Source: an optimization exercise on an open RTL-to-GDS flow (aim: small area and a short achievable clock period). Production flows keep margins and buffers that such runs may drop. At most, simulation tests tie the RTL to the original design; equivalence was not proved. Not every run is shown, and edits may drop behaviour that the tests do not exercise. No functional check of the RTL was part of runs 2 to 6. Power and IR drop assume default switching activity.

`design/flow/config.mk`:
```
export PLATFORM = sky130hd
export DESIGN_NAME = LabFPGA2
export DESIGN_NICKNAME = LabFPGA2
export VERILOG_FILES = /design/flow/design.v
export SDC_FILE = /design/flow/constraint.sdc
export NUM_CORES = 4
export LEC_CHECK = 0
export CAP_MARGIN = 20
export CORE_MARGIN = 2
export CORE_UTILIZATION = 40
export SLEW_MARGIN = 20
export SYNTH_HIERARCHICAL = 1
```
`design/flow/flow/run.sh`:
```
#!/bin/bash
# Own layout flow: the standard ORFS flow (standard.sh) with
#  - the standard synthesis script (synth_recipe.tcl), but ABC's mapping run with
#    flow/abc_area.script and no full/half-adder cell extraction;
#  - port buffers of type buf_2;
#  - extra ORFS settings from flow/knobs.txt (one VAR=value per line).
# The make output goes to flow_make.log; ORFS keeps each step's log under orfs/logs.
set -euo pipefail
W=$(pwd)
cat > "$W/my_synth.tcl" <<EOT
proc abc {args} {
  set i [lsearch -exact \$args -script]
  if {\$i >= 0} { set args [lreplace \$args [expr {\$i+1}] [expr {\$i+1}] $W/flow/abc_area.script] }
  yosys abc {*}\$args
}
source $W/synth_recipe.tcl
EOT
KNOBS=()
while IFS= read -r line; do
  [[ -z "$line" || "$line" == \#* ]] && continue
  KNOBS+=("$line")
done < "$W/flow/knobs.txt"
bash "$W/standard.sh" \
  "SYNTH_SCRIPT=$W/my_synth.tcl" \
  "ADDER_MAP_FILE=" \
  "BUFFER_PORTS_ARGS=-buffer_cell sky130_fd_sc_hd__buf_2" \
  "${KNOBS[@]}" \
  finish > "$W/flow_make.log" 2>&1
```
`design/flow/flow/abc_area.script`:
```
strash
&get -n
&st
&dch -f
&nf -R 1000 -p
&put
mfs2
strash
&get -n
&dch -f
&nf -R 1000 -p
&put
topo
stime -c
buffer -c
upsize -c
dnsize -c
```
`design/flow/standard.sh`:
```
#!/bin/bash
# synth_recipe.tcl (not shown) runs the flow's synth.tcl, then flattens the netlist and writes it again
# the make line also repeats each setting of config.mk as NAME=value (left out here)
make -C /OpenROAD-flow-scripts/flow DESIGN_CONFIG=/design/flow/config.mk WORK_HOME=/design/flow/orfs CLKGATE_MAP_FILE= SYNTH_SCRIPT=/design/flow/synth_recipe.tcl "${@:-finish}"
```
`design/flow/constraint.sdc`:
```
create_clock -name core_clock -period 12.0 [get_ports {clk_i}]
set_input_delay 2.4000 -clock core_clock [delete_from_list [all_inputs] [get_ports {clk_i}]]
set_output_delay 2.4000 -clock core_clock [all_outputs]
set_load 0.01 [all_outputs]
```
`design/flow/flow/knobs.txt`:
```
ABC_AREA=1
SETUP_SLACK_MARGIN=4
```
`design/flow/design.v`:
```
`timescale 1ns / 1ps
module LabFPGA2 #(
	parameter int WIDTH = 24,
	parameter int DIVIDER = 40
)(
	input		logic					clk_i,
										rst_i,
										en_reg_i,
										sw_reg_b_i,
										slct_op_i,
										slct_byte_i,
										slct_sb_i,
	input		logic	[3:0]			cntrl_alu_i,
	input		logic	[3:0]			op_i,
	output	logic	[3:0]			flag_o,
	output	logic	[41:0]		display_o,
	output	logic	[1:0]			counter_slct_op_o,
										counter_slct_byte_o,
	output 	logic					sb_op_o
);
	logic [23:0] reg_a, reg_b;
	logic [1:0]  counter_slct_byte, counter_slct_op;
	logic        sb_op, en_slct_sb, en_slct_byte;
	assign counter_slct_op_o   = counter_slct_op;
	assign counter_slct_byte_o = counter_slct_byte;
	assign sb_op_o             = sb_op;
	logic [3:0] btn_n;
	logic [5:0] db_cnt [4];
	logic [3:0] pulse;
	assign btn_n = {slct_sb_i, slct_byte_i, slct_op_i, en_reg_i};
	always_ff @(posedge clk_i) begin
		for (int k = 0; k < 4; k++) begin
			if (!rst_i)              db_cnt[k] <= 6'h3f;
			else if (~&db_cnt[k])    db_cnt[k] <= db_cnt[k] - 6'd1;
			else if (!btn_n[k])      db_cnt[k] <= 6'(DIVIDER - 1);
		end
	end
	always_comb for (int k = 0; k < 4; k++) pulse[k] = (db_cnt[k] == 6'(DIVIDER - 1));
	wire en_reg    = pulse[0];
	wire slct_op   = pulse[1];
	wire slct_byte = pulse[2];
	wire slct_sb   = pulse[3];
	always_ff @(posedge clk_i) begin
		if (!rst_i) begin
			counter_slct_byte <= 2'd0;
			en_slct_sb        <= 1'b0;
		end else if (en_slct_byte) begin
			counter_slct_byte <= 2'd0;
		end else if (slct_byte) begin
			en_slct_sb        <= 1'b1;
			counter_slct_byte <= {counter_slct_byte[0], ~counter_slct_byte[1] & ~counter_slct_byte[0]};
		end else begin
			en_slct_sb        <= 1'b0;
		end
	end
	always_ff @(posedge clk_i) begin
		if (!rst_i) begin
			counter_slct_op <= 2'd0;
			en_slct_byte    <= 1'b0;
		end else begin
			en_slct_byte <= slct_op;
			if (slct_op)
				counter_slct_op <= {counter_slct_op[0], ~counter_slct_op[1] & ~counter_slct_op[0]};
		end
	end
	always_ff @(posedge clk_i) begin
		if (!rst_i)          sb_op <= 1'b0;
		else if (en_slct_sb) sb_op <= 1'b0;
		else if (slct_sb)    sb_op <= ~sb_op;
	end
	logic [5:0] nib_sel;
	always_comb begin
		nib_sel[0] = ~counter_slct_byte[1] & ~counter_slct_byte[0] & ~sb_op;
		nib_sel[1] = ~counter_slct_byte[1] & ~counter_slct_byte[0] &  sb_op;
		nib_sel[2] =  counter_slct_byte[0] & ~sb_op;
		nib_sel[3] =  counter_slct_byte[0] &  sb_op;
		nib_sel[4] =  counter_slct_byte[1] & ~sb_op;
		nib_sel[5] =  counter_slct_byte[1] &  sb_op;
	end
	wire we_a  = en_reg & ~counter_slct_op[0];
	wire we_b  = en_reg &  counter_slct_op[0];
	wire ld_br = we_b & sw_reg_b_i;
	logic [24:0] r;
	always_ff @(posedge clk_i) begin
		if (!rst_i) begin
			reg_a <= 24'd0;
			reg_b <= 24'd0;
		end else begin
			for (int n = 0; n < 6; n++) begin
				if (we_a & nib_sel[n])      reg_a[4*n +: 4] <= op_i;
				if (ld_br)                  reg_b[4*n +: 4] <= r[4*n +: 4];
				else if (we_b & nib_sel[n]) reg_b[4*n +: 4] <= op_i;
			end
		end
	end
	logic [23:0] a, b;
	logic [15:0] s;
	logic [24:0] shl, shr, c_add, c_sub, c_inc, c_dec;
	assign a = reg_a;
	assign b = reg_b;
	always_comb for (int k = 0; k < 16; k++) s[k] = (cntrl_alu_i == k);
	alu_dp u_dp (.a(a), .b(b), .c_add(c_add), .c_sub(c_sub), .c_inc(c_inc), .c_dec(c_dec), .shl(shl), .shr(shr));
	logic [3:0] tt;
	always_comb begin
		case (cntrl_alu_i)
			4'd0, 4'd9, 4'd10: tt = 4'b0110;    
			4'd1:              tt = 4'b1001;    
			4'd2, 4'd6:        tt = 4'b1100;    
			4'd3:              tt = 4'b0011;    
			4'd4:              tt = 4'b1000;    
			4'd7:              tt = 4'b0101;    
			4'd8:              tt = 4'b0111;    
			default:           tt = 4'b0000;
		endcase
	end
	logic [23:0] x, y;
	always_comb for (int k = 0; k < 24; k++) x[k] = tt[{a[k], b[k]}];
	assign y = ({24{s[0]}} & c_add[23:0]) | ({24{s[1]}} & c_sub[23:0])
	         | ({24{s[2]}} & c_inc[23:0]) | ({24{s[3]}} & c_dec[23:0]);
	wire r24 = (s[0] & c_add[24]) | (s[1] & ~c_sub[24]) | (s[2] & c_inc[24]) | (s[3] & ~c_dec[24])
	         | s[7] | s[8] | (s[11] & shl[24]);
	wire lt = ~c_sub[24];
	wire bit0x = (s[5] & ((|a) | (|b))) | (s[13] & lt) | (s[14] & ~lt);
	assign r = {r24, (x ^ y) | ({24{s[11]}} & shl[23:0]) | ({24{s[12]}} & shr[23:0]) | {23'd0, bit0x}};
	assign flag_o[0] = (r == 25'd0);
	assign flag_o[1] = r[23];
	assign flag_o[2] = r[24];
	assign flag_o[3] = r[24];
	logic [23:0] display;
	always_comb begin
		case (counter_slct_op)
			2'b00:   display = reg_a;
			2'b01:   display = reg_b;
			default: display = r[23:0];
		endcase
	end
	always_comb begin
		for (int i = 0; i < 6; i++) begin
			case (display[4*i +: 4])
				4'h0: display_o[7*i +: 7] = 7'b100_0000;
				4'h1: display_o[7*i +: 7] = 7'b111_1001;
				4'h2: display_o[7*i +: 7] = 7'b010_0100;
				4'h3: display_o[7*i +: 7] = 7'b011_0000;
				4'h4: display_o[7*i +: 7] = 7'b001_1001;
				4'h5: display_o[7*i +: 7] = 7'b001_0010;
				4'h6: display_o[7*i +: 7] = 7'b000_0010;
				4'h7: display_o[7*i +: 7] = 7'b111_1000;
				4'h8: display_o[7*i +: 7] = 7'b000_0000;
				4'h9: display_o[7*i +: 7] = 7'b001_1000;
				4'ha: display_o[7*i +: 7] = 7'b000_1000;
				4'hb: display_o[7*i +: 7] = 7'b000_0011;
				4'hc: display_o[7*i +: 7] = 7'b100_0110;
				4'hd: display_o[7*i +: 7] = 7'b010_0001;
				4'he: display_o[7*i +: 7] = 7'b000_0110;
				default: display_o[7*i +: 7] = 7'b000_1110;
			endcase
		end
	end
endmodule
module alu_dp (
	input  logic [23:0] a,
	input  logic [23:0] b,
	output logic [24:0] c_add,
	output logic [24:0] c_sub,
	output logic [24:0] c_inc,
	output logic [24:0] c_dec,
	output logic [24:0] shl,
	output logic [24:0] shr
);
	wire ga0 = a[0] & b[0];
	wire ga1 = a[1] & b[1];
	wire ga2 = a[2] & b[2];
	wire ga3 = a[3] & b[3];
	wire ga4 = a[4] & b[4];
	wire ga5 = a[5] & b[5];
	wire ga6 = a[6] & b[6];
	wire ga7 = a[7] & b[7];
	wire ga8 = a[8] & b[8];
	wire ga9 = a[9] & b[9];
	wire ga10 = a[10] & b[10];
	wire ga11 = a[11] & b[11];
	wire ga12 = a[12] & b[12];
	wire ga13 = a[13] & b[13];
	wire ga14 = a[14] & b[14];
	wire ga15 = a[15] & b[15];
	wire ga16 = a[16] & b[16];
	wire ga17 = a[17] & b[17];
	wire ga18 = a[18] & b[18];
	wire ga19 = a[19] & b[19];
	wire ga20 = a[20] & b[20];
	wire ga21 = a[21] & b[21];
	wire ga22 = a[22] & b[22];
	wire ga23 = a[23] & b[23];
	wire pa0 = a[0] ^ b[0];
	wire pa1 = a[1] ^ b[1];
	wire pa2 = a[2] ^ b[2];
	wire pa3 = a[3] ^ b[3];
	wire pa4 = a[4] ^ b[4];
	wire pa5 = a[5] ^ b[5];
	wire pa6 = a[6] ^ b[6];
	wire pa7 = a[7] ^ b[7];
	wire pa8 = a[8] ^ b[8];
	wire pa9 = a[9] ^ b[9];
	wire pa10 = a[10] ^ b[10];
	wire pa11 = a[11] ^ b[11];
	wire pa12 = a[12] ^ b[12];
	wire pa13 = a[13] ^ b[13];
	wire pa14 = a[14] ^ b[14];
	wire pa15 = a[15] ^ b[15];
	wire pa16 = a[16] ^ b[16];
	wire pa17 = a[17] ^ b[17];
	wire pa18 = a[18] ^ b[18];
	wire pa19 = a[19] ^ b[19];
	wire pa20 = a[20] ^ b[20];
	wire pa21 = a[21] ^ b[21];
	wire pa22 = a[22] ^ b[22];
	wire pa23 = a[23] ^ b[23];
	wire t0 = ga1 | (pa1 & ga0);
	wire t1 = pa1 & pa0;
	wire t2 = ga3 | (pa3 & ga2);
	wire t3 = pa3 & pa2;
	wire t4 = ga5 | (pa5 & ga4);
	wire t5 = pa5 & pa4;
	wire t6 = ga7 | (pa7 & ga6);
	wire t7 = pa7 & pa6;
	wire t8 = ga9 | (pa9 & ga8);
	wire t9 = pa9 & pa8;
	wire t10 = ga11 | (pa11 & ga10);
	wire t11 = pa11 & pa10;
	wire t12 = ga13 | (pa13 & ga12);
	wire t13 = pa13 & pa12;
	wire t14 = ga15 | (pa15 & ga14);
	wire t15 = pa15 & pa14;
	wire t16 = ga17 | (pa17 & ga16);
	wire t17 = pa17 & pa16;
	wire t18 = ga19 | (pa19 & ga18);
	wire t19 = pa19 & pa18;
	wire t20 = ga21 | (pa21 & ga20);
	wire t21 = pa21 & pa20;
	wire t22 = ga23 | (pa23 & ga22);
	wire t23 = pa23 & pa22;
	wire t24 = ga2 | (pa2 & t0);
	wire t25 = pa2 & t1;
	wire t26 = t2 | (t3 & t0);
	wire t27 = t3 & t1;
	wire t28 = ga6 | (pa6 & t4);
	wire t29 = pa6 & t5;
	wire t30 = t6 | (t7 & t4);
	wire t31 = t7 & t5;
	wire t32 = ga10 | (pa10 & t8);
	wire t33 = pa10 & t9;
	wire t34 = t10 | (t11 & t8);
	wire t35 = t11 & t9;
	wire t36 = ga14 | (pa14 & t12);
	wire t37 = pa14 & t13;
	wire t38 = t14 | (t15 & t12);
	wire t39 = t15 & t13;
	wire t40 = ga18 | (pa18 & t16);
	wire t41 = pa18 & t17;
	wire t42 = t18 | (t19 & t16);
	wire t43 = t19 & t17;
	wire t44 = ga22 | (pa22 & t20);
	wire t45 = pa22 & t21;
	wire t46 = t22 | (t23 & t20);
	wire t47 = t23 & t21;
	wire t48 = ga4 | (pa4 & t26);
	wire t49 = pa4 & t27;
	wire t50 = t4 | (t5 & t26);
	wire t51 = t5 & t27;
	wire t52 = t28 | (t29 & t26);
	wire t53 = t29 & t27;
	wire t54 = t30 | (t31 & t26);
	wire t55 = t31 & t27;
	wire t56 = ga12 | (pa12 & t34);
	wire t57 = pa12 & t35;
	wire t58 = t12 | (t13 & t34);
	wire t59 = t13 & t35;
	wire t60 = t36 | (t37 & t34);
	wire t61 = t37 & t35;
	wire t62 = t38 | (t39 & t34);
	wire t63 = t39 & t35;
	wire t64 = ga20 | (pa20 & t42);
	wire t65 = pa20 & t43;
	wire t66 = t20 | (t21 & t42);
	wire t67 = t21 & t43;
	wire t68 = t44 | (t45 & t42);
	wire t69 = t45 & t43;
	wire t70 = t46 | (t47 & t42);
	wire t71 = t47 & t43;
	wire t72 = ga8 | (pa8 & t54);
	wire t73 = pa8 & t55;
	wire t74 = t8 | (t9 & t54);
	wire t75 = t9 & t55;
	wire t76 = t32 | (t33 & t54);
	wire t77 = t33 & t55;
	wire t78 = t34 | (t35 & t54);
	wire t79 = t35 & t55;
	wire t80 = t56 | (t57 & t54);
	wire t81 = t57 & t55;
	wire t82 = t58 | (t59 & t54);
	wire t83 = t59 & t55;
	wire t84 = t60 | (t61 & t54);
	wire t85 = t61 & t55;
	wire t86 = t62 | (t63 & t54);
	wire t87 = t63 & t55;
	wire t88 = ga16 | (pa16 & t86);
	wire t89 = pa16 & t87;
	wire t90 = t16 | (t17 & t86);
	wire t91 = t17 & t87;
	wire t92 = t40 | (t41 & t86);
	wire t93 = t41 & t87;
	wire t94 = t42 | (t43 & t86);
	wire t95 = t43 & t87;
	wire t96 = t64 | (t65 & t86);
	wire t97 = t65 & t87;
	wire t98 = t66 | (t67 & t86);
	wire t99 = t67 & t87;
	wire t100 = t68 | (t69 & t86);
	wire t101 = t69 & t87;
	wire t102 = t70 | (t71 & t86);
	wire t103 = t71 & t87;
	wire gs0 = a[0] | ~b[0];
	wire gs1 = a[1] & ~b[1];
	wire gs2 = a[2] & ~b[2];
	wire gs3 = a[3] & ~b[3];
	wire gs4 = a[4] & ~b[4];
	wire gs5 = a[5] & ~b[5];
	wire gs6 = a[6] & ~b[6];
	wire gs7 = a[7] & ~b[7];
	wire gs8 = a[8] & ~b[8];
	wire gs9 = a[9] & ~b[9];
	wire gs10 = a[10] & ~b[10];
	wire gs11 = a[11] & ~b[11];
	wire gs12 = a[12] & ~b[12];
	wire gs13 = a[13] & ~b[13];
	wire gs14 = a[14] & ~b[14];
	wire gs15 = a[15] & ~b[15];
	wire gs16 = a[16] & ~b[16];
	wire gs17 = a[17] & ~b[17];
	wire gs18 = a[18] & ~b[18];
	wire gs19 = a[19] & ~b[19];
	wire gs20 = a[20] & ~b[20];
	wire gs21 = a[21] & ~b[21];
	wire gs22 = a[22] & ~b[22];
	wire gs23 = a[23] & ~b[23];
	wire ps0 = ~pa0;
	wire ps1 = ~pa1;
	wire ps2 = ~pa2;
	wire ps3 = ~pa3;
	wire ps4 = ~pa4;
	wire ps5 = ~pa5;
	wire ps6 = ~pa6;
	wire ps7 = ~pa7;
	wire ps8 = ~pa8;
	wire ps9 = ~pa9;
	wire ps10 = ~pa10;
	wire ps11 = ~pa11;
	wire ps12 = ~pa12;
	wire ps13 = ~pa13;
	wire ps14 = ~pa14;
	wire ps15 = ~pa15;
	wire ps16 = ~pa16;
	wire ps17 = ~pa17;
	wire ps18 = ~pa18;
	wire ps19 = ~pa19;
	wire ps20 = ~pa20;
	wire ps21 = ~pa21;
	wire ps22 = ~pa22;
	wire ps23 = ~pa23;
	wire t104 = gs1 | (ps1 & gs0);
	wire t105 = ps1 & ps0;
	wire t106 = gs3 | (ps3 & gs2);
	wire t107 = ps3 & ps2;
	wire t108 = gs5 | (ps5 & gs4);
	wire t109 = ps5 & ps4;
	wire t110 = gs7 | (ps7 & gs6);
	wire t111 = ps7 & ps6;
	wire t112 = gs9 | (ps9 & gs8);
	wire t113 = ps9 & ps8;
	wire t114 = gs11 | (ps11 & gs10);
	wire t115 = ps11 & ps10;
	wire t116 = gs13 | (ps13 & gs12);
	wire t117 = ps13 & ps12;
	wire t118 = gs15 | (ps15 & gs14);
	wire t119 = ps15 & ps14;
	wire t120 = gs17 | (ps17 & gs16);
	wire t121 = ps17 & ps16;
	wire t122 = gs19 | (ps19 & gs18);
	wire t123 = ps19 & ps18;
	wire t124 = gs21 | (ps21 & gs20);
	wire t125 = ps21 & ps20;
	wire t126 = gs23 | (ps23 & gs22);
	wire t127 = ps23 & ps22;
	wire t128 = gs2 | (ps2 & t104);
	wire t129 = ps2 & t105;
	wire t130 = t106 | (t107 & t104);
	wire t131 = t107 & t105;
	wire t132 = gs6 | (ps6 & t108);
	wire t133 = ps6 & t109;
	wire t134 = t110 | (t111 & t108);
	wire t135 = t111 & t109;
	wire t136 = gs10 | (ps10 & t112);
	wire t137 = ps10 & t113;
	wire t138 = t114 | (t115 & t112);
	wire t139 = t115 & t113;
	wire t140 = gs14 | (ps14 & t116);
	wire t141 = ps14 & t117;
	wire t142 = t118 | (t119 & t116);
	wire t143 = t119 & t117;
	wire t144 = gs18 | (ps18 & t120);
	wire t145 = ps18 & t121;
	wire t146 = t122 | (t123 & t120);
	wire t147 = t123 & t121;
	wire t148 = gs22 | (ps22 & t124);
	wire t149 = ps22 & t125;
	wire t150 = t126 | (t127 & t124);
	wire t151 = t127 & t125;
	wire t152 = gs4 | (ps4 & t130);
	wire t153 = ps4 & t131;
	wire t154 = t108 | (t109 & t130);
	wire t155 = t109 & t131;
	wire t156 = t132 | (t133 & t130);
	wire t157 = t133 & t131;
	wire t158 = t134 | (t135 & t130);
	wire t159 = t135 & t131;
	wire t160 = gs12 | (ps12 & t138);
	wire t161 = ps12 & t139;
	wire t162 = t116 | (t117 & t138);
	wire t163 = t117 & t139;
	wire t164 = t140 | (t141 & t138);
	wire t165 = t141 & t139;
	wire t166 = t142 | (t143 & t138);
	wire t167 = t143 & t139;
	wire t168 = gs20 | (ps20 & t146);
	wire t169 = ps20 & t147;
	wire t170 = t124 | (t125 & t146);
	wire t171 = t125 & t147;
	wire t172 = t148 | (t149 & t146);
	wire t173 = t149 & t147;
	wire t174 = t150 | (t151 & t146);
	wire t175 = t151 & t147;
	wire t176 = gs8 | (ps8 & t158);
	wire t177 = ps8 & t159;
	wire t178 = t112 | (t113 & t158);
	wire t179 = t113 & t159;
	wire t180 = t136 | (t137 & t158);
	wire t181 = t137 & t159;
	wire t182 = t138 | (t139 & t158);
	wire t183 = t139 & t159;
	wire t184 = t160 | (t161 & t158);
	wire t185 = t161 & t159;
	wire t186 = t162 | (t163 & t158);
	wire t187 = t163 & t159;
	wire t188 = t164 | (t165 & t158);
	wire t189 = t165 & t159;
	wire t190 = t166 | (t167 & t158);
	wire t191 = t167 & t159;
	wire t192 = gs16 | (ps16 & t190);
	wire t193 = ps16 & t191;
	wire t194 = t120 | (t121 & t190);
	wire t195 = t121 & t191;
	wire t196 = t144 | (t145 & t190);
	wire t197 = t145 & t191;
	wire t198 = t146 | (t147 & t190);
	wire t199 = t147 & t191;
	wire t200 = t168 | (t169 & t190);
	wire t201 = t169 & t191;
	wire t202 = t170 | (t171 & t190);
	wire t203 = t171 & t191;
	wire t204 = t172 | (t173 & t190);
	wire t205 = t173 & t191;
	wire t206 = t174 | (t175 & t190);
	wire t207 = t175 & t191;
	wire t208 = a[1] & a[0];
	wire t209 = a[3] & a[2];
	wire t210 = a[5] & a[4];
	wire t211 = a[7] & a[6];
	wire t212 = a[9] & a[8];
	wire t213 = a[11] & a[10];
	wire t214 = a[13] & a[12];
	wire t215 = a[15] & a[14];
	wire t216 = a[17] & a[16];
	wire t217 = a[19] & a[18];
	wire t218 = a[21] & a[20];
	wire t219 = a[23] & a[22];
	wire t220 = a[2] & t208;
	wire t221 = t209 & t208;
	wire t222 = a[6] & t210;
	wire t223 = t211 & t210;
	wire t224 = a[10] & t212;
	wire t225 = t213 & t212;
	wire t226 = a[14] & t214;
	wire t227 = t215 & t214;
	wire t228 = a[18] & t216;
	wire t229 = t217 & t216;
	wire t230 = a[22] & t218;
	wire t231 = t219 & t218;
	wire t232 = a[4] & t221;
	wire t233 = t210 & t221;
	wire t234 = t222 & t221;
	wire t235 = t223 & t221;
	wire t236 = a[12] & t225;
	wire t237 = t214 & t225;
	wire t238 = t226 & t225;
	wire t239 = t227 & t225;
	wire t240 = a[20] & t229;
	wire t241 = t218 & t229;
	wire t242 = t230 & t229;
	wire t243 = t231 & t229;
	wire t244 = a[8] & t235;
	wire t245 = t212 & t235;
	wire t246 = t224 & t235;
	wire t247 = t225 & t235;
	wire t248 = t236 & t235;
	wire t249 = t237 & t235;
	wire t250 = t238 & t235;
	wire t251 = t239 & t235;
	wire t252 = a[16] & t251;
	wire t253 = t216 & t251;
	wire t254 = t228 & t251;
	wire t255 = t229 & t251;
	wire t256 = t240 & t251;
	wire t257 = t241 & t251;
	wire t258 = t242 & t251;
	wire t259 = t243 & t251;
	wire t260 = ~a[1] & ~a[0];
	wire t261 = ~a[3] & ~a[2];
	wire t262 = ~a[5] & ~a[4];
	wire t263 = ~a[7] & ~a[6];
	wire t264 = ~a[9] & ~a[8];
	wire t265 = ~a[11] & ~a[10];
	wire t266 = ~a[13] & ~a[12];
	wire t267 = ~a[15] & ~a[14];
	wire t268 = ~a[17] & ~a[16];
	wire t269 = ~a[19] & ~a[18];
	wire t270 = ~a[21] & ~a[20];
	wire t271 = ~a[23] & ~a[22];
	wire t272 = ~a[2] & t260;
	wire t273 = t261 & t260;
	wire t274 = ~a[6] & t262;
	wire t275 = t263 & t262;
	wire t276 = ~a[10] & t264;
	wire t277 = t265 & t264;
	wire t278 = ~a[14] & t266;
	wire t279 = t267 & t266;
	wire t280 = ~a[18] & t268;
	wire t281 = t269 & t268;
	wire t282 = ~a[22] & t270;
	wire t283 = t271 & t270;
	wire t284 = ~a[4] & t273;
	wire t285 = t262 & t273;
	wire t286 = t274 & t273;
	wire t287 = t275 & t273;
	wire t288 = ~a[12] & t277;
	wire t289 = t266 & t277;
	wire t290 = t278 & t277;
	wire t291 = t279 & t277;
	wire t292 = ~a[20] & t281;
	wire t293 = t270 & t281;
	wire t294 = t282 & t281;
	wire t295 = t283 & t281;
	wire t296 = ~a[8] & t287;
	wire t297 = t264 & t287;
	wire t298 = t276 & t287;
	wire t299 = t277 & t287;
	wire t300 = t288 & t287;
	wire t301 = t289 & t287;
	wire t302 = t290 & t287;
	wire t303 = t291 & t287;
	wire t304 = ~a[16] & t303;
	wire t305 = t268 & t303;
	wire t306 = t280 & t303;
	wire t307 = t281 & t303;
	wire t308 = t292 & t303;
	wire t309 = t293 & t303;
	wire t310 = t294 & t303;
	wire t311 = t295 & t303;
	assign c_add = {t102, t100, t98, t96, t94, t92, t90, t88, t86, t84, t82, t80, t78, t76, t74, t72, t54, t52, t50, t48, t26, t24, t0, ga0, 1'b0};
	assign c_sub = {t206, t204, t202, t200, t198, t196, t194, t192, t190, t188, t186, t184, t182, t180, t178, t176, t158, t156, t154, t152, t130, t128, t104, gs0, 1'b1};
	assign c_inc = {t259, t258, t257, t256, t255, t254, t253, t252, t251, t250, t249, t248, t247, t246, t245, t244, t235, t234, t233, t232, t221, t220, t208, a[0], 1'b1};
	assign c_dec = ~{t311, t310, t309, t308, t307, t306, t305, t304, t303, t302, t301, t300, t299, t298, t297, t296, t287, t286, t285, t284, t273, t272, t260, ~a[0], 1'b1};
	wire big = |b[23:5];
	assign shl = big ? 25'd0 : ({1'b0, a} << b[4:0]);
	assign shr = big ? 25'd0 : ({1'b0, a} >> b[4:0]);
endmodule
```
==> run_1/ir_map.png <==
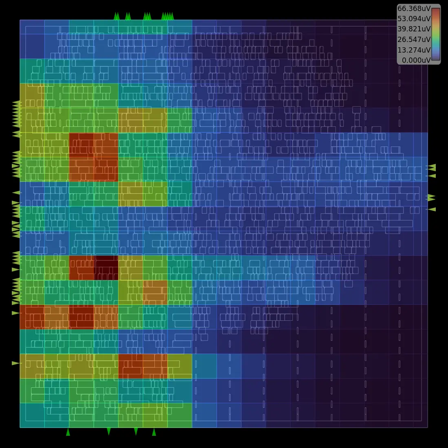
Cell Pwr Density: 107 nW/um2
NetSw: 526 uW
power after layout: 1.22 mW
Internal Power: 693 uW

==> run_1/clock_wires.png <==
The bar under the picture is 50 um long.
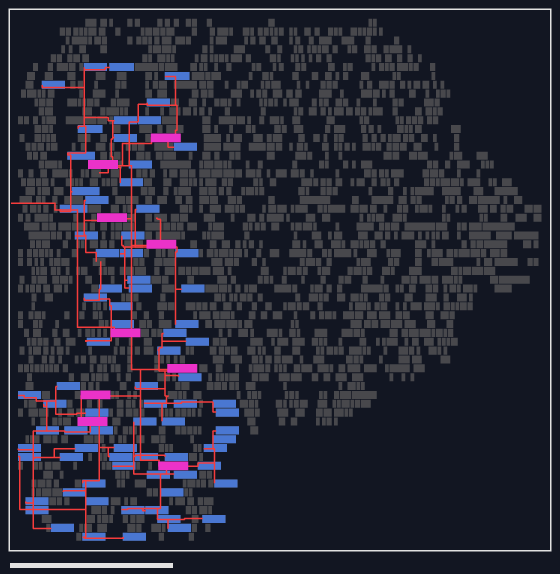
- blue: flip-flops (count 79)
- red: clock wires (length 1060 um)
- magenta: clock-net drivers (count 9)
- routed clock nets: 10

==> flow_metrics.py, run 1 <==
metrics = {
    "sta": {
        "finalHoldViolCount": 0,
        "fin_crit_sh": 0.668,
        "rsz0062_at_grt": "yes",
        "fin_crit_ns": 8.02,
    },
    "global_route": {
        "grt_pass1_vias": 11000,
        "grt_max_degree": 79,
        "antenna_found_initial": 0,
        "grt_overflow": 0,
    },
    "power_and_ir_drop": {
        "sequentialPowerShare": 0.276,
        "clkPwrFrac": 0.226,
        "ir_worst_vdd_v": 0.000114,
        "p_leak_nw": 4.78,
    },
    "hold_path": {
        "hold_path.class": "register to register",
    },
    "clocking": {
        "cts_max_level": 3,
        "clockBufferDepth": 2,
        "cts_buffers": 9,
        "cts_sinks": 79,
    },
    "drt": {
        "routed_wl_um": 39700,
        "drtIter0Drc": 1691,
        "vias_per_cell": 6.34,
        "drc_errors": 0,
    },
    "critical_path": {
        "timing.rr.start": "reg_a[2]$_SDFFE_PN0P_",
        "crit_type": "register to primary output",
        "start_kind": "register",
        "ff2ff_setup_slack_ns": 7.15,
        "crit_path_max_incr_delay_ns": 0.38,
    },
    "die": {
        "rows": 59,
        "die_x_um": 166,
        "die_y_um": 166,
        "ios": 66,
        "die_area_um2": 27500,
        "core-area_um2": 25800,
    },
    "synth": {
        "ys.warnings.count": 8,
        "synthCells": 1643,
    },
    "final_layout": {
        "n_clock_buffer": 9,
        "drive_above_1_share": 0.167,
        "final_common_cell": "nor2_1",
        "multi_input_area_um2": 8090,
        "area_growth_pct": 9.36,
        "insertedDiodeCount": 0,
        "final_cell_mix": "nor2_1, nand2_1, o21ai_0, a21oi_1, dfxtp_1",
        "n_fill_cell": 2766,
        "clk_share": 0.0260,
        "nMultiInputCombCells": 1357,
        "ff_latch_area_um2": 1600,
        "instances_no_fill": 1949,
        "buffer_area_frac": 0.0796,
        "reg_top3": "db_cnt (24), reg_a (24), reg_b (24)",
        "buffers": 129,
    },
    "place": {
        "gp_congestion": 1.01,
        "dp_cells": 1893,
        "io_buffers": 65,
    },
    "run_status": {
        "status": "finished clean",
    },
}
==> run_1/layers.png <==
The bar under the picture is 50 um long.
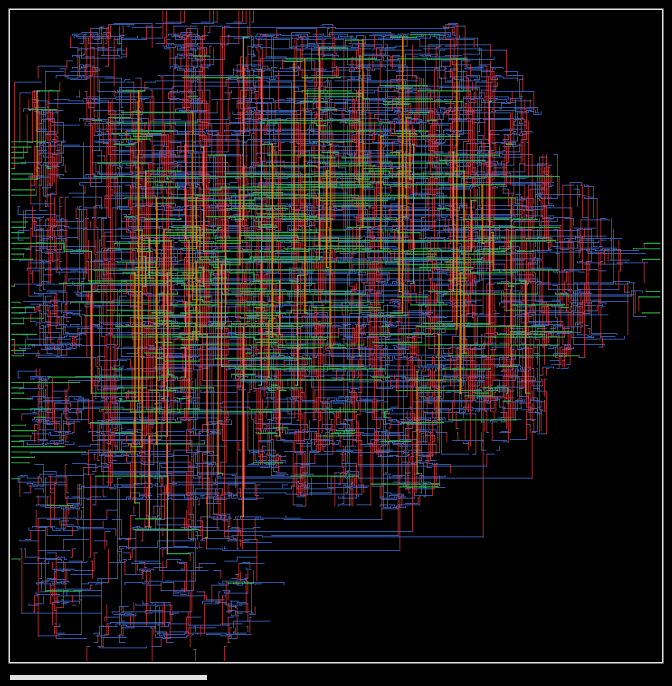
- green: M3 (wire length 4120 um)
- red: M2 (wire length 17200 um)
- orange: M4 (wire length 2150 um)
- blue: M1 (wire length 16200 um)
All-Layer GR Usage: 0.272
via count: 12300

==> run 1: what timing repair did <==
item / CTS / global route
setup buffers: 11 / 27
pin swaps: 4 / 25
resized for setup: 30 / 66
cloned: 2 / 0
endpoints found under the setup margin: 44 / 40
==> run 1: power groups by stage <==
stage	Sequential, mW	Clock, mW	Combinational, mW
floorplan	0.332	0	0.404
global placement	0.344	0	0.523
detailed placement	0.345	0	0.529
CTS	0.340	0.280	0.545
global route	0.345	0.290	0.665
finish	0.337	0.275	0.607
==> run 1: stage by stage <==
stage	util	hold WS, ns	setup slack, ns	total power [mW]
after floorplan	-	0.392	4.59	0.736
after global placement	0.402	0.402	3.50	0.868
after detailed placement	0.402	0.402	3.40	0.874
after CTS	0.423	0.424	3.95	1.17
after global routing	0.443	0.441	3.81	1.30
final	0.443	0.426	3.98	1.22
==> run 1: routing by layer <==
| layer | vias up | global-route usage | part of all wire | wire length [um] |
|---|---|---|---|---|
| li1 | 5808 | - | - | - |
| met1 | 5685 | 0.367 | 0.41 | 16200 |
| met2 | 718 | 0.423 | 0.43 | 17200 |
| met3 | 136 | 0.0400 | 0.10 | 4120 |
| met4 | 0 | 0.137 | 0.054 | 2150 |
| met5 | - | 0 | 0 | 0 |
==> run 1: worst min path at each step <==
stage                            startpoint  slack, ns  cells past startpoint                  to
CTS                 en_slct_sb$_SDFFE_PN0N_       0.42                      1  sb_op$_SDFFE_PP0N_
global route        en_slct_sb$_SDFFE_PN0N_       0.44                      1  sb_op$_SDFFE_PP0N_
finish              en_slct_sb$_SDFFE_PN0N_       0.43                      1  sb_op$_SDFFE_PP0N_
global placement    en_slct_sb$_SDFFE_PN0N_       0.40                      1  sb_op$_SDFFE_PP0N_
detailed placement  en_slct_sb$_SDFFE_PN0N_       0.40                      1  sb_op$_SDFFE_PP0N_
floorplan           en_slct_sb$_SDFFE_PN0N_       0.39                      1  sb_op$_SDFFE_PP0N_
==> run 1: worst max-delay path: cells and delay by family, from the launching register on <==
| family | cells | cell delay [ns] |
|---|---|---|
| and+or+nand+nor | 18 | 3.12 |
| xor gates and xnor gates | 1 | 0.19 |
| buffers and inverters | 3 | 0.34 |
| AOI/OAI and AO/OA | 6 | 1.22 |
| DFF | 1 | 0.37 |
==> inputs of run 2 (changes only) <==
--- a/design/flow/design.v
+++ b/design/flow/design.v
@@ -99,74 +99,6 @@
 	assign a = reg_a;
 	assign b = reg_b;
 	always_comb for (int k = 0; k < 16; k++) s[k] = (cntrl_alu_i == k);
-	alu_dp u_dp (.a(a), .b(b), .c_add(c_add), .c_sub(c_sub), .c_inc(c_inc), .c_dec(c_dec), .shl(shl), .shr(shr));
-	logic [3:0] tt;
-	always_comb begin
-		case (cntrl_alu_i)
-			4'd0, 4'd9, 4'd10: tt = 4'b0110;    
-			4'd1:              tt = 4'b1001;    
-			4'd2, 4'd6:        tt = 4'b1100;    
-			4'd3:              tt = 4'b0011;    
-			4'd4:              tt = 4'b1000;    
-			4'd7:              tt = 4'b0101;    
-			4'd8:              tt = 4'b0111;    
-			default:           tt = 4'b0000;
-		endcase
-	end
-	logic [23:0] x, y;
-	always_comb for (int k = 0; k < 24; k++) x[k] = tt[{a[k], b[k]}];
-	assign y = ({24{s[0]}} & c_add[23:0]) | ({24{s[1]}} & c_sub[23:0])
-	         | ({24{s[2]}} & c_inc[23:0]) | ({24{s[3]}} & c_dec[23:0]);
-	wire r24 = (s[0] & c_add[24]) | (s[1] & ~c_sub[24]) | (s[2] & c_inc[24]) | (s[3] & ~c_dec[24])
-	         | s[7] | s[8] | (s[11] & shl[24]);
-	wire lt = ~c_sub[24];
-	wire bit0x = (s[5] & ((|a) | (|b))) | (s[13] & lt) | (s[14] & ~lt);
-	assign r = {r24, (x ^ y) | ({24{s[11]}} & shl[23:0]) | ({24{s[12]}} & shr[23:0]) | {23'd0, bit0x}};
-	assign flag_o[0] = (r == 25'd0);
-	assign flag_o[1] = r[23];
-	assign flag_o[2] = r[24];
-	assign flag_o[3] = r[24];
-	logic [23:0] display;
-	always_comb begin
-		case (counter_slct_op)
-			2'b00:   display = reg_a;
-			2'b01:   display = reg_b;
-			default: display = r[23:0];
-		endcase
-	end
-	always_comb begin
-		for (int i = 0; i < 6; i++) begin
-			case (display[4*i +: 4])
-				4'h0: display_o[7*i +: 7] = 7'b100_0000;
-				4'h1: display_o[7*i +: 7] = 7'b111_1001;
-				4'h2: display_o[7*i +: 7] = 7'b010_0100;
-				4'h3: display_o[7*i +: 7] = 7'b011_0000;
-				4'h4: display_o[7*i +: 7] = 7'b001_1001;
-				4'h5: display_o[7*i +: 7] = 7'b001_0010;
-				4'h6: display_o[7*i +: 7] = 7'b000_0010;
-				4'h7: display_o[7*i +: 7] = 7'b111_1000;
-				4'h8: display_o[7*i +: 7] = 7'b000_0000;
-				4'h9: display_o[7*i +: 7] = 7'b001_1000;
-				4'ha: display_o[7*i +: 7] = 7'b000_1000;
-				4'hb: display_o[7*i +: 7] = 7'b000_0011;
-				4'hc: display_o[7*i +: 7] = 7'b100_0110;
-				4'hd: display_o[7*i +: 7] = 7'b010_0001;
-				4'he: display_o[7*i +: 7] = 7'b000_0110;
-				default: display_o[7*i +: 7] = 7'b000_1110;
-			endcase
-		end
-	end
-endmodule
-module alu_dp (
-	input  logic [23:0] a,
-	input  logic [23:0] b,
-	output logic [24:0] c_add,
-	output logic [24:0] c_sub,
-	output logic [24:0] c_inc,
-	output logic [24:0] c_dec,
-	output logic [24:0] shl,
-	output logic [24:0] shr
-);
 	wire ga0 = a[0] & b[0];
 	wire ga1 = a[1] & b[1];
 	wire ga2 = a[2] & b[2];
@@ -582,4 +514,60 @@
 	wire big = |b[23:5];
 	assign shl = big ? 25'd0 : ({1'b0, a} << b[4:0]);
 	assign shr = big ? 25'd0 : ({1'b0, a} >> b[4:0]);
+	logic [3:0] tt;
+	always_comb begin
+		case (cntrl_alu_i)
+			4'd0, 4'd9, 4'd10: tt = 4'b0110;    
+			4'd1:              tt = 4'b1001;    
+			4'd2, 4'd6:        tt = 4'b1100;    
+			4'd3:              tt = 4'b0011;    
+			4'd4:              tt = 4'b1000;    
+			4'd7:              tt = 4'b0101;    
+			4'd8:              tt = 4'b0111;    
+			default:           tt = 4'b0000;
+		endcase
+	end
+	logic [23:0] x, y;
+	always_comb for (int k = 0; k < 24; k++) x[k] = tt[{a[k], b[k]}];
+	assign y = ({24{s[0]}} & c_add[23:0]) | ({24{s[1]}} & c_sub[23:0])
+	         | ({24{s[2]}} & c_inc[23:0]) | ({24{s[3]}} & c_dec[23:0]);
+	wire r24 = (s[0] & c_add[24]) | (s[1] & ~c_sub[24]) | (s[2] & c_inc[24]) | (s[3] & ~c_dec[24])
+	         | s[7] | s[8] | (s[11] & shl[24]);
+	wire lt = ~c_sub[24];
+	wire bit0x = (s[5] & ((|a) | (|b))) | (s[13] & lt) | (s[14] & ~lt);
+	assign r = {r24, (x ^ y) | ({24{s[11]}} & shl[23:0]) | ({24{s[12]}} & shr[23:0]) | {23'd0, bit0x}};
+	assign flag_o[0] = (r == 25'd0);
+	assign flag_o[1] = r[23];
+	assign flag_o[2] = r[24];
+	assign flag_o[3] = r[24];
+	logic [23:0] display;
+	always_comb begin
+		case (counter_slct_op)
+			2'b00:   display = reg_a;
+			2'b01:   display = reg_b;
+			default: display = r[23:0];
+		endcase
+	end
+	always_comb begin
+		for (int i = 0; i < 6; i++) begin
+			case (display[4*i +: 4])
+				4'h0: display_o[7*i +: 7] = 7'b100_0000;
+				4'h1: display_o[7*i +: 7] = 7'b111_1001;
+				4'h2: display_o[7*i +: 7] = 7'b010_0100;
+				4'h3: display_o[7*i +: 7] = 7'b011_0000;
+				4'h4: display_o[7*i +: 7] = 7'b001_1001;
+				4'h5: display_o[7*i +: 7] = 7'b001_0010;
+				4'h6: display_o[7*i +: 7] = 7'b000_0010;
+				4'h7: display_o[7*i +: 7] = 7'b111_1000;
+				4'h8: display_o[7*i +: 7] = 7'b000_0000;
+				4'h9: display_o[7*i +: 7] = 7'b001_1000;
+				4'ha: display_o[7*i +: 7] = 7'b000_1000;
+				4'hb: display_o[7*i +: 7] = 7'b000_0011;
+				4'hc: display_o[7*i +: 7] = 7'b100_0110;
+				4'hd: display_o[7*i +: 7] = 7'b010_0001;
+				4'he: display_o[7*i +: 7] = 7'b000_0110;
+				default: display_o[7*i +: 7] = 7'b000_1110;
+			endcase
+		end
+	end
 endmodule
--- a/design/flow/config.mk
+++ b/design/flow/config.mk
@@ -9,4 +9,3 @@
 export CORE_MARGIN = 2
 export CORE_UTILIZATION = 40
 export SLEW_MARGIN = 20
-export SYNTH_HIERARCHICAL = 1
==> run_2/util_map.png <==
The bar under the picture is 50 um long. 16 x 16 tiles, from black (low) to pale yellow (high), 0 to 100% covered.
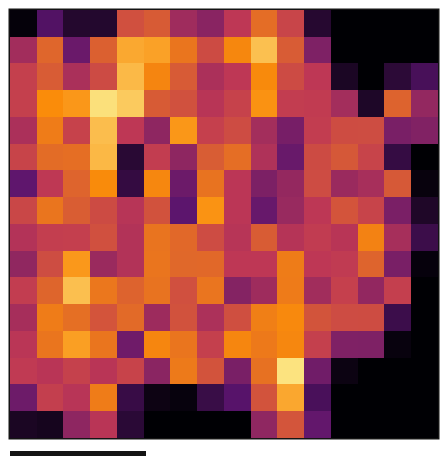
- fullest tile: 94%
- nearly empty tiles: 12%
- mean over tiles: 45%

==> run_2/ir_map.png <==
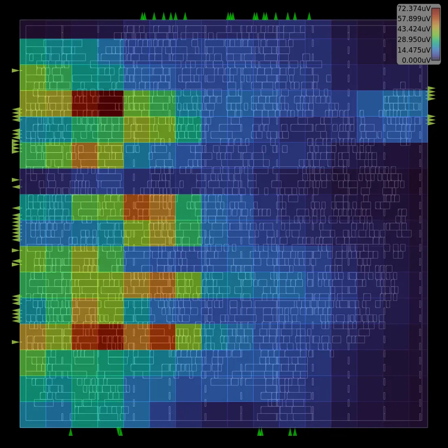
NetSw: 450 uW
Internal Power: 697 uW
Cell Pwr Density: 100 nW/um2

==> run_2/clock_wires.png <==
The bar under the picture is 50 um long.
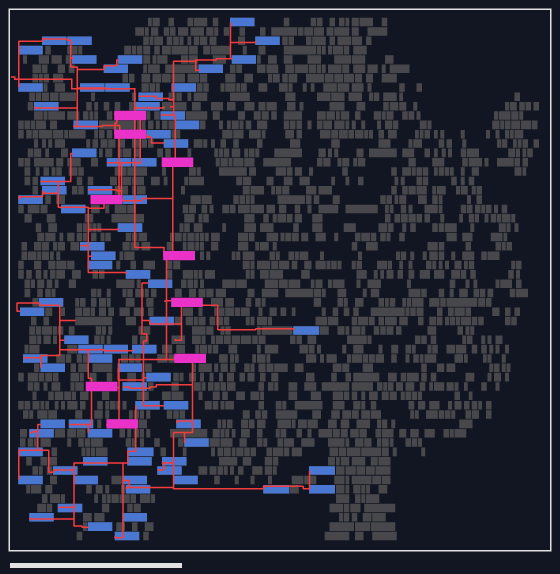
- magenta: clock-net drivers (count 9)
- red: clock wires (length 1160 um)
- blue: flip-flops (count 79)
- routed clock nets: 10

==> run_2/congestion_map.png <==
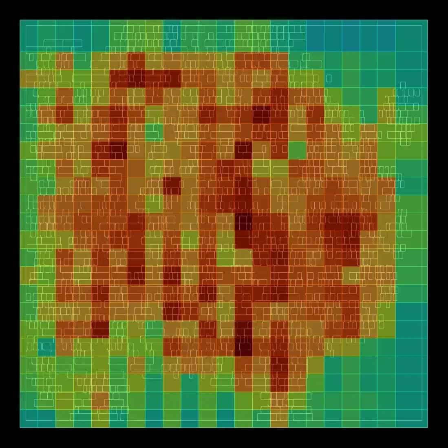
global routing usage on met1: 0.434
met2 usage: 0.486
met3 Use GR: 0.0551
Final Util: 0.491
routed wire length per instance: 21.5 um

==> run 2 against run 1 <==
Compared with the run above:
- still clean on timing, DRC and antenna
- utilization is 4.8 points higher
- critical path depth shrank 8
- die area shrank 10%
- sequential share of layout area shrank 0.061 points
- wire length grew 1.1%
- combinational power fell by 22%
- synthesized area fell by 10%
- global-route usage increased by 4.2 points
==> flow_metrics.py, run 2 <==
metrics = {
    "run_status": {
        "status": "finished clean",
    },
    "drt": {
        "drc_errors": 0,
        "vias_per_cell": 6.42,
        "vias": 12000,
    },
    "critical_path": {
        "timing.rr.start": "reg_b[0]$_SDFFE_PN0P_",
        "start_kind": "primary input",
        "crit_type": "primary input to primary output",
        "critical_path_buf_inv_count": 3,
    },
    "final_layout": {
        "instances_no_fill": 1868,
        "insertedDiodeCount": 0,
        "reg_top3": "db_cnt (24), reg_a (24), reg_b (24)",
        "n_fill_cell": 2419,
        "drive_above_1_share": 0.205,
        "area_growth_pct": 21.8,
        "final_cell_mix": "nand2_1, nor2_1, o21ai_0",
        "final_common_cell": "nand2_1",
    },
    "clocking": {
        "cts_buffers": 9,
        "cts_max_level": 3,
        "clockBufferDepth": 2,
        "cts_sinks": 79,
    },
    "power_and_ir_drop": {
        "p_leak_nw": 4.35,
        "ir_worst_vdd_v": 0.0000785,
        "total_power_mw": 1.15,
    },
    "place": {
        "dp_cells": 1788,
        "io_buffers": 65,
    },
    "die": {
        "core-area_um2": 23300,
        "die_area_um2": 24700,
        "ios": 66,
        "die_x_um": 157,
    },
    "hold_path": {
        "hold_depth": 1,
        "hp-start": "en_slct_sb$_SDFFE_PN0N_",
        "hold_path.class": "register to register",
    },
    "global_route": {
        "track_usage": 0.314,
        "grt_pass1_vias": 10500,
        "antenna_found_initial": 0,
    },
    "sta": {
        "holdWs_ns": 0.420,
        "rsz0062_at_grt": "yes",
        "finalHoldViolCount": 0,
    },
    "synth": {
        "ys.warnings.count": 2,
    },
}
-- run 2: area by class of cell --
type,count,area [um2],share of cell area
Clock buffer,9,225,0.0197
Clock inverter,7,129,0.0113
Sequential cell,79,1590,0.139
Timing Repair Buffer,149,1130,0.0988
Multi-Input combinational cell,1271,7830,0.685
Tap cell,319,399,0.0349
Inverter,34,129,0.0113
-- run 2: how the worst max path moves through the flow --
stage               cells past startpoint  slack [ns]       endpoint
CTS                                    22        3.54  display_o[41]
global placement                       22        3.19  display_o[36]
global route                           20        3.30      flag_o[0]
detailed placement                     21        3.12  display_o[28]
finish                                 20        3.45      flag_o[0]
floorplan                              19        3.99  display_o[31]
-- run 2: through the flow --
step / cell area, um2 / setup WS, ns
final: 11400 / 3.45
after CTS: 10700 / 3.54
after global placement: 9870 / 3.19
after global routing: 11400 / 3.30
after floorplan: 9460 / 3.99
after detailed placement: 9870 / 3.12
-- run 2: repair_timing --
item / 4_1_cts / 5_1_grt
setup endpoints to repair: 43 / 42
pin swaps: 33 / 49
setup buffers: 33 / 28
cloned: 1 / 2
hold endpoints to repair: 0 / 0
resized for setup: 63 / 112
hold buffers: 0 / 0
-- run 2: per-layer routing --
metal  track usage  wire [um]
met3        0.0551       4710
met4         0.118       1570
met5             0         50
met2         0.486      17500
met1         0.434      16300
-- run 2: cells by family (layout without fill, tap and decap cells) --
family	Yosys count	in the layout	synth area share
flops	79	79	0.168
simple gates	663	663	0.329
compound gates	537	537	0.355
mux	30	30	0.0432
buf+inv	156	199	0.0649
fa+ha+maj	5	5	0.00560
xor+xnor	36	36	0.0336
-- run 2: power by group --
part / switching (mW) / internal (mW)
Combinational: 0.281 / 0.195
Sequential: 0.0466 / 0.295
Clock: 0.123 / 0.207
Total: 0.450 / 0.697
==> inputs of run 3 (changes only) <==
--- a/design/flow/design.v
+++ b/design/flow/design.v
@@ -26,16 +26,20 @@
 	assign sb_op_o             = sb_op;
 	logic [3:0] btn_n;
 	logic [5:0] db_cnt [4];
-	logic [3:0] pulse;
+	logic [3:0] pulse, idle, last;
 	assign btn_n = {slct_sb_i, slct_byte_i, slct_op_i, en_reg_i};
 	always_ff @(posedge clk_i) begin
 		for (int k = 0; k < 4; k++) begin
-			if (!rst_i)              db_cnt[k] <= 6'h3f;
-			else if (~&db_cnt[k])    db_cnt[k] <= db_cnt[k] - 6'd1;
-			else if (!btn_n[k])      db_cnt[k] <= 6'(DIVIDER - 1);
+			if (!rst_i || last[k])               db_cnt[k] <= 6'd0;
+			else if (idle[k])                    db_cnt[k] <= btn_n[k] ? 6'd0 : 6'd24;
+			else db_cnt[k] <= {db_cnt[k][4:0], db_cnt[k][5] ^ db_cnt[k][4]};
 		end
 	end
-	always_comb for (int k = 0; k < 4; k++) pulse[k] = (db_cnt[k] == 6'(DIVIDER - 1));
+	always_comb for (int k = 0; k < 4; k++) begin
+		idle[k]  = ~|db_cnt[k][3:0];
+		pulse[k] = ~db_cnt[k][0] & ~db_cnt[k][1] & ~db_cnt[k][2] & db_cnt[k][4];
+		last[k]  = ~db_cnt[k][1] & db_cnt[k][2] & db_cnt[k][3] & ~db_cnt[k][4] & ~db_cnt[k][5];
+	end
 	wire en_reg    = pulse[0];
 	wire slct_op   = pulse[1];
 	wire slct_byte = pulse[2];
@@ -99,6 +103,74 @@
 	assign a = reg_a;
 	assign b = reg_b;
 	always_comb for (int k = 0; k < 16; k++) s[k] = (cntrl_alu_i == k);
+	alu_dp u_dp (.a(a), .b(b), .c_add(c_add), .c_sub(c_sub), .c_inc(c_inc), .c_dec(c_dec), .shl(shl), .shr(shr));
+	logic [3:0] tt;
+	always_comb begin
+		case (cntrl_alu_i)
+			4'd0, 4'd9, 4'd10: tt = 4'b0110;    
+			4'd1:              tt = 4'b1001;    
+			4'd2, 4'd6:        tt = 4'b1100;    
+			4'd3:              tt = 4'b0011;    
+			4'd4:              tt = 4'b1000;    
+			4'd7:              tt = 4'b0101;    
+			4'd8:              tt = 4'b0111;    
+			default:           tt = 4'b0000;
+		endcase
+	end
+	logic [23:0] x, y;
+	always_comb for (int k = 0; k < 24; k++) x[k] = tt[{a[k], b[k]}];
+	assign y = ({24{s[0]}} & c_add[23:0]) | ({24{s[1]}} & c_sub[23:0])
+	         | ({24{s[2]}} & c_inc[23:0]) | ({24{s[3]}} & c_dec[23:0]);
+	wire r24 = (s[0] & c_add[24]) | (s[1] & ~c_sub[24]) | (s[2] & c_inc[24]) | (s[3] & ~c_dec[24])
+	         | s[7] | s[8] | (s[11] & shl[24]);
+	wire lt = ~c_sub[24];
+	wire bit0x = (s[5] & ((|a) | (|b))) | (s[13] & lt) | (s[14] & ~lt);
+	assign r = {r24, (x ^ y) | ({24{s[11]}} & shl[23:0]) | ({24{s[12]}} & shr[23:0]) | {23'd0, bit0x}};
+	assign flag_o[0] = (r == 25'd0);
+	assign flag_o[1] = r[23];
+	assign flag_o[2] = r[24];
+	assign flag_o[3] = r[24];
+	logic [23:0] display;
+	always_comb begin
+		case (counter_slct_op)
+			2'b00:   display = reg_a;
+			2'b01:   display = reg_b;
+			default: display = r[23:0];
+		endcase
+	end
+	always_comb begin
+		for (int i = 0; i < 6; i++) begin
+			case (display[4*i +: 4])
+				4'h0: display_o[7*i +: 7] = 7'b100_0000;
+				4'h1: display_o[7*i +: 7] = 7'b111_1001;
+				4'h2: display_o[7*i +: 7] = 7'b010_0100;
+				4'h3: display_o[7*i +: 7] = 7'b011_0000;
+				4'h4: display_o[7*i +: 7] = 7'b001_1001;
+				4'h5: display_o[7*i +: 7] = 7'b001_0010;
+				4'h6: display_o[7*i +: 7] = 7'b000_0010;
+				4'h7: display_o[7*i +: 7] = 7'b111_1000;
+				4'h8: display_o[7*i +: 7] = 7'b000_0000;
+				4'h9: display_o[7*i +: 7] = 7'b001_1000;
+				4'ha: display_o[7*i +: 7] = 7'b000_1000;
+				4'hb: display_o[7*i +: 7] = 7'b000_0011;
+				4'hc: display_o[7*i +: 7] = 7'b100_0110;
+				4'hd: display_o[7*i +: 7] = 7'b010_0001;
+				4'he: display_o[7*i +: 7] = 7'b000_0110;
+				default: display_o[7*i +: 7] = 7'b000_1110;
+			endcase
+		end
+	end
+endmodule
+module alu_dp (
+	input  logic [23:0] a,
+	input  logic [23:0] b,
+	output logic [24:0] c_add,
+	output logic [24:0] c_sub,
+	output logic [24:0] c_inc,
+	output logic [24:0] c_dec,
+	output logic [24:0] shl,
+	output logic [24:0] shr
+);
 	wire ga0 = a[0] & b[0];
 	wire ga1 = a[1] & b[1];
 	wire ga2 = a[2] & b[2];
@@ -514,60 +586,4 @@
 	wire big = |b[23:5];
 	assign shl = big ? 25'd0 : ({1'b0, a} << b[4:0]);
 	assign shr = big ? 25'd0 : ({1'b0, a} >> b[4:0]);
-	logic [3:0] tt;
-	always_comb begin
-		case (cntrl_alu_i)
-			4'd0, 4'd9, 4'd10: tt = 4'b0110;    
-			4'd1:              tt = 4'b1001;    
-			4'd2, 4'd6:        tt = 4'b1100;    
-			4'd3:              tt = 4'b0011;    
-			4'd4:              tt = 4'b1000;    
-			4'd7:              tt = 4'b0101;    
-			4'd8:              tt = 4'b0111;    
-			default:           tt = 4'b0000;
-		endcase
-	end
-	logic [23:0] x, y;
-	always_comb for (int k = 0; k < 24; k++) x[k] = tt[{a[k], b[k]}];
-	assign y = ({24{s[0]}} & c_add[23:0]) | ({24{s[1]}} & c_sub[23:0])
-	         | ({24{s[2]}} & c_inc[23:0]) | ({24{s[3]}} & c_dec[23:0]);
-	wire r24 = (s[0] & c_add[24]) | (s[1] & ~c_sub[24]) | (s[2] & c_inc[24]) | (s[3] & ~c_dec[24])
-	         | s[7] | s[8] | (s[11] & shl[24]);
-	wire lt = ~c_sub[24];
-	wire bit0x = (s[5] & ((|a) | (|b))) | (s[13] & lt) | (s[14] & ~lt);
-	assign r = {r24, (x ^ y) | ({24{s[11]}} & shl[23:0]) | ({24{s[12]}} & shr[23:0]) | {23'd0, bit0x}};
-	assign flag_o[0] = (r == 25'd0);
-	assign flag_o[1] = r[23];
-	assign flag_o[2] = r[24];
-	assign flag_o[3] = r[24];
-	logic [23:0] display;
-	always_comb begin
-		case (counter_slct_op)
-			2'b00:   display = reg_a;
-			2'b01:   display = reg_b;
-			default: display = r[23:0];
-		endcase
-	end
-	always_comb begin
-		for (int i = 0; i < 6; i++) begin
-			case (display[4*i +: 4])
-				4'h0: display_o[7*i +: 7] = 7'b100_0000;
-				4'h1: display_o[7*i +: 7] = 7'b111_1001;
-				4'h2: display_o[7*i +: 7] = 7'b010_0100;
-				4'h3: display_o[7*i +: 7] = 7'b011_0000;
-				4'h4: display_o[7*i +: 7] = 7'b001_1001;
-				4'h5: display_o[7*i +: 7] = 7'b001_0010;
-				4'h6: display_o[7*i +: 7] = 7'b000_0010;
-				4'h7: display_o[7*i +: 7] = 7'b111_1000;
-				4'h8: display_o[7*i +: 7] = 7'b000_0000;
-				4'h9: display_o[7*i +: 7] = 7'b001_1000;
-				4'ha: display_o[7*i +: 7] = 7'b000_1000;
-				4'hb: display_o[7*i +: 7] = 7'b000_0011;
-				4'hc: display_o[7*i +: 7] = 7'b100_0110;
-				4'hd: display_o[7*i +: 7] = 7'b010_0001;
-				4'he: display_o[7*i +: 7] = 7'b000_0110;
-				default: display_o[7*i +: 7] = 7'b000_1110;
-			endcase
-		end
-	end
 endmodule
==> design/flow/flow/knobs.txt (replaced) <==
ABC_AREA=1
SETUP_SLACK_MARGIN=5
--- a/design/flow/config.mk
+++ b/design/flow/config.mk
@@ -9,3 +9,4 @@
 export CORE_MARGIN = 2
 export CORE_UTILIZATION = 40
 export SLEW_MARGIN = 20
+export SYNTH_HIERARCHICAL = 1
==> run_3/util_map.png <==
The bar under the picture is 50 um long. 16 x 16 tiles, from black (low) to pale yellow (high), 0 to 100% covered.
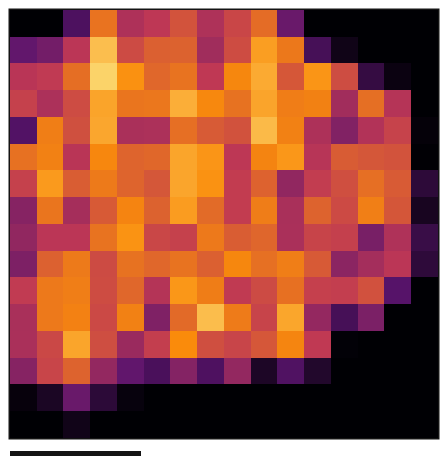
- nearly empty tiles: 20%
- emptiest ninth of the die: lower right
- tiles over 75% full: 9.0%
- mean over tiles: 44%
starting density of the core: 0.404
Final Util: 0.478

==> run_3/ir_map.png <==
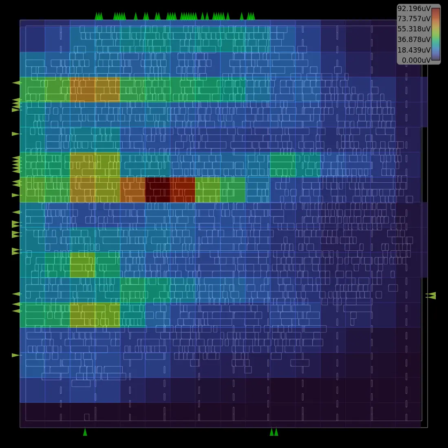
Cell Pwr Density: 109 nW/um2
power after layout: 1.30 mW
Internal Power: 741 uW
NetSw: 562 uW

==> run 3 against run 2 <==
Compared with the run above:
- final cell count shrank 1.8%
- worst hold slack lost 0.0072 ns
- largest cell class unchanged
- critical path type is now register to primary output
- global-route usage shrank 2.0 points
- critical endpoint is now display_o[36]
==> flow_metrics.py, run 3 <==
metrics = {
    "drt": {
        "drtIter0Drc": 1610,
        "vias_per_cell": 6.46,
    },
    "critical_path": {
        "start_kind": "register",
        "crit_path_max_incr_delay_ns": 0.40,
        "critical_path_buf_inv_count": 1,
    },
    "die": {
        "rows": 58,
        "core-area_um2": 25000,
    },
    "synth": {
        "synthCells": 1502,
        "ys.warnings.count": 8,
    },
    "place": {
        "dp_cells": 1747,
        "place_ws_ns": 2.95,
        "gp_congestion": 0.987,
        "dpl_cell_area_um2": 10300,
    },
    "global_route": {
        "grt_max_degree": 70,
    },
    "sta": {
        "postLayoutSetupSlackWorst_ns": 3.78,
        "holdWs_ns": 0.413,
        "fin_crit_ns": 8.22,
        "rsz0062_at_grt": "yes",
        "fin_crit_sh": 0.685,
    },
    "final_layout": {
        "insertedDiodeCount": 0,
        "instances_no_fill": 1835,
        "post-route-cell-area_um2": 11900,
        "drive_above_1_share": 0.245,
        "final_cell_mix": "nand2_1, nor2_1, a21oi_1",
        "final_common_cell": "nand2_1",
    },
    "clocking": {
        "cts_sinks": 79,
        "clockBufferDepth": 2,
        "cts_max_level": 3,
    },
    "run_status": {
        "status": "finished clean",
    },
}
==> run_3/layers.png <==
The bar under the picture is 50 um long.
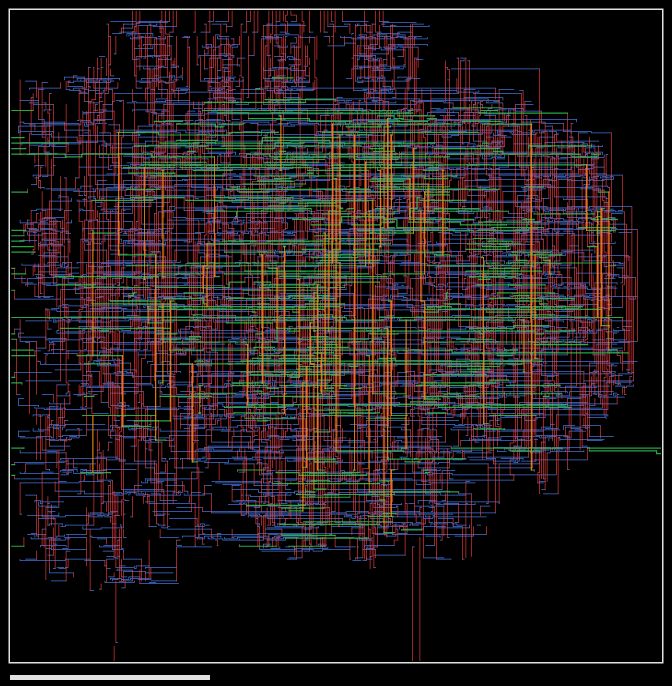
routed wire length per instance: 22.0 um
via count: 11900
drt total wl: 40500 um
All-Layer GR Usage: 0.294

==> run_3/clock_wires.png <==
The bar under the picture is 50 um long.
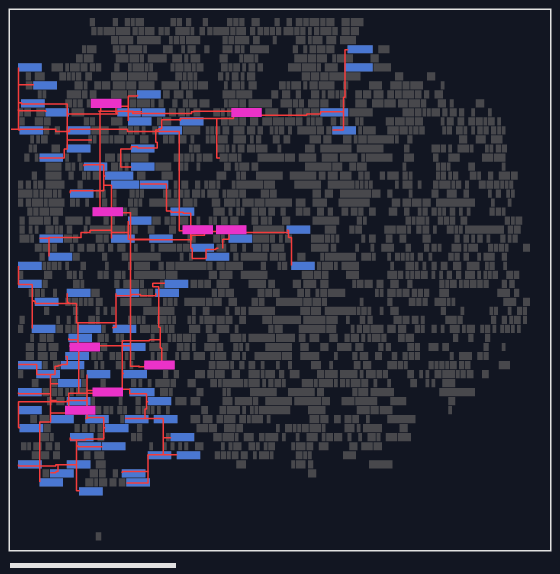
- blue: flip-flops (count 79)
- red: clock wires (length 1160 um)
- magenta: clock-net drivers (count 9)
- routed clock nets: 10
worst skew pair latency: 0.35 ns
Clk. pwr: 277 uW

==> run 3: cell types whose count changed in the layout (fill, tap and decap cells not counted), sizes merged, moves of 12 or more <==
cell / delta
o21ai: -55
and3: +22
maj3: +16
mux4: +16
xor2: +17
nand2: -35
and2: +16
a21oi: -25
xnor2: -12
o211ai: -16
nor2: +15
nor3: -13
==> run 3: final timing paths <==
| kind | cells after the start | startpoint | slack, ns | to |
|---|---|---|---|---|
| setup / recovery | 22 | reg_a[2]$_SDFFE_PN0P_ | 3.78 | display_o[36] |
| hold / removal | 1 | en_slct_sb$_SDFFE_PN0N_ | 0.41 | sb_op$_SDFFE_PP0P_ |
| setup reg to reg | 20 | reg_a[2]$_SDFFE_PN0P_ | 7.05 | reg_b[23]$_SDFFE_PN0P_ |
| hold reg to reg | 1 | en_slct_sb$_SDFFE_PN0N_ | 0.41 | sb_op$_SDFFE_PP0P_ |
==> run 3: power groups by stage <==
stage	registers [mW]	clock network, mW	logic (mW)
global placement	0.307	0	0.571
detailed placement	0.307	0	0.574
floorplan	0.293	0	0.472
global route	0.300	0.292	0.775
CTS	0.298	0.280	0.671
finish	0.299	0.277	0.727
==> run 3: routing by layer <==
layer,up-vias,global-route usage,share of wire
met4,0,0.109,0.043
met2,804,0.455,0.44
li1,5373,-,-
met1,5535,0.397,0.40
met3,147,0.0675,0.12
met5,-,0,0
==> run 3: what timing repair did <==
item / 4_1_cts / 5_1_grt
endpoints found under the setup margin: 46 / 46
setup buffers: 52 / 15
resized for setup: 103 / 37
cloned: 4 / 1
pin swaps: 20 / 9
==> run 3: area by class of cell <==
type | instances | area (um2)
fillers | 2550 | 13000
multi-input cells | 1220 | 8280
flip-flops and latches | 79 | 1600
repair buffers | 158 | 1200
well taps | 330 | 413
clock buffers | 11 | 233
inverters | 32 | 150
clock inverters | 5 | 58.8
==> run 3: worst reg2reg max path: cells and delay by family, from the launching register on <==
family | cells | cell delay (ns)
buffers and inverters | 2 | 0.32
AO/OA/AOI/OAI | 3 | 0.51
XOR/XNOR | 1 | 0.34
AND/OR/NAND/NOR | 14 | 3.26
flip-flops | 1 | 0.37
==> run_3/m4.png <==
The bar under the picture is 50 um long.
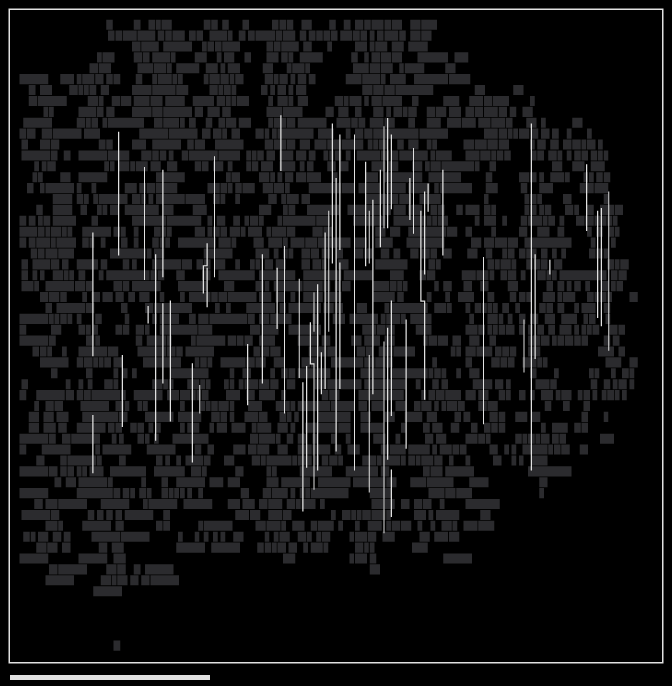

==> inputs of run 4 (changes only) <==
==> design/flow/flow/run.sh (replaced) <==
#!/bin/bash
# Own layout flow: the standard ORFS flow (standard.sh) with
#  - the standard synthesis script (synth_recipe.tcl, hierarchical), but ABC's mapping run
#    with flow/abc_dp.script (delay oriented) on the operand datapath module alu_dp and
#    with flow/abc_area.script (area oriented) on the top module, and no full/half-adder
#    cell extraction;
#  - port buffers of type buf_2;
#  - extra ORFS settings from flow/knobs.txt (one VAR=value per line).
# The make output goes to flow_make.log; ORFS keeps each step's log under orfs/logs.
set -euo pipefail
W=$(pwd)
cat > "$W/my_synth.tcl" <<EOT
proc abc {args} {
  set i [lsearch -exact \$args -script]
  set a_top [lreplace \$args [expr {\$i+1}] [expr {\$i+1}] $W/flow/abc_area.script]
  set a_dp  [lreplace \$args [expr {\$i+1}] [expr {\$i+1}] $W/flow/abc_dp.script]
  yosys abc {*}\$a_dp alu_dp
  yosys abc {*}\$a_top LabFPGA2
}
source $W/synth_recipe.tcl
EOT
KNOBS=()
while IFS= read -r line; do
  [[ -z "$line" || "$line" == \#* ]] && continue
  KNOBS+=("$line")
done < "$W/flow/knobs.txt"
bash "$W/standard.sh" \
  "SYNTH_SCRIPT=$W/my_synth.tcl" \
  "ADDER_MAP_FILE=" \
  "BUFFER_PORTS_ARGS=-buffer_cell sky130_fd_sc_hd__buf_2" \
  "${KNOBS[@]}" \
  finish > "$W/flow_make.log" 2>&1
==> design/flow/flow/abc_dp.script (new file) <==
&get -n
&st
&dch
&nf
&st
&syn2
&if -g -K 6
&synch2
&nf
&st
&syn2
&if -g -K 6
&synch2
&nf
&st
&syn2
&if -g -K 6
&synch2
&nf
&st
&syn2
&if -g -K 6
&synch2
&nf
&st
&syn2
&if -g -K 6
&synch2
&nf
&put
buffer -c
topo
stime -c
upsize -c
dnsize -c
==> run_4/m4.png <==
The bar under the picture is 50 um long.
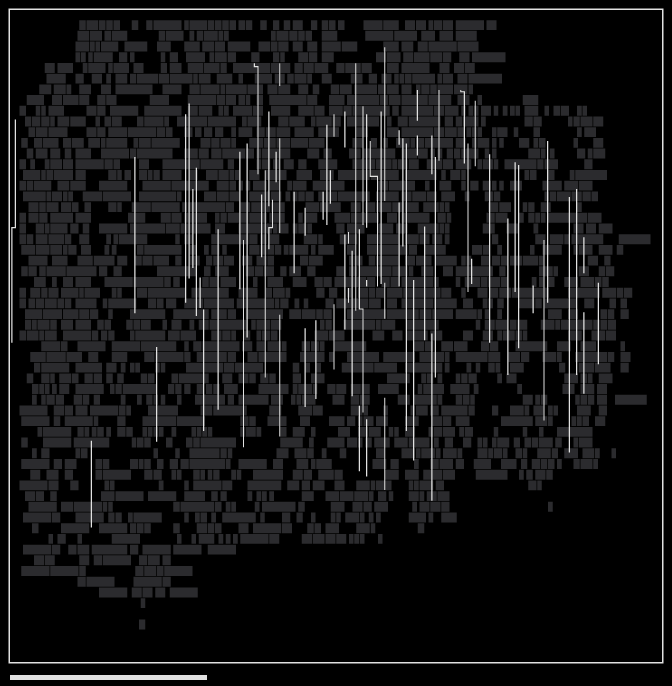
- wire length on this layer: 2100 um
- main direction: vertical
via count: 12200
drt total wl: 43100 um

==> run_4/util_map.png <==
The bar under the picture is 50 um long. 17 x 17 tiles, from black (low) to pale yellow (high), 0 to 100% covered.
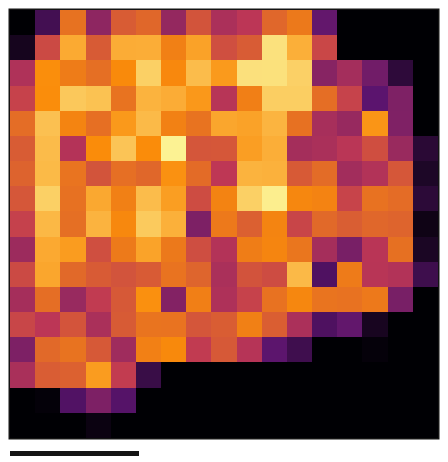
- tiles over 75% full: 19%
- emptiest ninth of the die: lower right
- mean over tiles: 48%
- fullest tile: 97%
Placeable Area: 25800 um2
Final Util: 0.522
starting density of the core: 0.405

==> run 4 against run 3 <==
Compared with the run above:
- largest power group unchanged
- maximum frequency grew 5.9%
- worst hold slack gained 0.0036 ns
- global-route usage shrank 0.86 points
- setup slack gained 0.46 ns
- still clean
- wire length grew 6.6%
- die area grew 3.6%
- non-clock buffer count grew 65
- via count grew 3.2%
- power grew 9.8%
==> flow_metrics.py, run 4 <==
metrics = {
    "power_and_ir_drop": {
        "sequentialPowerShare": 0.209,
        "pwr-share-comb": 0.603,
        "ir_worst_vdd_v": 0.0000839,
        "p_sw_frac": 0.441,
    },
    "die": {
        "die_y_um": 166,
        "ios": 66,
    },
    "hold_path": {
        "hold_depth": 1,
        "hold_path.class": "register to register",
        "hp-start": "en_slct_sb$_SDFFE_PN0N_",
    },
    "final_layout": {
        "final_cell_mix": "nor2_1, nand2_1, buf_4",
        "n_fill_cell": 2424,
        "drive_above_1_share": 0.344,
        "reg_top3": "db_cnt (24), reg_a (24), reg_b (24)",
        "post-route-cell-area_um2": 13500,
    },
    "run_status": {
        "status": "finished clean",
    },
    "synth": {
        "ys.warnings.count": 8,
    },
    "global_route": {
        "track_usage": 0.285,
        "grt_max_degree": 70,
    },
    "critical_path": {
        "path_depth": 18,
        "crit_family": "simple AND/OR/NAND/NOR gates",
        "timing.rr.end": "reg_b[18]$_SDFFE_PN0P_",
        "critical_path_buf_inv_count": 6,
    },
    "place": {
        "dpl_cell_area_um2": 10900,
        "io_buffers": 65,
    },
    "clocking": {
        "clockBufferDepth": 2,
        "cts_max_level": 3,
        "hold_buffers": 0,
        "cts_buffers": 9,
    },
    "drt": {
        "vias_per_cell": 6.49,
        "drtIter0Drc": 2029,
        "drc_errors": 0,
    },
    "sta": {
        "fin_crit_sh": 0.647,
        "finalHoldViolCount": 0,
    },
}
==> run_4/clock_wires.png <==
The bar under the picture is 50 um long.
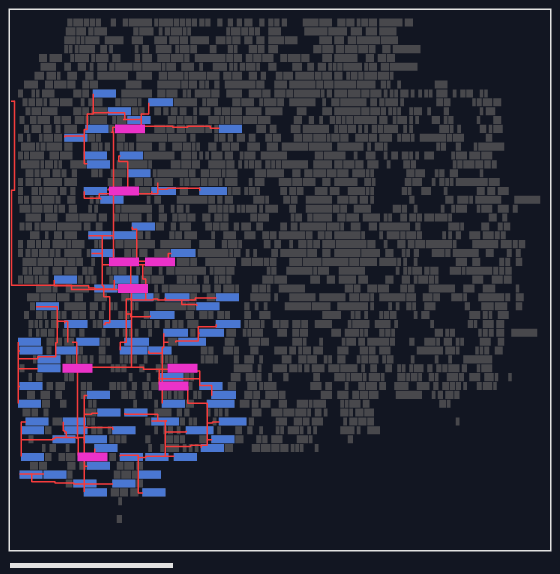
- magenta: clock-net drivers (count 9)
- red: clock wires (length 964 um)
- blue: flip-flops (count 79)
- routed clock nets: 10
Clk. pwr: 269 uW
Clk pwr share: 0.188
worst skew pair latency: 0.34 ns
Worst Skew: 0.00718 ns

==> run_4/congestion_map.png <==
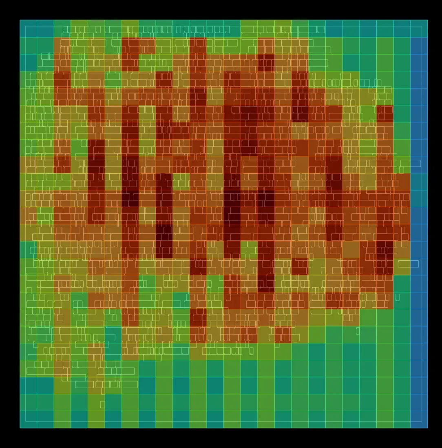
routed wire length per instance: 22.9 um
met2 usage: 0.445

## run 4: timing repair
| action | CTS | global route |
|---|---|---|
| pin swaps | 37 | 65 |
| endpoints found under the setup margin | 46 | 46 |
| gates cloned | 6 | 4 |
| buffers inserted | 76 | 47 |
| gates resized for setup | 139 | 131 |
## run 4: cell type report
type,instances,area [um2],area share
clock inverter,7,70.1,0.00520
clock buffer,9,225,0.0167
tap,335,419,0.0311
sequential,79,1630,0.121
multi-input combinational,1182,9120,0.677
timing repair buffer,223,1830,0.135
inverter,50,188,0.0139
## run 4: how the worst max path moves through the flow
stage / from / end / slack, ns
after global placement: cntrl_alu_i[0] / display_o[4] / 3.22
final: cntrl_alu_i[0] / display_o[28] / 4.23
after global routing: cntrl_alu_i[1] / display_o[35] / 4.11
after detailed placement: cntrl_alu_i[0] / display_o[4] / 3.50
after floorplan: cntrl_alu_i[1] / display_o[36] / 4.68
after CTS: cntrl_alu_i[0] / display_o[10] / 4.38
## run 4: power groups by stage
stage                     Clock (mW)  Sequential (mW)  Combinational (mW)
after floorplan                    0            0.292               0.510
after global placement             0            0.306               0.620
after detailed placement           0            0.306               0.623
after CTS                      0.272            0.302               0.742
after global routing           0.286            0.300               0.911
final                          0.269            0.299               0.863
## run 4: per-layer routing
layer	GRT usage	share of wire	vias up
met1	0.380	0.40	5756
met3	0.0631	0.11	169
li1	-	-	5499
met4	0.121	0.049	0
met2	0.445	0.44	818
met5	0	0	-
## run 4: worst reg2reg max path: cells and delay by family (launching register included)
family,cells,cell delay [ns]
adder cells (fa/ha/maj),5,1.76
AO/OA/AOI/OAI,6,1.25
AND/OR/NAND/NOR,3,0.36
buffers and inverters,2,0.35
flip-flops,1,0.32
XOR/XNOR,1,0.09
## run 4: through the flow
stage               instances  hold WS (ns)  setup slack [ns]   util
detailed placement       1736         0.403              3.50  0.423
global placement         1736         0.406              3.22  0.423
floorplan                1491         0.392              4.68      -
finish                   1885         0.416              4.23  0.522
CTS                      1834         0.418              4.38  0.484
global route             1885         0.454              4.11  0.522
==> inputs of run 5 (changes only) <==
--- a/design/flow/design.v
+++ b/design/flow/design.v
@@ -103,6 +103,7 @@
 	assign a = reg_a;
 	assign b = reg_b;
 	always_comb for (int k = 0; k < 16; k++) s[k] = (cntrl_alu_i == k);
+	wire big = |b[23:5];
 	alu_dp u_dp (.a(a), .b(b), .c_add(c_add), .c_sub(c_sub), .c_inc(c_inc), .c_dec(c_dec), .shl(shl), .shr(shr));
 	logic [3:0] tt;
 	always_comb begin
@@ -122,10 +123,10 @@
 	assign y = ({24{s[0]}} & c_add[23:0]) | ({24{s[1]}} & c_sub[23:0])
 	         | ({24{s[2]}} & c_inc[23:0]) | ({24{s[3]}} & c_dec[23:0]);
 	wire r24 = (s[0] & c_add[24]) | (s[1] & ~c_sub[24]) | (s[2] & c_inc[24]) | (s[3] & ~c_dec[24])
-	         | s[7] | s[8] | (s[11] & shl[24]);
+	         | s[7] | s[8] | (s[11] & ~big & shl[24]);
 	wire lt = ~c_sub[24];
 	wire bit0x = (s[5] & ((|a) | (|b))) | (s[13] & lt) | (s[14] & ~lt);
-	assign r = {r24, (x ^ y) | ({24{s[11]}} & shl[23:0]) | ({24{s[12]}} & shr[23:0]) | {23'd0, bit0x}};
+	assign r = {r24, (x ^ y) | ({24{s[11] & ~big}} & shl[23:0]) | ({24{s[12] & ~big}} & shr[23:0]) | {23'd0, bit0x}};
 	assign flag_o[0] = (r == 25'd0);
 	assign flag_o[1] = r[23];
 	assign flag_o[2] = r[24];
@@ -583,7 +584,6 @@
 	assign c_sub = {t206, t204, t202, t200, t198, t196, t194, t192, t190, t188, t186, t184, t182, t180, t178, t176, t158, t156, t154, t152, t130, t128, t104, gs0, 1'b1};
 	assign c_inc = {t259, t258, t257, t256, t255, t254, t253, t252, t251, t250, t249, t248, t247, t246, t245, t244, t235, t234, t233, t232, t221, t220, t208, a[0], 1'b1};
 	assign c_dec = ~{t311, t310, t309, t308, t307, t306, t305, t304, t303, t302, t301, t300, t299, t298, t297, t296, t287, t286, t285, t284, t273, t272, t260, ~a[0], 1'b1};
-	wire big = |b[23:5];
-	assign shl = big ? 25'd0 : ({1'b0, a} << b[4:0]);
-	assign shr = big ? 25'd0 : ({1'b0, a} >> b[4:0]);
+	assign shl = {1'b0, a} << b[4:0];
+	assign shr = {1'b0, a} >> b[4:0];
 endmodule
==> design/flow/flow/knobs.txt (replaced) <==
ABC_AREA=1
SETUP_SLACK_MARGIN=4
==> run 5 against run 4 <==
Compared with the run above:
- maximum frequency shrank 3.2%
- register-to-register slack lost 0.68 ns
- still clean on timing, DRC and antenna
- via count shrank 4.9%
- critical endpoint is now flag_o[0]
- die area grew 1.8%
- first-iteration DRC count shrank 16%
==> flow_metrics.py, run 5 <==
metrics = {
    "sta": {
        "max_freq_ghz": 0.125,
        "holdWs_ns": 0.413,
        "finalHoldViolCount": 0,
        "fin_crit_sh": 0.669,
        "finalClockSkew_ns": 0.0142,
        "rsz0062_at_grt": "yes",
        "postLayoutSetupSlackWorst_ns": 3.98,
    },
    "critical_path": {
        "timing.rr.end": "reg_b[23]$_SDFFE_PN0P_",
        "ff2ff_setup_slack_ns": 7.05,
        "crit_type": "register to primary output",
        "r2r_cells": 18,
        "start_kind": "register",
    },
    "die": {
        "rows": 59,
        "core-area_um2": 26100,
        "die_x_um": 167,
        "die_y_um": 167,
        "die_area_um2": 27900,
        "start_util": 0.409,
        "ios": 66,
    },
    "run_status": {
        "status": "finished clean",
    },
    "hold_path": {
        "hp-start": "en_slct_sb$_SDFFE_PN0N_",
        "min_to": "sb_op$_SDFFE_PP0P_",
        "hold_path.class": "register to register",
        "hold_depth": 1,
    },
    "power_and_ir_drop": {
        "cellPowerDensity_nw_per_um2": 103,
        "total_power_mw": 1.17,
        "p_leak_nw": 4.51,
        "ir_worst_vdd_v": 0.000120,
    },
    "global_route": {
        "grt_max_degree": 72,
        "antenna_found_initial": 0,
        "grt_overflow": 0,
        "grt_pass1_vias": 10400,
    },
    "final_layout": {
        "area_growth_pct": 7.03,
        "final_common_cell": "nor2_1",
        "drive_above_1_share": 0.208,
        "post-route-cell-area_um2": 11400,
        "reg_top3": "db_cnt (24), reg_a (24), reg_b (24)",
        "final_cell_mix": "nor2_1, nand2_1, a21oi_1, o21ai_0, dfxtp_1",
    },
    "drt": {
        "drc_errors": 0,
        "drtIter0Drc": 1700,
    },
    "place": {
        "place_ws_ns": 3.55,
        "gp_congestion": 0.971,
        "io_buffers": 65,
        "dpl_cell_area_um2": 10500,
        "dp_cells": 1735,
    },
    "clocking": {
        "clockBufferDepth": 2,
        "insertion_delay_ns": 0.36,
        "cts_sinks": 79,
        "cts_max_level": 3,
    },
    "synth": {
        "ys.warnings.count": 8,
    },
}
[run 5: repair_timing]
item	in CTS	in global routing
hold buffers	0	0
pin swaps	4	12
gates cloned	0	1
buffers inserted	5	23
endpoints found under the setup margin	33	33
resized for setup	36	64
[run 5: worst max path at each step]
stage               cells after the start  slack (ns)       endpoint                  start
floorplan                              14        4.63  display_o[26]         cntrl_alu_i[2]
global placement                       13        3.57   display_o[0]         cntrl_alu_i[2]
detailed placement                     14        3.55  display_o[13]         cntrl_alu_i[2]
CTS                                    14        4.00   display_o[3]         cntrl_alu_i[2]
global route                           20        3.89  display_o[36]  reg_a[1]$_SDFFE_PN0P_
finish                                 19        3.98      flag_o[0]  reg_a[1]$_SDFFE_PN0P_
[run 5: critical path: stages, from the launching register on]
cell and delay, ns:
dfxtp_4 0.35, buf_12 0.12, or4_4 0.48, or3_4 0.36
nand2b_4 0.15, or3_4 0.34, or4_4 0.44, or3_4 0.34
nand2b_4 0.16, or4_4 0.45, or4_4 0.46, or3_1 0.34
nand2_2 0.09, a21oi_2 0.06, a21oi_1 0.15, nand2_2 0.15
nor4b_2 0.32, nand4_1 0.19, nor2_2 0.16, buf_2 0.15
[run 5: routing by layer]
| metal | GRT usage | routed length (um) |
|---|---|---|
| met1 | 0.363 | 15700 |
| met2 | 0.421 | 17800 |
| met3 | 0.0388 | 4020 |
| met4 | 0.117 | 1580 |
| met5 | 0 | 0 |
[run 5: power breakdown]
part | leakage [nW] | switching [mW] | total [mW] | internal, mW
registers | 0.649 | 0.0234 | 0.297 | 0.273
clock network | 0.145 | 0.131 | 0.276 | 0.146
logic | 3.72 | 0.352 | 0.596 | 0.244
total | 4.51 | 0.506 | 1.17 | 0.662
[run 5: area by class of cell]
| type | instances | area, um2 |
|---|---|---|
| clock inverter | 7 | 62.6 |
| sequential | 79 | 1610 |
| fill | 2682 | 14700 |
| clock buffer | 9 | 225 |
| tap | 335 | 419 |
| multi-input combinational | 1193 | 8150 |
| timing repair buffer | 120 | 787 |
| inverter | 37 | 139 |
==> run_5/util_map.png <==
The bar under the picture is 50 um long. 17 x 17 tiles, from black (low) to pale yellow (high), 0 to 100% covered.
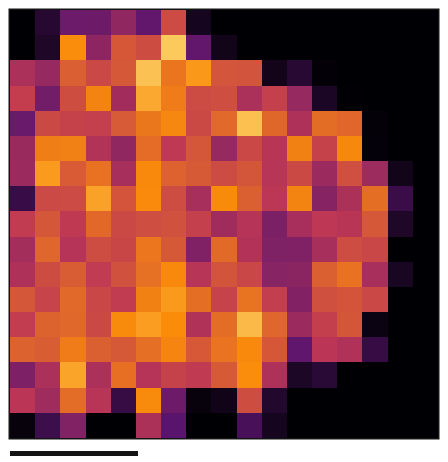
- emptiest ninth of the die: upper right
- nearly empty tiles: 23%
- fullest tile: 88%

==> run_5/congestion_map.png <==
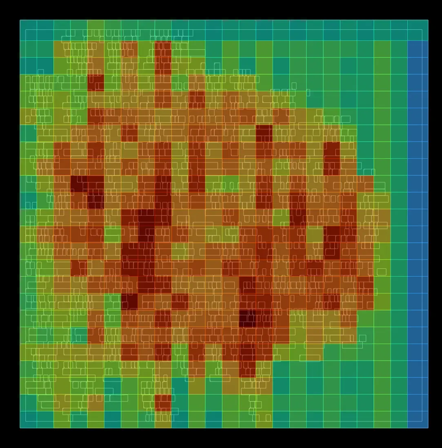
grt peak-use layer: met2
global routing usage on met1: 0.363
routed wire length per instance: 22.0 um
All-Layer GR Usage: 0.266

==> run_5/m4.png <==
The bar under the picture is 50 um long.
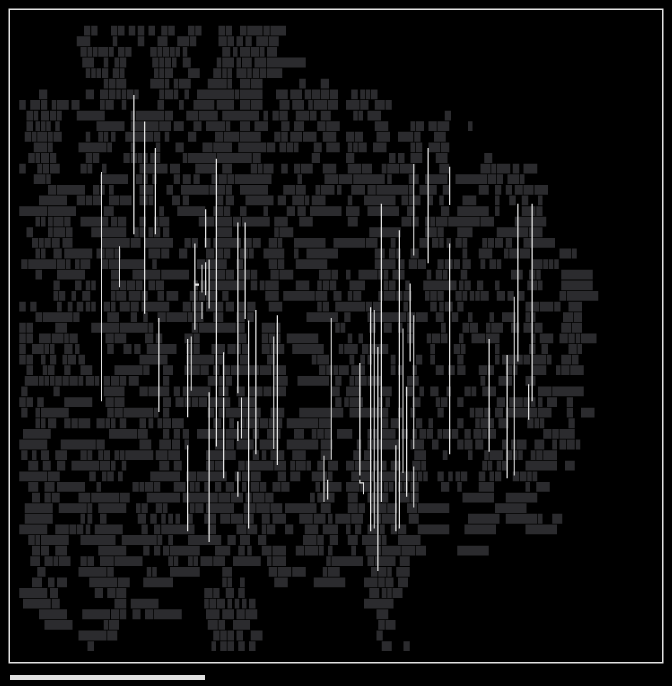
- longest straight run: 76.2 um
- wire length on this layer: 1580 um
- share of all routed wire: 4.1%
- nets with wire on the layer: 48
- main direction: vertical
drt total wl: 39100 um
via count: 11600

==> run_5/layers.png <==
The bar under the picture is 50 um long.
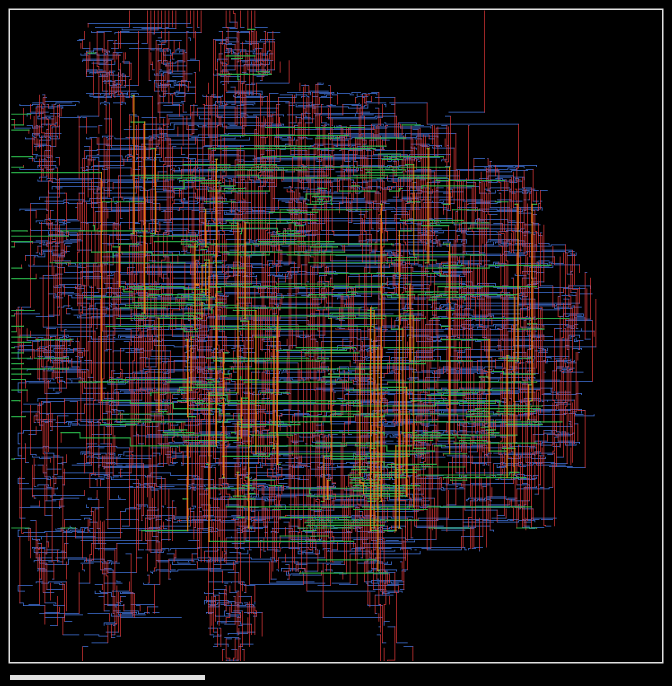
- orange: M4 (wire length 1580 um)
- blue: M1 (wire length 15700 um)
- green: M3 (wire length 4020 um)
- red: M2 (wire length 17800 um)

==> run_5/clock_wires.png <==
The bar under the picture is 50 um long.
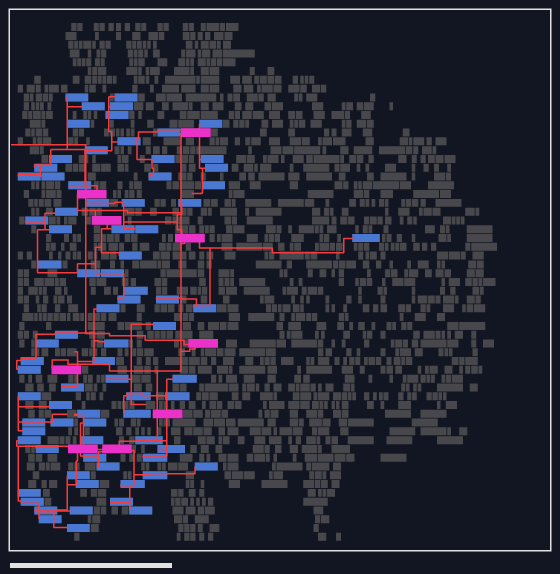

==> inputs of run 6 (changes only) <==
==> design/flow/flow/knobs.txt (replaced) <==
ABC_AREA=1
SETUP_SLACK_MARGIN=4
CORE_UTILIZATION=65
CTS_BUF_LIST=sky130_fd_sc_hd__clkbuf_8
CTS_CLUSTER_SIZE=40
==> run_6/clock_wires.png <==
The bar under the picture is 50 um long.
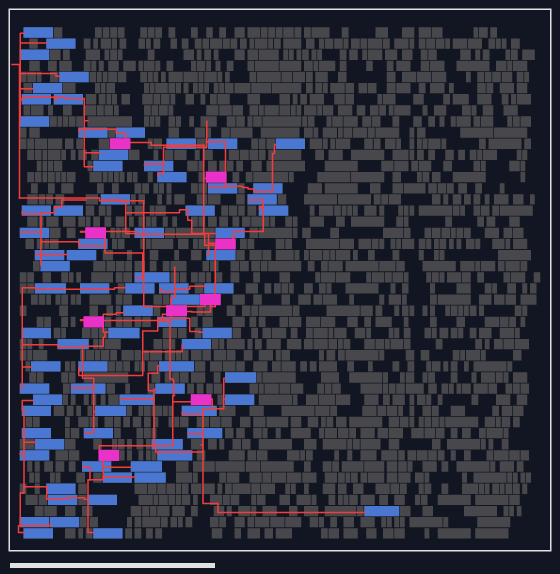
- red: clock wires (length 1130 um)
- magenta: clock-net drivers (count 9)
- blue: flip-flops (count 79)
- routed clock nets: 10

==> run_6/ir_map.png <==
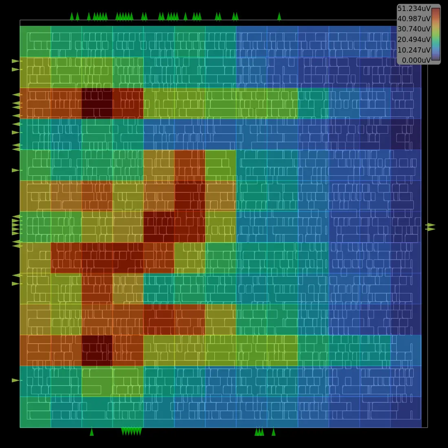
Internal Power: 639 uW
NetSw: 497 uW
Cell Pwr Density: 102 nW/um2

==> run_6/layers.png <==
The bar under the picture is 50 um long.
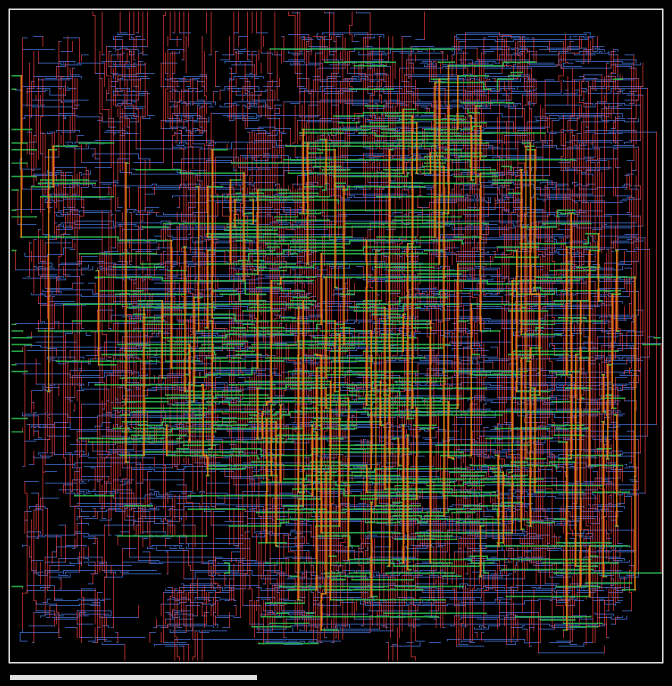
routed wire length per instance: 23.4 um
drt total wl: 39000 um

==> run_6/congestion_map.png <==
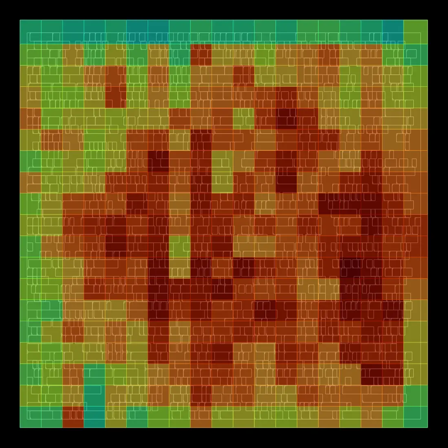
met3 Use GR: 0.0846
global routing usage on met1: 0.539
met2 usage: 0.650
Final Util: 0.702
All-Layer GR Usage: 0.419

==> run 6 against run 5 <==
Compared with the run above:
- final cell count down 6.5%
- sequential share of layout area up 0.38 points
- count of clock-buffer cells in the layout unchanged
- final area down 1.8%
- global-route usage up 15 points
- clock power down 12%
- critical path depth unchanged
- setup slack better by 0.029 ns
- first-iteration DRC count up 20%
- register-to-register slack better by 0.07 ns
- critical endpoint unchanged
==> flow_metrics.py, run 6 <==
metrics = {
    "critical_path": {
        "cpMostUsedCell": "or4_4",
        "crit_family": "simple AND/OR/NAND/NOR gates",
        "start_kind": "register",
        "crit_type": "register to primary output",
        "timing.rr.start": "reg_a[0]$_SDFFE_PN0P_",
        "r2r_cells": 19,
        "critical_path_buf_inv_count": 2,
        "ff2ff_setup_slack_ns": 7.12,
        "crit_path_cell_trace": "buf_8 -> or4_4 -> or3_4 -> nand2b_4 -> or3_4 -> or4_4 -> or3_4 -> nand2b_4 -> or4_4 -> or4_4 -> or4_1 -> nor2b_1 -> nor3_1 -> a221oi_1 -> nand3_1 -> nor3_1 -> nand3_1 -> nor2_2 -> buf_2",
        "timing.rr.end": "reg_b[22]$_SDFFE_PN0P_",
        "crit_path_max_incr_delay_ns": 0.52,
        "critical_path.slowest_cell": "or4_1",
    },
    "die": {
        "ios": 66,
        "rows": 46,
        "die_area_um2": 17400,
        "start_util": 0.668,
        "die_x_um": 132,
        "core-area_um2": 15900,
    },
    "power_and_ir_drop": {
        "sequentialPowerShare": 0.261,
        "pwr-share-comb": 0.525,
        "p_sw_frac": 0.438,
        "clkPwrFrac": 0.213,
        "p_leak_nw": 4.50,
        "ir_worst_vdd_v": 0.0000890,
    },
    "drt": {
        "vias": 12100,
        "dr_wl_met2_um": 17000,
        "drt-met1-wl_um": 14100,
        "routed.top_layer": "met4",
        "vias_per_cell": 7.28,
        "drc_errors": 0,
        "drtIter0Drc": 2033,
        "wl_met3_um": 5040,
    },
    "sta": {
        "fin_crit_ns": 7.99,
        "finalHoldViolCount": 0,
    },
    "place": {
        "gp_congestion": 1.01,
        "io_buffers": 65,
        "dp_cells": 1616,
    },
    "global_route": {
        "grt_pass1_vias": 10500,
        "grt_overflow": 0,
        "grt_max_degree": 70,
    },
    "hold_path": {
        "hp-start": "en_slct_sb$_SDFFE_PN0N_",
        "min_to": "sb_op$_SDFFE_PP0P_",
        "hold_path.class": "register to register",
    },
    "run_status": {
        "status": "finished clean",
    },
    "final_layout": {
        "instances_no_fill": 1664,
        "drive_above_1_share": 0.206,
        "insertedDiodeCount": 0,
        "reg_top3": "db_cnt (24), reg_a (24), reg_b (24)",
        "area_growth_pct": 5.09,
        "final_cell_mix": "nor2_1, nand2_1, a21oi_1",
    },
    "clocking": {
        "insertion_delay_ns": 0.38,
        "hold_buffers": 0,
        "cts_sinks": 79,
        "cts_buffers": 9,
        "cts_max_level": 3,
    },
    "synth": {
        "ys.warnings.count": 8,
    },
}
-- run 6: area by class of cell --
cell class | count | area [um2]
clock buffers | 9 | 124
multi-input cells | 1193 | 8120
flip-flops and latches | 79 | 1620
well taps | 216 | 270
inverters | 37 | 139
clock inverters | 7 | 111
repair buffers | 123 | 806
fillers | 1399 | 4760
-- run 6: power groups by stage --
stage	clock network, mW	logic [mW]	registers (mW)
after global routing	0.251	0.634	0.299
final	0.242	0.597	0.297
after global placement	0	0.511	0.306
after CTS	0.240	0.527	0.299
after floorplan	0	0.423	0.293
after detailed placement	0	0.514	0.307
-- run 6: worst max-delay path by stage --
| stage | end | start | cells after the start |
|---|---|---|---|
| finish | flag_o[0] | reg_a[0]$_SDFFE_PN0P_ | 19 |
| global route | display_o[0] | reg_b[0]$_SDFFE_PN0P_ | 21 |
| CTS | display_o[0] | reg_a[4]$_SDFFE_PN0P_ | 19 |
| detailed placement | display_o[10] | cntrl_alu_i[2] | 14 |
| global placement | display_o[0] | cntrl_alu_i[2] | 13 |
| floorplan | display_o[26] | cntrl_alu_i[2] | 14 |
-- run 6: stage by stage --
stage                     worst slack, ns  area [um2]  hold WS, ns   util
after floorplan                      4.63       10700        0.393      -
after global placement               3.80       10300        0.415  0.647
after detailed placement             3.66       10300        0.435  0.647
after CTS                            3.98       10700        0.449  0.671
after global routing                 3.93       11200        0.480  0.702
final                                4.01       11200        0.445  0.702
-- run 6: per-layer routing --
metal  GRT usage  up-vias
met3      0.0846      242
met4       0.251        0
met1       0.539     5592
met2       0.650      956
li1            -     5330
met5           0        -
-- run 6: timing repair --
item,CTS,global route
pin swaps,5,9
resized for setup,28,64
gates cloned,0,1
setup buffers,8,23
setup endpoints to repair,35,34
==> inputs of run 7 (changes only) <==
--- a/design/flow/design.v
+++ b/design/flow/design.v
@@ -98,69 +98,13 @@
 		end
 	end
 	logic [23:0] a, b;
-	logic [15:0] s;
 	logic [24:0] shl, shr, c_add, c_sub, c_inc, c_dec;
 	assign a = reg_a;
 	assign b = reg_b;
-	always_comb for (int k = 0; k < 16; k++) s[k] = (cntrl_alu_i == k);
-	wire big = |b[23:5];
 	alu_dp u_dp (.a(a), .b(b), .c_add(c_add), .c_sub(c_sub), .c_inc(c_inc), .c_dec(c_dec), .shl(shl), .shr(shr));
-	logic [3:0] tt;
-	always_comb begin
-		case (cntrl_alu_i)
-			4'd0, 4'd9, 4'd10: tt = 4'b0110;    
-			4'd1:              tt = 4'b1001;    
-			4'd2, 4'd6:        tt = 4'b1100;    
-			4'd3:              tt = 4'b0011;    
-			4'd4:              tt = 4'b1000;    
-			4'd7:              tt = 4'b0101;    
-			4'd8:              tt = 4'b0111;    
-			default:           tt = 4'b0000;
-		endcase
-	end
-	logic [23:0] x, y;
-	always_comb for (int k = 0; k < 24; k++) x[k] = tt[{a[k], b[k]}];
-	assign y = ({24{s[0]}} & c_add[23:0]) | ({24{s[1]}} & c_sub[23:0])
-	         | ({24{s[2]}} & c_inc[23:0]) | ({24{s[3]}} & c_dec[23:0]);
-	wire r24 = (s[0] & c_add[24]) | (s[1] & ~c_sub[24]) | (s[2] & c_inc[24]) | (s[3] & ~c_dec[24])
-	         | s[7] | s[8] | (s[11] & ~big & shl[24]);
-	wire lt = ~c_sub[24];
-	wire bit0x = (s[5] & ((|a) | (|b))) | (s[13] & lt) | (s[14] & ~lt);
-	assign r = {r24, (x ^ y) | ({24{s[11] & ~big}} & shl[23:0]) | ({24{s[12] & ~big}} & shr[23:0]) | {23'd0, bit0x}};
-	assign flag_o[0] = (r == 25'd0);
-	assign flag_o[1] = r[23];
-	assign flag_o[2] = r[24];
-	assign flag_o[3] = r[24];
-	logic [23:0] display;
-	always_comb begin
-		case (counter_slct_op)
-			2'b00:   display = reg_a;
-			2'b01:   display = reg_b;
-			default: display = r[23:0];
-		endcase
-	end
-	always_comb begin
-		for (int i = 0; i < 6; i++) begin
-			case (display[4*i +: 4])
-				4'h0: display_o[7*i +: 7] = 7'b100_0000;
-				4'h1: display_o[7*i +: 7] = 7'b111_1001;
-				4'h2: display_o[7*i +: 7] = 7'b010_0100;
-				4'h3: display_o[7*i +: 7] = 7'b011_0000;
-				4'h4: display_o[7*i +: 7] = 7'b001_1001;
-				4'h5: display_o[7*i +: 7] = 7'b001_0010;
-				4'h6: display_o[7*i +: 7] = 7'b000_0010;
-				4'h7: display_o[7*i +: 7] = 7'b111_1000;
-				4'h8: display_o[7*i +: 7] = 7'b000_0000;
-				4'h9: display_o[7*i +: 7] = 7'b001_1000;
-				4'ha: display_o[7*i +: 7] = 7'b000_1000;
-				4'hb: display_o[7*i +: 7] = 7'b000_0011;
-				4'hc: display_o[7*i +: 7] = 7'b100_0110;
-				4'hd: display_o[7*i +: 7] = 7'b010_0001;
-				4'he: display_o[7*i +: 7] = 7'b000_0110;
-				default: display_o[7*i +: 7] = 7'b000_1110;
-			endcase
-		end
-	end
+	alu_out u_out (.cntrl_alu_i(cntrl_alu_i), .a(a), .b(b), .view(counter_slct_op),
+		.c_add(c_add), .c_sub(c_sub), .c_inc(c_inc), .c_dec(c_dec), .shl(shl), .shr(shr),
+		.r(r), .flag_o(flag_o), .display_o(display_o));
 endmodule
 module alu_dp (
 	input  logic [23:0] a,
@@ -587,3 +531,78 @@
 	assign shl = {1'b0, a} << b[4:0];
 	assign shr = {1'b0, a} >> b[4:0];
 endmodule
+module alu_out (
+	input  logic [3:0]  cntrl_alu_i,
+	input  logic [23:0] a,
+	input  logic [23:0] b,
+	input  logic [1:0]  view,
+	input  logic [24:0] c_add,
+	input  logic [24:0] c_sub,
+	input  logic [24:0] c_inc,
+	input  logic [24:0] c_dec,
+	input  logic [24:0] shl,
+	input  logic [24:0] shr,
+	output logic [24:0] r,
+	output logic [3:0]  flag_o,
+	output logic [41:0] display_o
+);
+	logic [15:0] s;
+	always_comb for (int k = 0; k < 16; k++) s[k] = (cntrl_alu_i == k);
+	wire big = |b[23:5];
+	logic [3:0] tt;
+	always_comb begin
+		case (cntrl_alu_i)
+			4'd0, 4'd9, 4'd10: tt = 4'b0110;    
+			4'd1:              tt = 4'b1001;    
+			4'd2, 4'd6:        tt = 4'b1100;    
+			4'd3:              tt = 4'b0011;    
+			4'd4:              tt = 4'b1000;    
+			4'd7:              tt = 4'b0101;    
+			4'd8:              tt = 4'b0111;    
+			default:           tt = 4'b0000;
+		endcase
+	end
+	logic [23:0] x, y;
+	always_comb for (int k = 0; k < 24; k++) x[k] = tt[{a[k], b[k]}];
+	assign y = ({24{s[0]}} & c_add[23:0]) | ({24{s[1]}} & c_sub[23:0])
+	         | ({24{s[2]}} & c_inc[23:0]) | ({24{s[3]}} & c_dec[23:0]);
+	wire r24 = (s[0] & c_add[24]) | (s[1] & ~c_sub[24]) | (s[2] & c_inc[24]) | (s[3] & ~c_dec[24])
+	         | s[7] | s[8] | (s[11] & ~big & shl[24]);
+	wire lt = ~c_sub[24];
+	wire bit0x = (s[5] & ((|a) | (|b))) | (s[13] & lt) | (s[14] & ~lt);
+	assign r = {r24, (x ^ y) | ({24{s[11] & ~big}} & shl[23:0]) | ({24{s[12] & ~big}} & shr[23:0]) | {23'd0, bit0x}};
+	assign flag_o[0] = (r == 25'd0);
+	assign flag_o[1] = r[23];
+	assign flag_o[2] = r[24];
+	assign flag_o[3] = r[24];
+	logic [23:0] display;
+	always_comb begin
+		case (view)
+			2'b00:   display = a;
+			2'b01:   display = b;
+			default: display = r[23:0];
+		endcase
+	end
+	always_comb begin
+		for (int i = 0; i < 6; i++) begin
+			case (display[4*i +: 4])
+				4'h0: display_o[7*i +: 7] = 7'b100_0000;
+				4'h1: display_o[7*i +: 7] = 7'b111_1001;
+				4'h2: display_o[7*i +: 7] = 7'b010_0100;
+				4'h3: display_o[7*i +: 7] = 7'b011_0000;
+				4'h4: display_o[7*i +: 7] = 7'b001_1001;
+				4'h5: display_o[7*i +: 7] = 7'b001_0010;
+				4'h6: display_o[7*i +: 7] = 7'b000_0010;
+				4'h7: display_o[7*i +: 7] = 7'b111_1000;
+				4'h8: display_o[7*i +: 7] = 7'b000_0000;
+				4'h9: display_o[7*i +: 7] = 7'b001_1000;
+				4'ha: display_o[7*i +: 7] = 7'b000_1000;
+				4'hb: display_o[7*i +: 7] = 7'b000_0011;
+				4'hc: display_o[7*i +: 7] = 7'b100_0110;
+				4'hd: display_o[7*i +: 7] = 7'b010_0001;
+				4'he: display_o[7*i +: 7] = 7'b000_0110;
+				default: display_o[7*i +: 7] = 7'b000_1110;
+			endcase
+		end
+	end
+endmodule
==> design/flow/flow/run.sh (replaced) <==
#!/bin/bash
# Own layout flow: the standard ORFS flow (standard.sh) with
#  - the standard synthesis script (synth_recipe.tcl, hierarchical), but ABC's mapping run
#    per module: flow/abc_dp.script on the operand datapath alu_dp, flow/abc_out.script
#    on the result/display logic alu_out and flow/abc_area.script on the top module;
#    no full/half-adder cell extraction;
#  - port buffers of type buf_2;
#  - extra ORFS settings from flow/knobs.txt (one VAR=value per line).
# The make output goes to flow_make.log; ORFS keeps each step's log under orfs/logs.
set -euo pipefail
W=$(pwd)
cat > "$W/my_synth.tcl" <<EOT
proc abc {args} {
  set i [lsearch -exact \$args -script]
  set j [expr {\$i + 1}]
  yosys abc {*}[lreplace \$args \$j \$j $W/flow/abc_dp.script] alu_dp
  yosys abc {*}[lreplace \$args \$j \$j $W/flow/abc_out.script] alu_out
  yosys abc {*}[lreplace \$args \$j \$j $W/flow/abc_area.script] LabFPGA2
}
source $W/synth_recipe.tcl
EOT
KNOBS=()
while IFS= read -r line; do
  [[ -z "$line" || "$line" == \#* ]] && continue
  KNOBS+=("$line")
done < "$W/flow/knobs.txt"
bash "$W/standard.sh" \
  "SYNTH_SCRIPT=$W/my_synth.tcl" \
  "ADDER_MAP_FILE=" \
  "BUFFER_PORTS_ARGS=-buffer_cell sky130_fd_sc_hd__buf_2" \
  "${KNOBS[@]}" \
  finish > "$W/flow_make.log" 2>&1
==> design/flow/flow/abc_dp.script (replaced) <==
strash
dch
map
topo
stime -c
buffer -c
upsize -c
dnsize -c
==> design/flow/flow/abc_out.script (new file) <==
strash
&get -n
&st
&dch -f
&nf -R 1000 -p
&put
mfs2
strash
&get -n
&dch -f
&nf -R 1000 -p
&put
topo
stime -c
buffer -c
upsize -c
dnsize -c
==> design/flow/flow/knobs.txt (replaced) <==
ABC_AREA=1
SETUP_SLACK_MARGIN=4
==> run_7/layers.png <==
The bar under the picture is 50 um long.
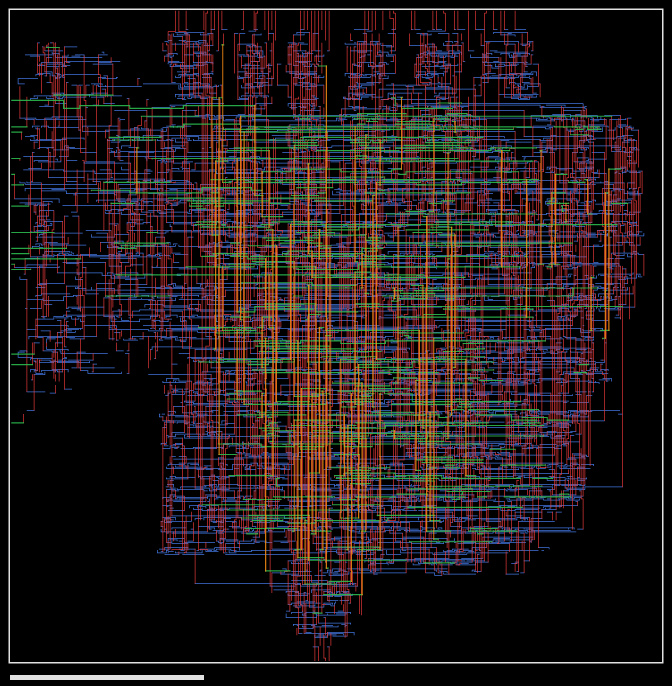
- red: M2 (wire length 18700 um)
- orange: M4 (wire length 2720 um)
- blue: M1 (wire length 16300 um)
- green: M3 (wire length 4550 um)
routed wire length per instance: 21.1 um
drt total wl: 42300 um
All-Layer GR Usage: 0.284
via count: 12600

==> run_7/ir_map.png <==
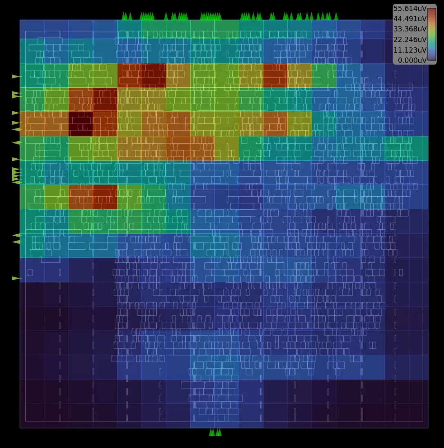
NetSw: 489 uW
Internal Power: 598 uW

==> run_7/util_map.png <==
The bar under the picture is 50 um long. 17 x 17 tiles, from black (low) to pale yellow (high), 0 to 100% covered.
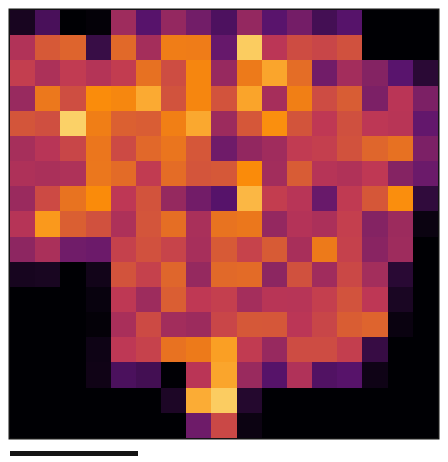
- fullest tile: 90%
- tiles over 75% full: 5.2%
- emptiest ninth of the die: lower left
Placeable Area: 26200 um2
Final Util: 0.433
starting density of the core: 0.409

==> run_7/m4.png <==
The bar under the picture is 50 um long.
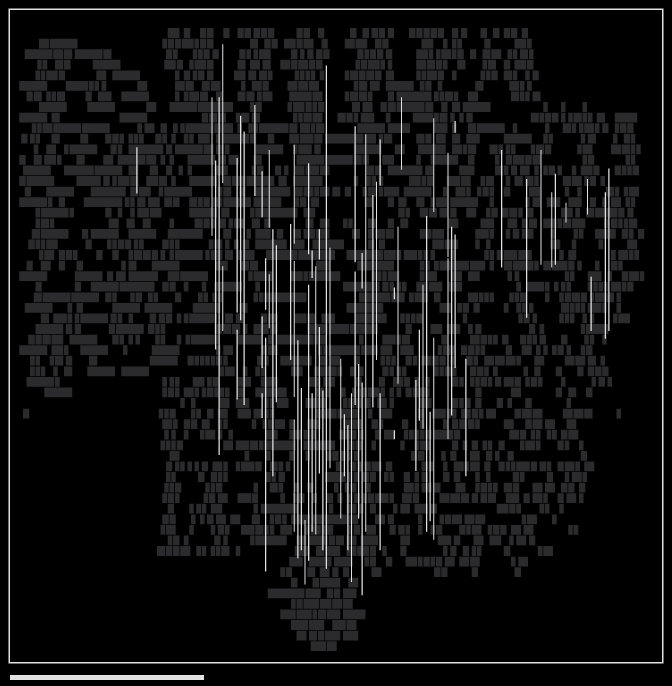
- nets with wire on the layer: 68
- main direction: vertical
- longest straight run: 129 um

==> run 7 against run 6 <==
Compared with the run above:
- largest cell class unchanged
- maximum frequency grew 0.90%
- clock power rose by 15%
- synthesized area up 0.76%
- setup slack improved by 0.071 ns
- still clean
- non-clock buffer count decreased by 13
- wire length increased by 8.4%
- utilization fell by 27 points
- power down 4.3%
==> flow_metrics.py, run 7 <==
metrics = {
    "run_status": {
        "status": "finished clean",
    },
    "sta": {
        "finalClockSkew_ns": 0.00692,
        "fin_crit_sh": 0.660,
        "rsz0062_at_grt": "no",
    },
    "final_layout": {
        "final_cell_mix": "nand2_1, nor2_1, o21ai_0",
        "area_growth_pct": 5.90,
        "instances_no_fill": 2004,
        "reg_top3": "db_cnt (24), reg_a (24), reg_b (24)",
        "drive_above_1_share": 0.133,
        "final_common_cell": "nand2_1",
    },
    "hold_path": {
        "hp-start": "en_slct_sb$_SDFFE_PN0N_",
        "hold_path.class": "register to register",
        "hold_depth": 1,
    },
    "die": {
        "ios": 66,
        "die_area_um2": 28100,
        "rows": 59,
        "die_x_um": 168,
    },
    "critical_path": {
        "timing.rr.end": "reg_b[22]$_SDFFE_PN0P_",
        "r2r_cells": 13,
    },
    "power_and_ir_drop": {
        "clkPwrFrac": 0.255,
        "pwr-share-comb": 0.469,
        "ir_worst_vdd_v": 0.000100,
        "cellPowerDensity_nw_per_um2": 95.7,
        "total_power_mw": 1.09,
        "p_leak_nw": 4.71,
        "p_sw_frac": 0.450,
    },
    "place": {
        "io_buffers": 65,
        "dp_cells": 1962,
    },
    "global_route": {
        "grt_overflow": 0,
        "grt_pass1_vias": 11200,
    },
    "drt": {
        "drc_errors": 0,
        "vias_per_cell": 6.31,
    },
    "synth": {
        "synthCells": 1718,
    },
}
## run 7: what timing repair did
item                                    4_1_cts  5_1_grt
buffers inserted                             13        7
endpoints found under the hold margin         0        0
gates resized for setup                      10       38
endpoints found under the setup margin       42       35
pin swaps                                     8       13
cloned                                        1        5
## run 7: worst max-delay path, cell delays in order
cell and delay, ns:
buf_4 0.22, inv_4 0.07, nand2_4 0.09, nor2_2 0.08, a21oi_1 0.60, nor2_1 0.09, a211oi_1 0.35, o31ai_1 0.14
a211oi_2 0.42, inv_1 0.13, nor4_1 0.24, nand4_1 0.16, nor2_1 0.17, and3_1 0.21, buf_2 0.14
## run 7: worst max-delay path by stage
| stage | startpoint | slack (ns) | depth (start not counted) | endpoint |
|---|---|---|---|---|
| 3_5_place_dp | cntrl_alu_i[2] | 3.36 | 14 | display_o[6] |
| 4_1_cts | cntrl_alu_i[1] | 3.96 | 17 | display_o[41] |
| 3_3_place_gp | cntrl_alu_i[2] | 3.48 | 14 | display_o[6] |
| 5_1_grt | cntrl_alu_i[0] | 4.00 | 16 | display_o[1] |
| 6_report | cntrl_alu_i[0] | 4.08 | 15 | flag_o[0] |
| 2_1_floorplan | cntrl_alu_i[0] | 4.17 | 13 | display_o[6] |
## run 7: area by class of cell
cell class / count / area [um2]
tap: 335 / 419
clock inverter: 7 / 72.6
sequential: 79 / 1590
clock buffer: 9 / 225
timing repair buffer: 110 / 694
fill: 2798 / 14800
inverter: 100 / 380
multi-input combinational: 1364 / 7980
## run 7: routing by layer
metal / GRT usage / wire (um) / up-vias
met5: 0 / 0 / -
met4: 0.140 / 2720 / 0
met3: 0.0565 / 4550 / 168
met2: 0.455 / 18700 / 766
met1: 0.365 / 16300 / 5779
li1: - / - / 5936
## run 7: through the flow
step | cell area, um2 | hold WS (ns) | util | setup WS [ns]
global placement | 10600 | 0.408 | 0.406 | 3.48
finish | 11400 | 0.423 | 0.433 | 4.08
detailed placement | 10600 | 0.414 | 0.406 | 3.36
CTS | 11100 | 0.427 | 0.423 | 3.96
floorplan | 10700 | 0.392 | - | 4.17
global route | 11400 | 0.441 | 0.433 | 4.00
## run 7: power groups by stage
stage               Clock (mW)  Sequential [mW]  Combinational [mW]
floorplan                    0            0.292               0.387
global placement             0            0.305               0.462
detailed placement           0            0.305               0.466
CTS                      0.281            0.299               0.476
global route             0.292            0.301               0.551
finish                   0.278            0.300               0.509
==> inputs of run 8 (changes only) <==
==> design/flow/flow/knobs.txt (replaced) <==
ABC_AREA=1
SETUP_SLACK_MARGIN=5
==> run_8/layers.png <==
The bar under the picture is 50 um long.
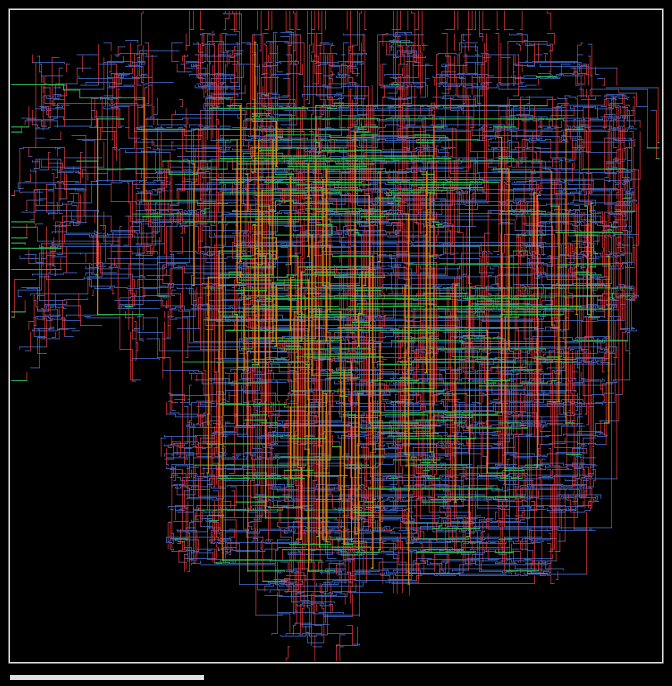
drt total wl: 43000 um
via count: 12900

==> run_8/m4.png <==
The bar under the picture is 50 um long.
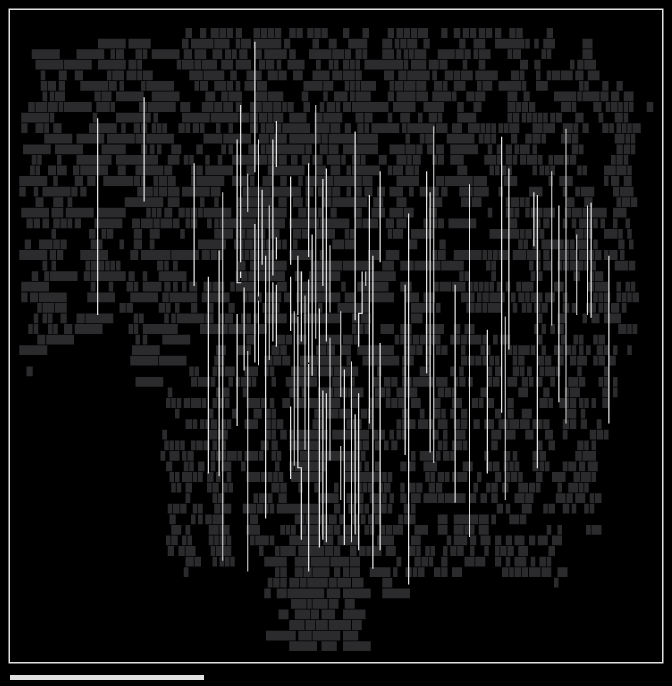
- longest straight run: 95.2 um
- main direction: vertical
- share of all routed wire: 7.1%

==> run_8/clock_wires.png <==
The bar under the picture is 50 um long.
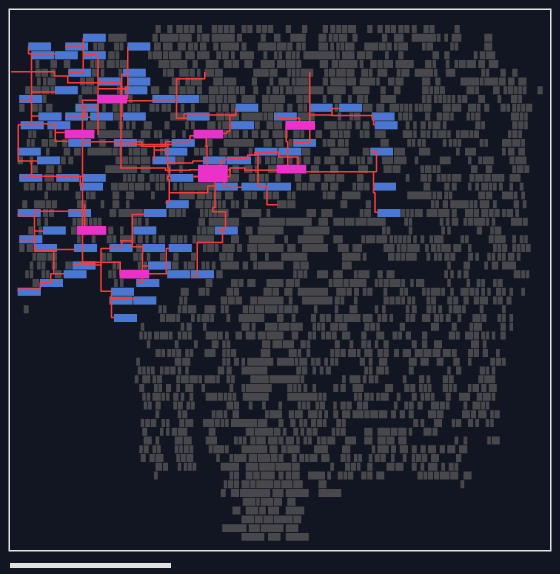
- magenta: clock-net drivers (count 9)
- red: clock wires (length 1090 um)
- blue: flip-flops (count 79)
- routed clock nets: 10

==> run_8/ir_map.png <==
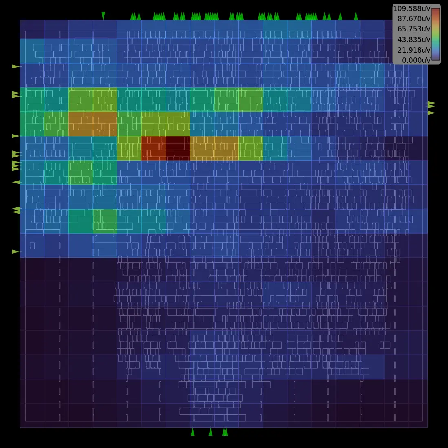
Cell Pwr Density: 96.6 nW/um2
power after layout: 1.18 mW
Internal Power: 668 uW
NetSw: 513 uW

==> run 8 against run 7 <==
Compared with the run above:
- critical path type unchanged
- clock power up 5%
- maximum frequency up 3.2%
- critical endpoint is now display_o[24]
- die area unchanged
- largest power group unchanged
- power up 8.6%
- count of clock-buffer cells in the layout up 1
- register-to-register slack better by 0.27 ns
==> flow_metrics.py, run 8 <==
metrics = {
    "final_layout": {
        "insertedDiodeCount": 0,
        "multi_input_area_um2": 8460,
        "reg_top3": "db_cnt (24), reg_a (24), reg_b (24)",
        "final_common_cell": "nand2_1",
        "drive_above_1_share": 0.201,
        "area_growth_pct": 14.0,
    },
    "critical_path": {
        "path_depth": 15,
        "critical_path_buf_inv_count": 4,
        "cpMostUsedCell": "nand2_1",
        "start_kind": "primary input",
        "crit_path_cell_trace": "buf_12 -> clkinv_8 -> nand2_4 -> nor3_4 -> buf_6 -> a222oi_1 -> nand2_1 -> xor2_2 -> a221o_2 -> nand2_1 -> and2_1 -> nor2_2 -> or4_1 -> nand3_1 -> buf_2",
        "timing.rr.start": "reg_b[2]$_SDFFE_PN0P_",
        "crit_start": "cntrl_alu_i[1]",
    },
    "clocking": {
        "clockBufferDepth": 2,
        "cts_max_level": 3,
    },
    "drt": {
        "drc_errors": 0,
    },
    "global_route": {
        "grt_max_degree": 74,
    },
    "place": {
        "gp_congestion": 1.00,
        "dp_cells": 1965,
    },
    "synth": {
        "synthCells": 1718,
        "ys.warnings.count": 9,
    },
    "die": {
        "core-area_um2": 26200,
        "start_util": 0.409,
    },
    "sta": {
        "fin_crit_ns": 7.68,
        "finalHoldViolCount": 0,
        "postLayoutSetupSlackWorst_ns": 4.32,
    },
    "power_and_ir_drop": {
        "ir_worst_vdd_v": 0.000112,
    },
    "run_status": {
        "status": "finished clean",
    },
}
[run 8: power breakdown]
group	switching, mW	total, mW	internal [mW]
Clock	0.122	0.293	0.170
Combinational	0.362	0.588	0.225
Sequential	0.0281	0.301	0.273
[run 8: how the worst min path moves through the flow]
| stage | startpoint | end | slack [ns] | cells after the start |
|---|---|---|---|---|
| 5_1_grt | en_slct_sb$_SDFFE_PN0N_ | sb_op$_SDFFE_PP0P_ | 0.44 | 1 |
| 3_5_place_dp | en_slct_sb$_SDFFE_PN0N_ | sb_op$_SDFFE_PP0P_ | 0.41 | 1 |
| 6_report | en_slct_sb$_SDFFE_PN0N_ | sb_op$_SDFFE_PP0P_ | 0.43 | 1 |
| 2_1_floorplan | en_slct_sb$_SDFFE_PN0N_ | sb_op$_SDFFE_PP0P_ | 0.39 | 1 |
| 4_1_cts | en_slct_sb$_SDFFE_PN0N_ | sb_op$_SDFFE_PP0P_ | 0.43 | 1 |
| 3_3_place_gp | en_slct_sb$_SDFFE_PN0N_ | sb_op$_SDFFE_PP0P_ | 0.41 | 1 |
[run 8: layer usage]
| layer | routed length [um] | GRT usage | vias to the layer above | share of wire |
|---|---|---|---|---|
| li1 | - | - | 5993 | - |
| met1 | 16900 | 0.380 | 5916 | 0.39 |
| met2 | 18700 | 0.457 | 788 | 0.44 |
| met3 | 4320 | 0.0548 | 171 | 0.10 |
| met4 | 3060 | 0.174 | 0 | 0.071 |
| met5 | 0 | 0 | - | 0 |
[run 8: stage by stage]
stage          instance area, um2  power, mW
2_1_floorplan               11000      0.700
3_3_place_gp                10900      0.787
3_5_place_dp                10900      0.792
4_1_cts                     11900       1.13
5_1_grt                     12200       1.24
6_report                    12200       1.18
[run 8: what timing repair did]
action,4_1_cts,5_1_grt
gates cloned,7,2
setup buffers,34,16
pin swaps,28,15
endpoints found under the setup margin,44,43
resized for setup,93,44
[run 8: layout make-up]
class | count | area share
clock buffers | 10 | 0.0195
clock inverters | 6 | 0.00614
inverters | 100 | 0.0319
multi-input cells | 1361 | 0.692
flip-flops and latches | 79 | 0.130
well taps | 335 | 0.0343
repair buffers | 149 | 0.0869

==> screenshots <==
Cell density map.
image #1
The bar under the picture is 50 um long. 17 x 17 tiles, from black (low) to pale yellow (high), 0 to 100% covered.
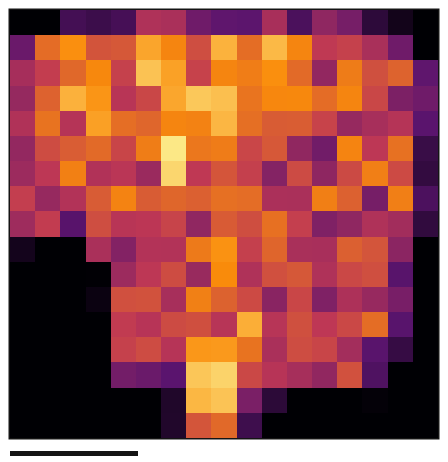
image #2
The bar under the picture is 50 um long. 13 x 13 tiles, from black (low) to pale yellow (high), 0 to 100% covered.
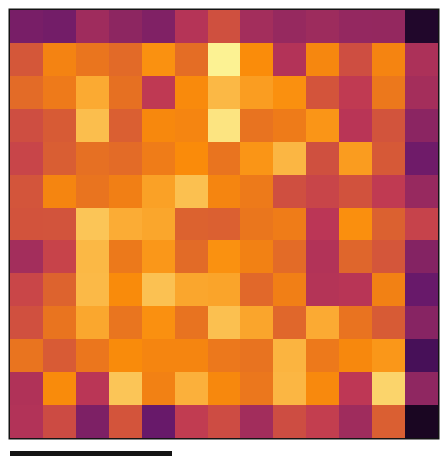
image #3
The bar under the picture is 50 um long. 17 x 17 tiles, from black (low) to pale yellow (high), 0 to 100% covered.
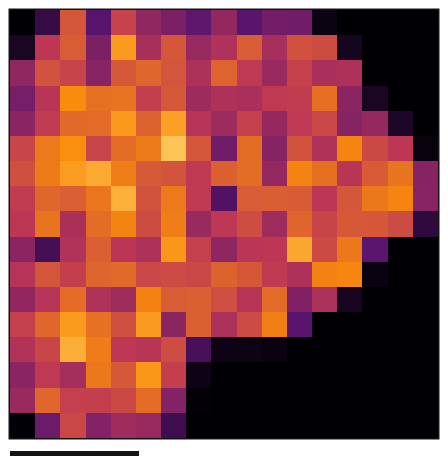
Run 6 is image #2.
Run 1 is image #3.
Run 8 is image #1.

Key to image #1:
- nearly empty tiles: 20%
- densest ninth of the die: top center
- tiles over 75% full: 8.3%


## Gallery

M4 wires.
The bar under the picture is 50 um long.
picture 1
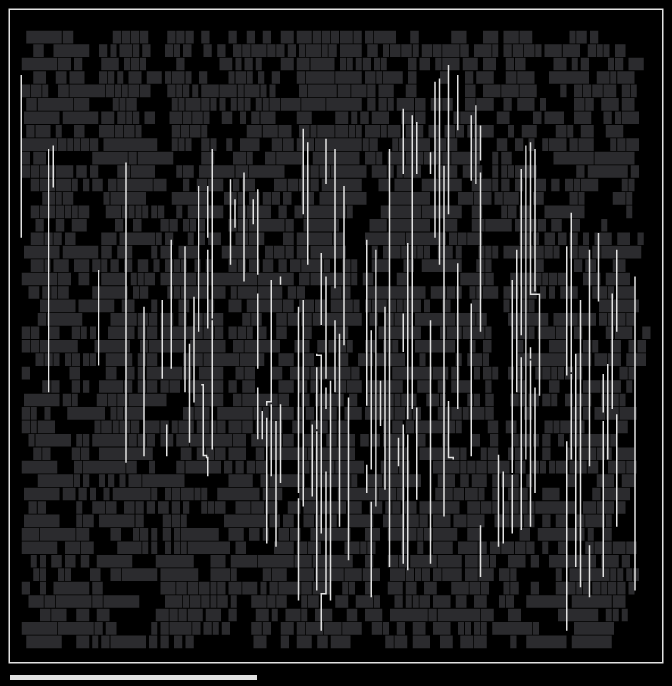
picture 2
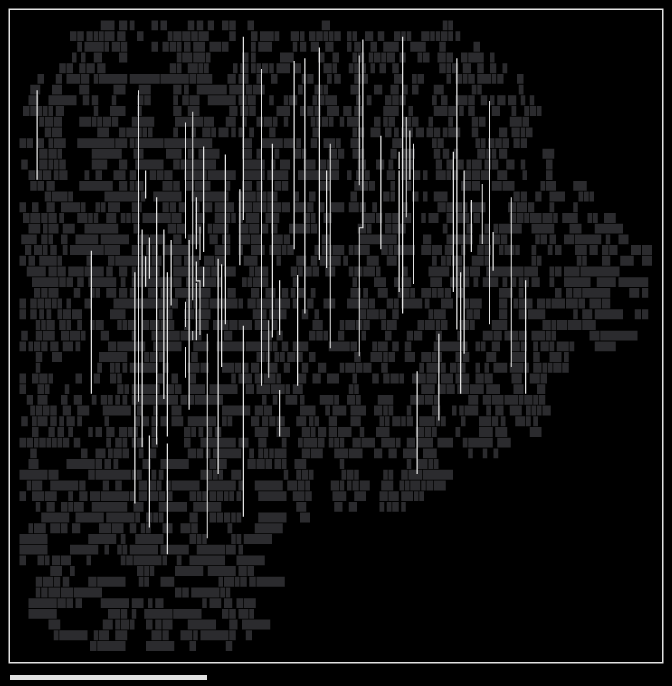
picture 3
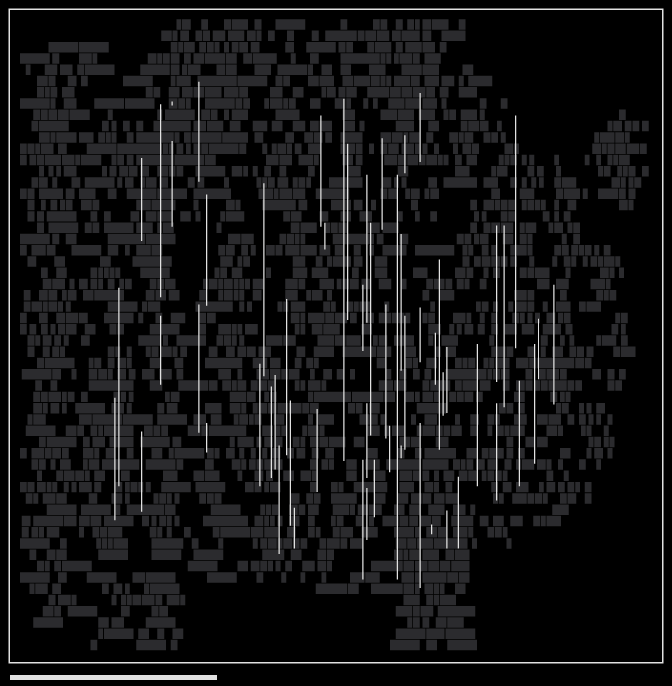
Picture 2 comes from run 1.
Picture 3 comes from run 2.
Picture 1 comes from run 6.
Of these, smallest die: picture 1

Key to picture 2:
- share of all routed wire: 5.4%
- longest straight run: 80.2 um
- wire length on this layer: 2150 um
- nets with wire on the layer: 51
- main direction: vertical

[port drivers added, routing unchanged]
The results above use ideal ports. As a check the final layouts listed here were re-extracted and re-timed, cells and wires unchanged.
Step 1: set_driving_cell puts a clkbuf_16 on clk_i and a buf_2 on each other input, an assumption about the parent block.
Step 2, shift: input delay + t, output delay - t, t = (earliest + latest rising clock arrival at the registers) / 2. This alone moves slack from input paths to output paths.
Slacks: no drivers / after step 1 / after step 2; pairs: no drivers / after step 1.
| run | shift t [ns] | setup WS [ns] | worst setup path after step 2 |
|---|---|---|---|
| run 1 | 0.377 | 3.983 / 3.947 / 4.120 | input to output |
| run 2 | 0.379 | 3.447 / 3.372 / 3.372 | input to output |
| run 3 | 0.379 | 3.776 / 3.737 / 4.075 | input to output |
| run 4 | 0.370 | 4.234 / 4.167 / 4.167 | input to output |
| run 5 | 0.399 | 3.977 / 3.930 / 4.116 | input to output |
| run 6 | 0.413 | 4.006 / 3.967 / 4.118 | input to output |
| run 7 | 0.384 | 4.077 / 4.054 / 4.054 | input to output |
| run 8 | 0.377 | 4.319 / 4.258 / 4.258 | input to output |
After both steps every run listed still meets setup and hold. The setup slack of run 2, which loses most, moves by -0.075 ns with the drivers and by -0.075 ns with both steps.
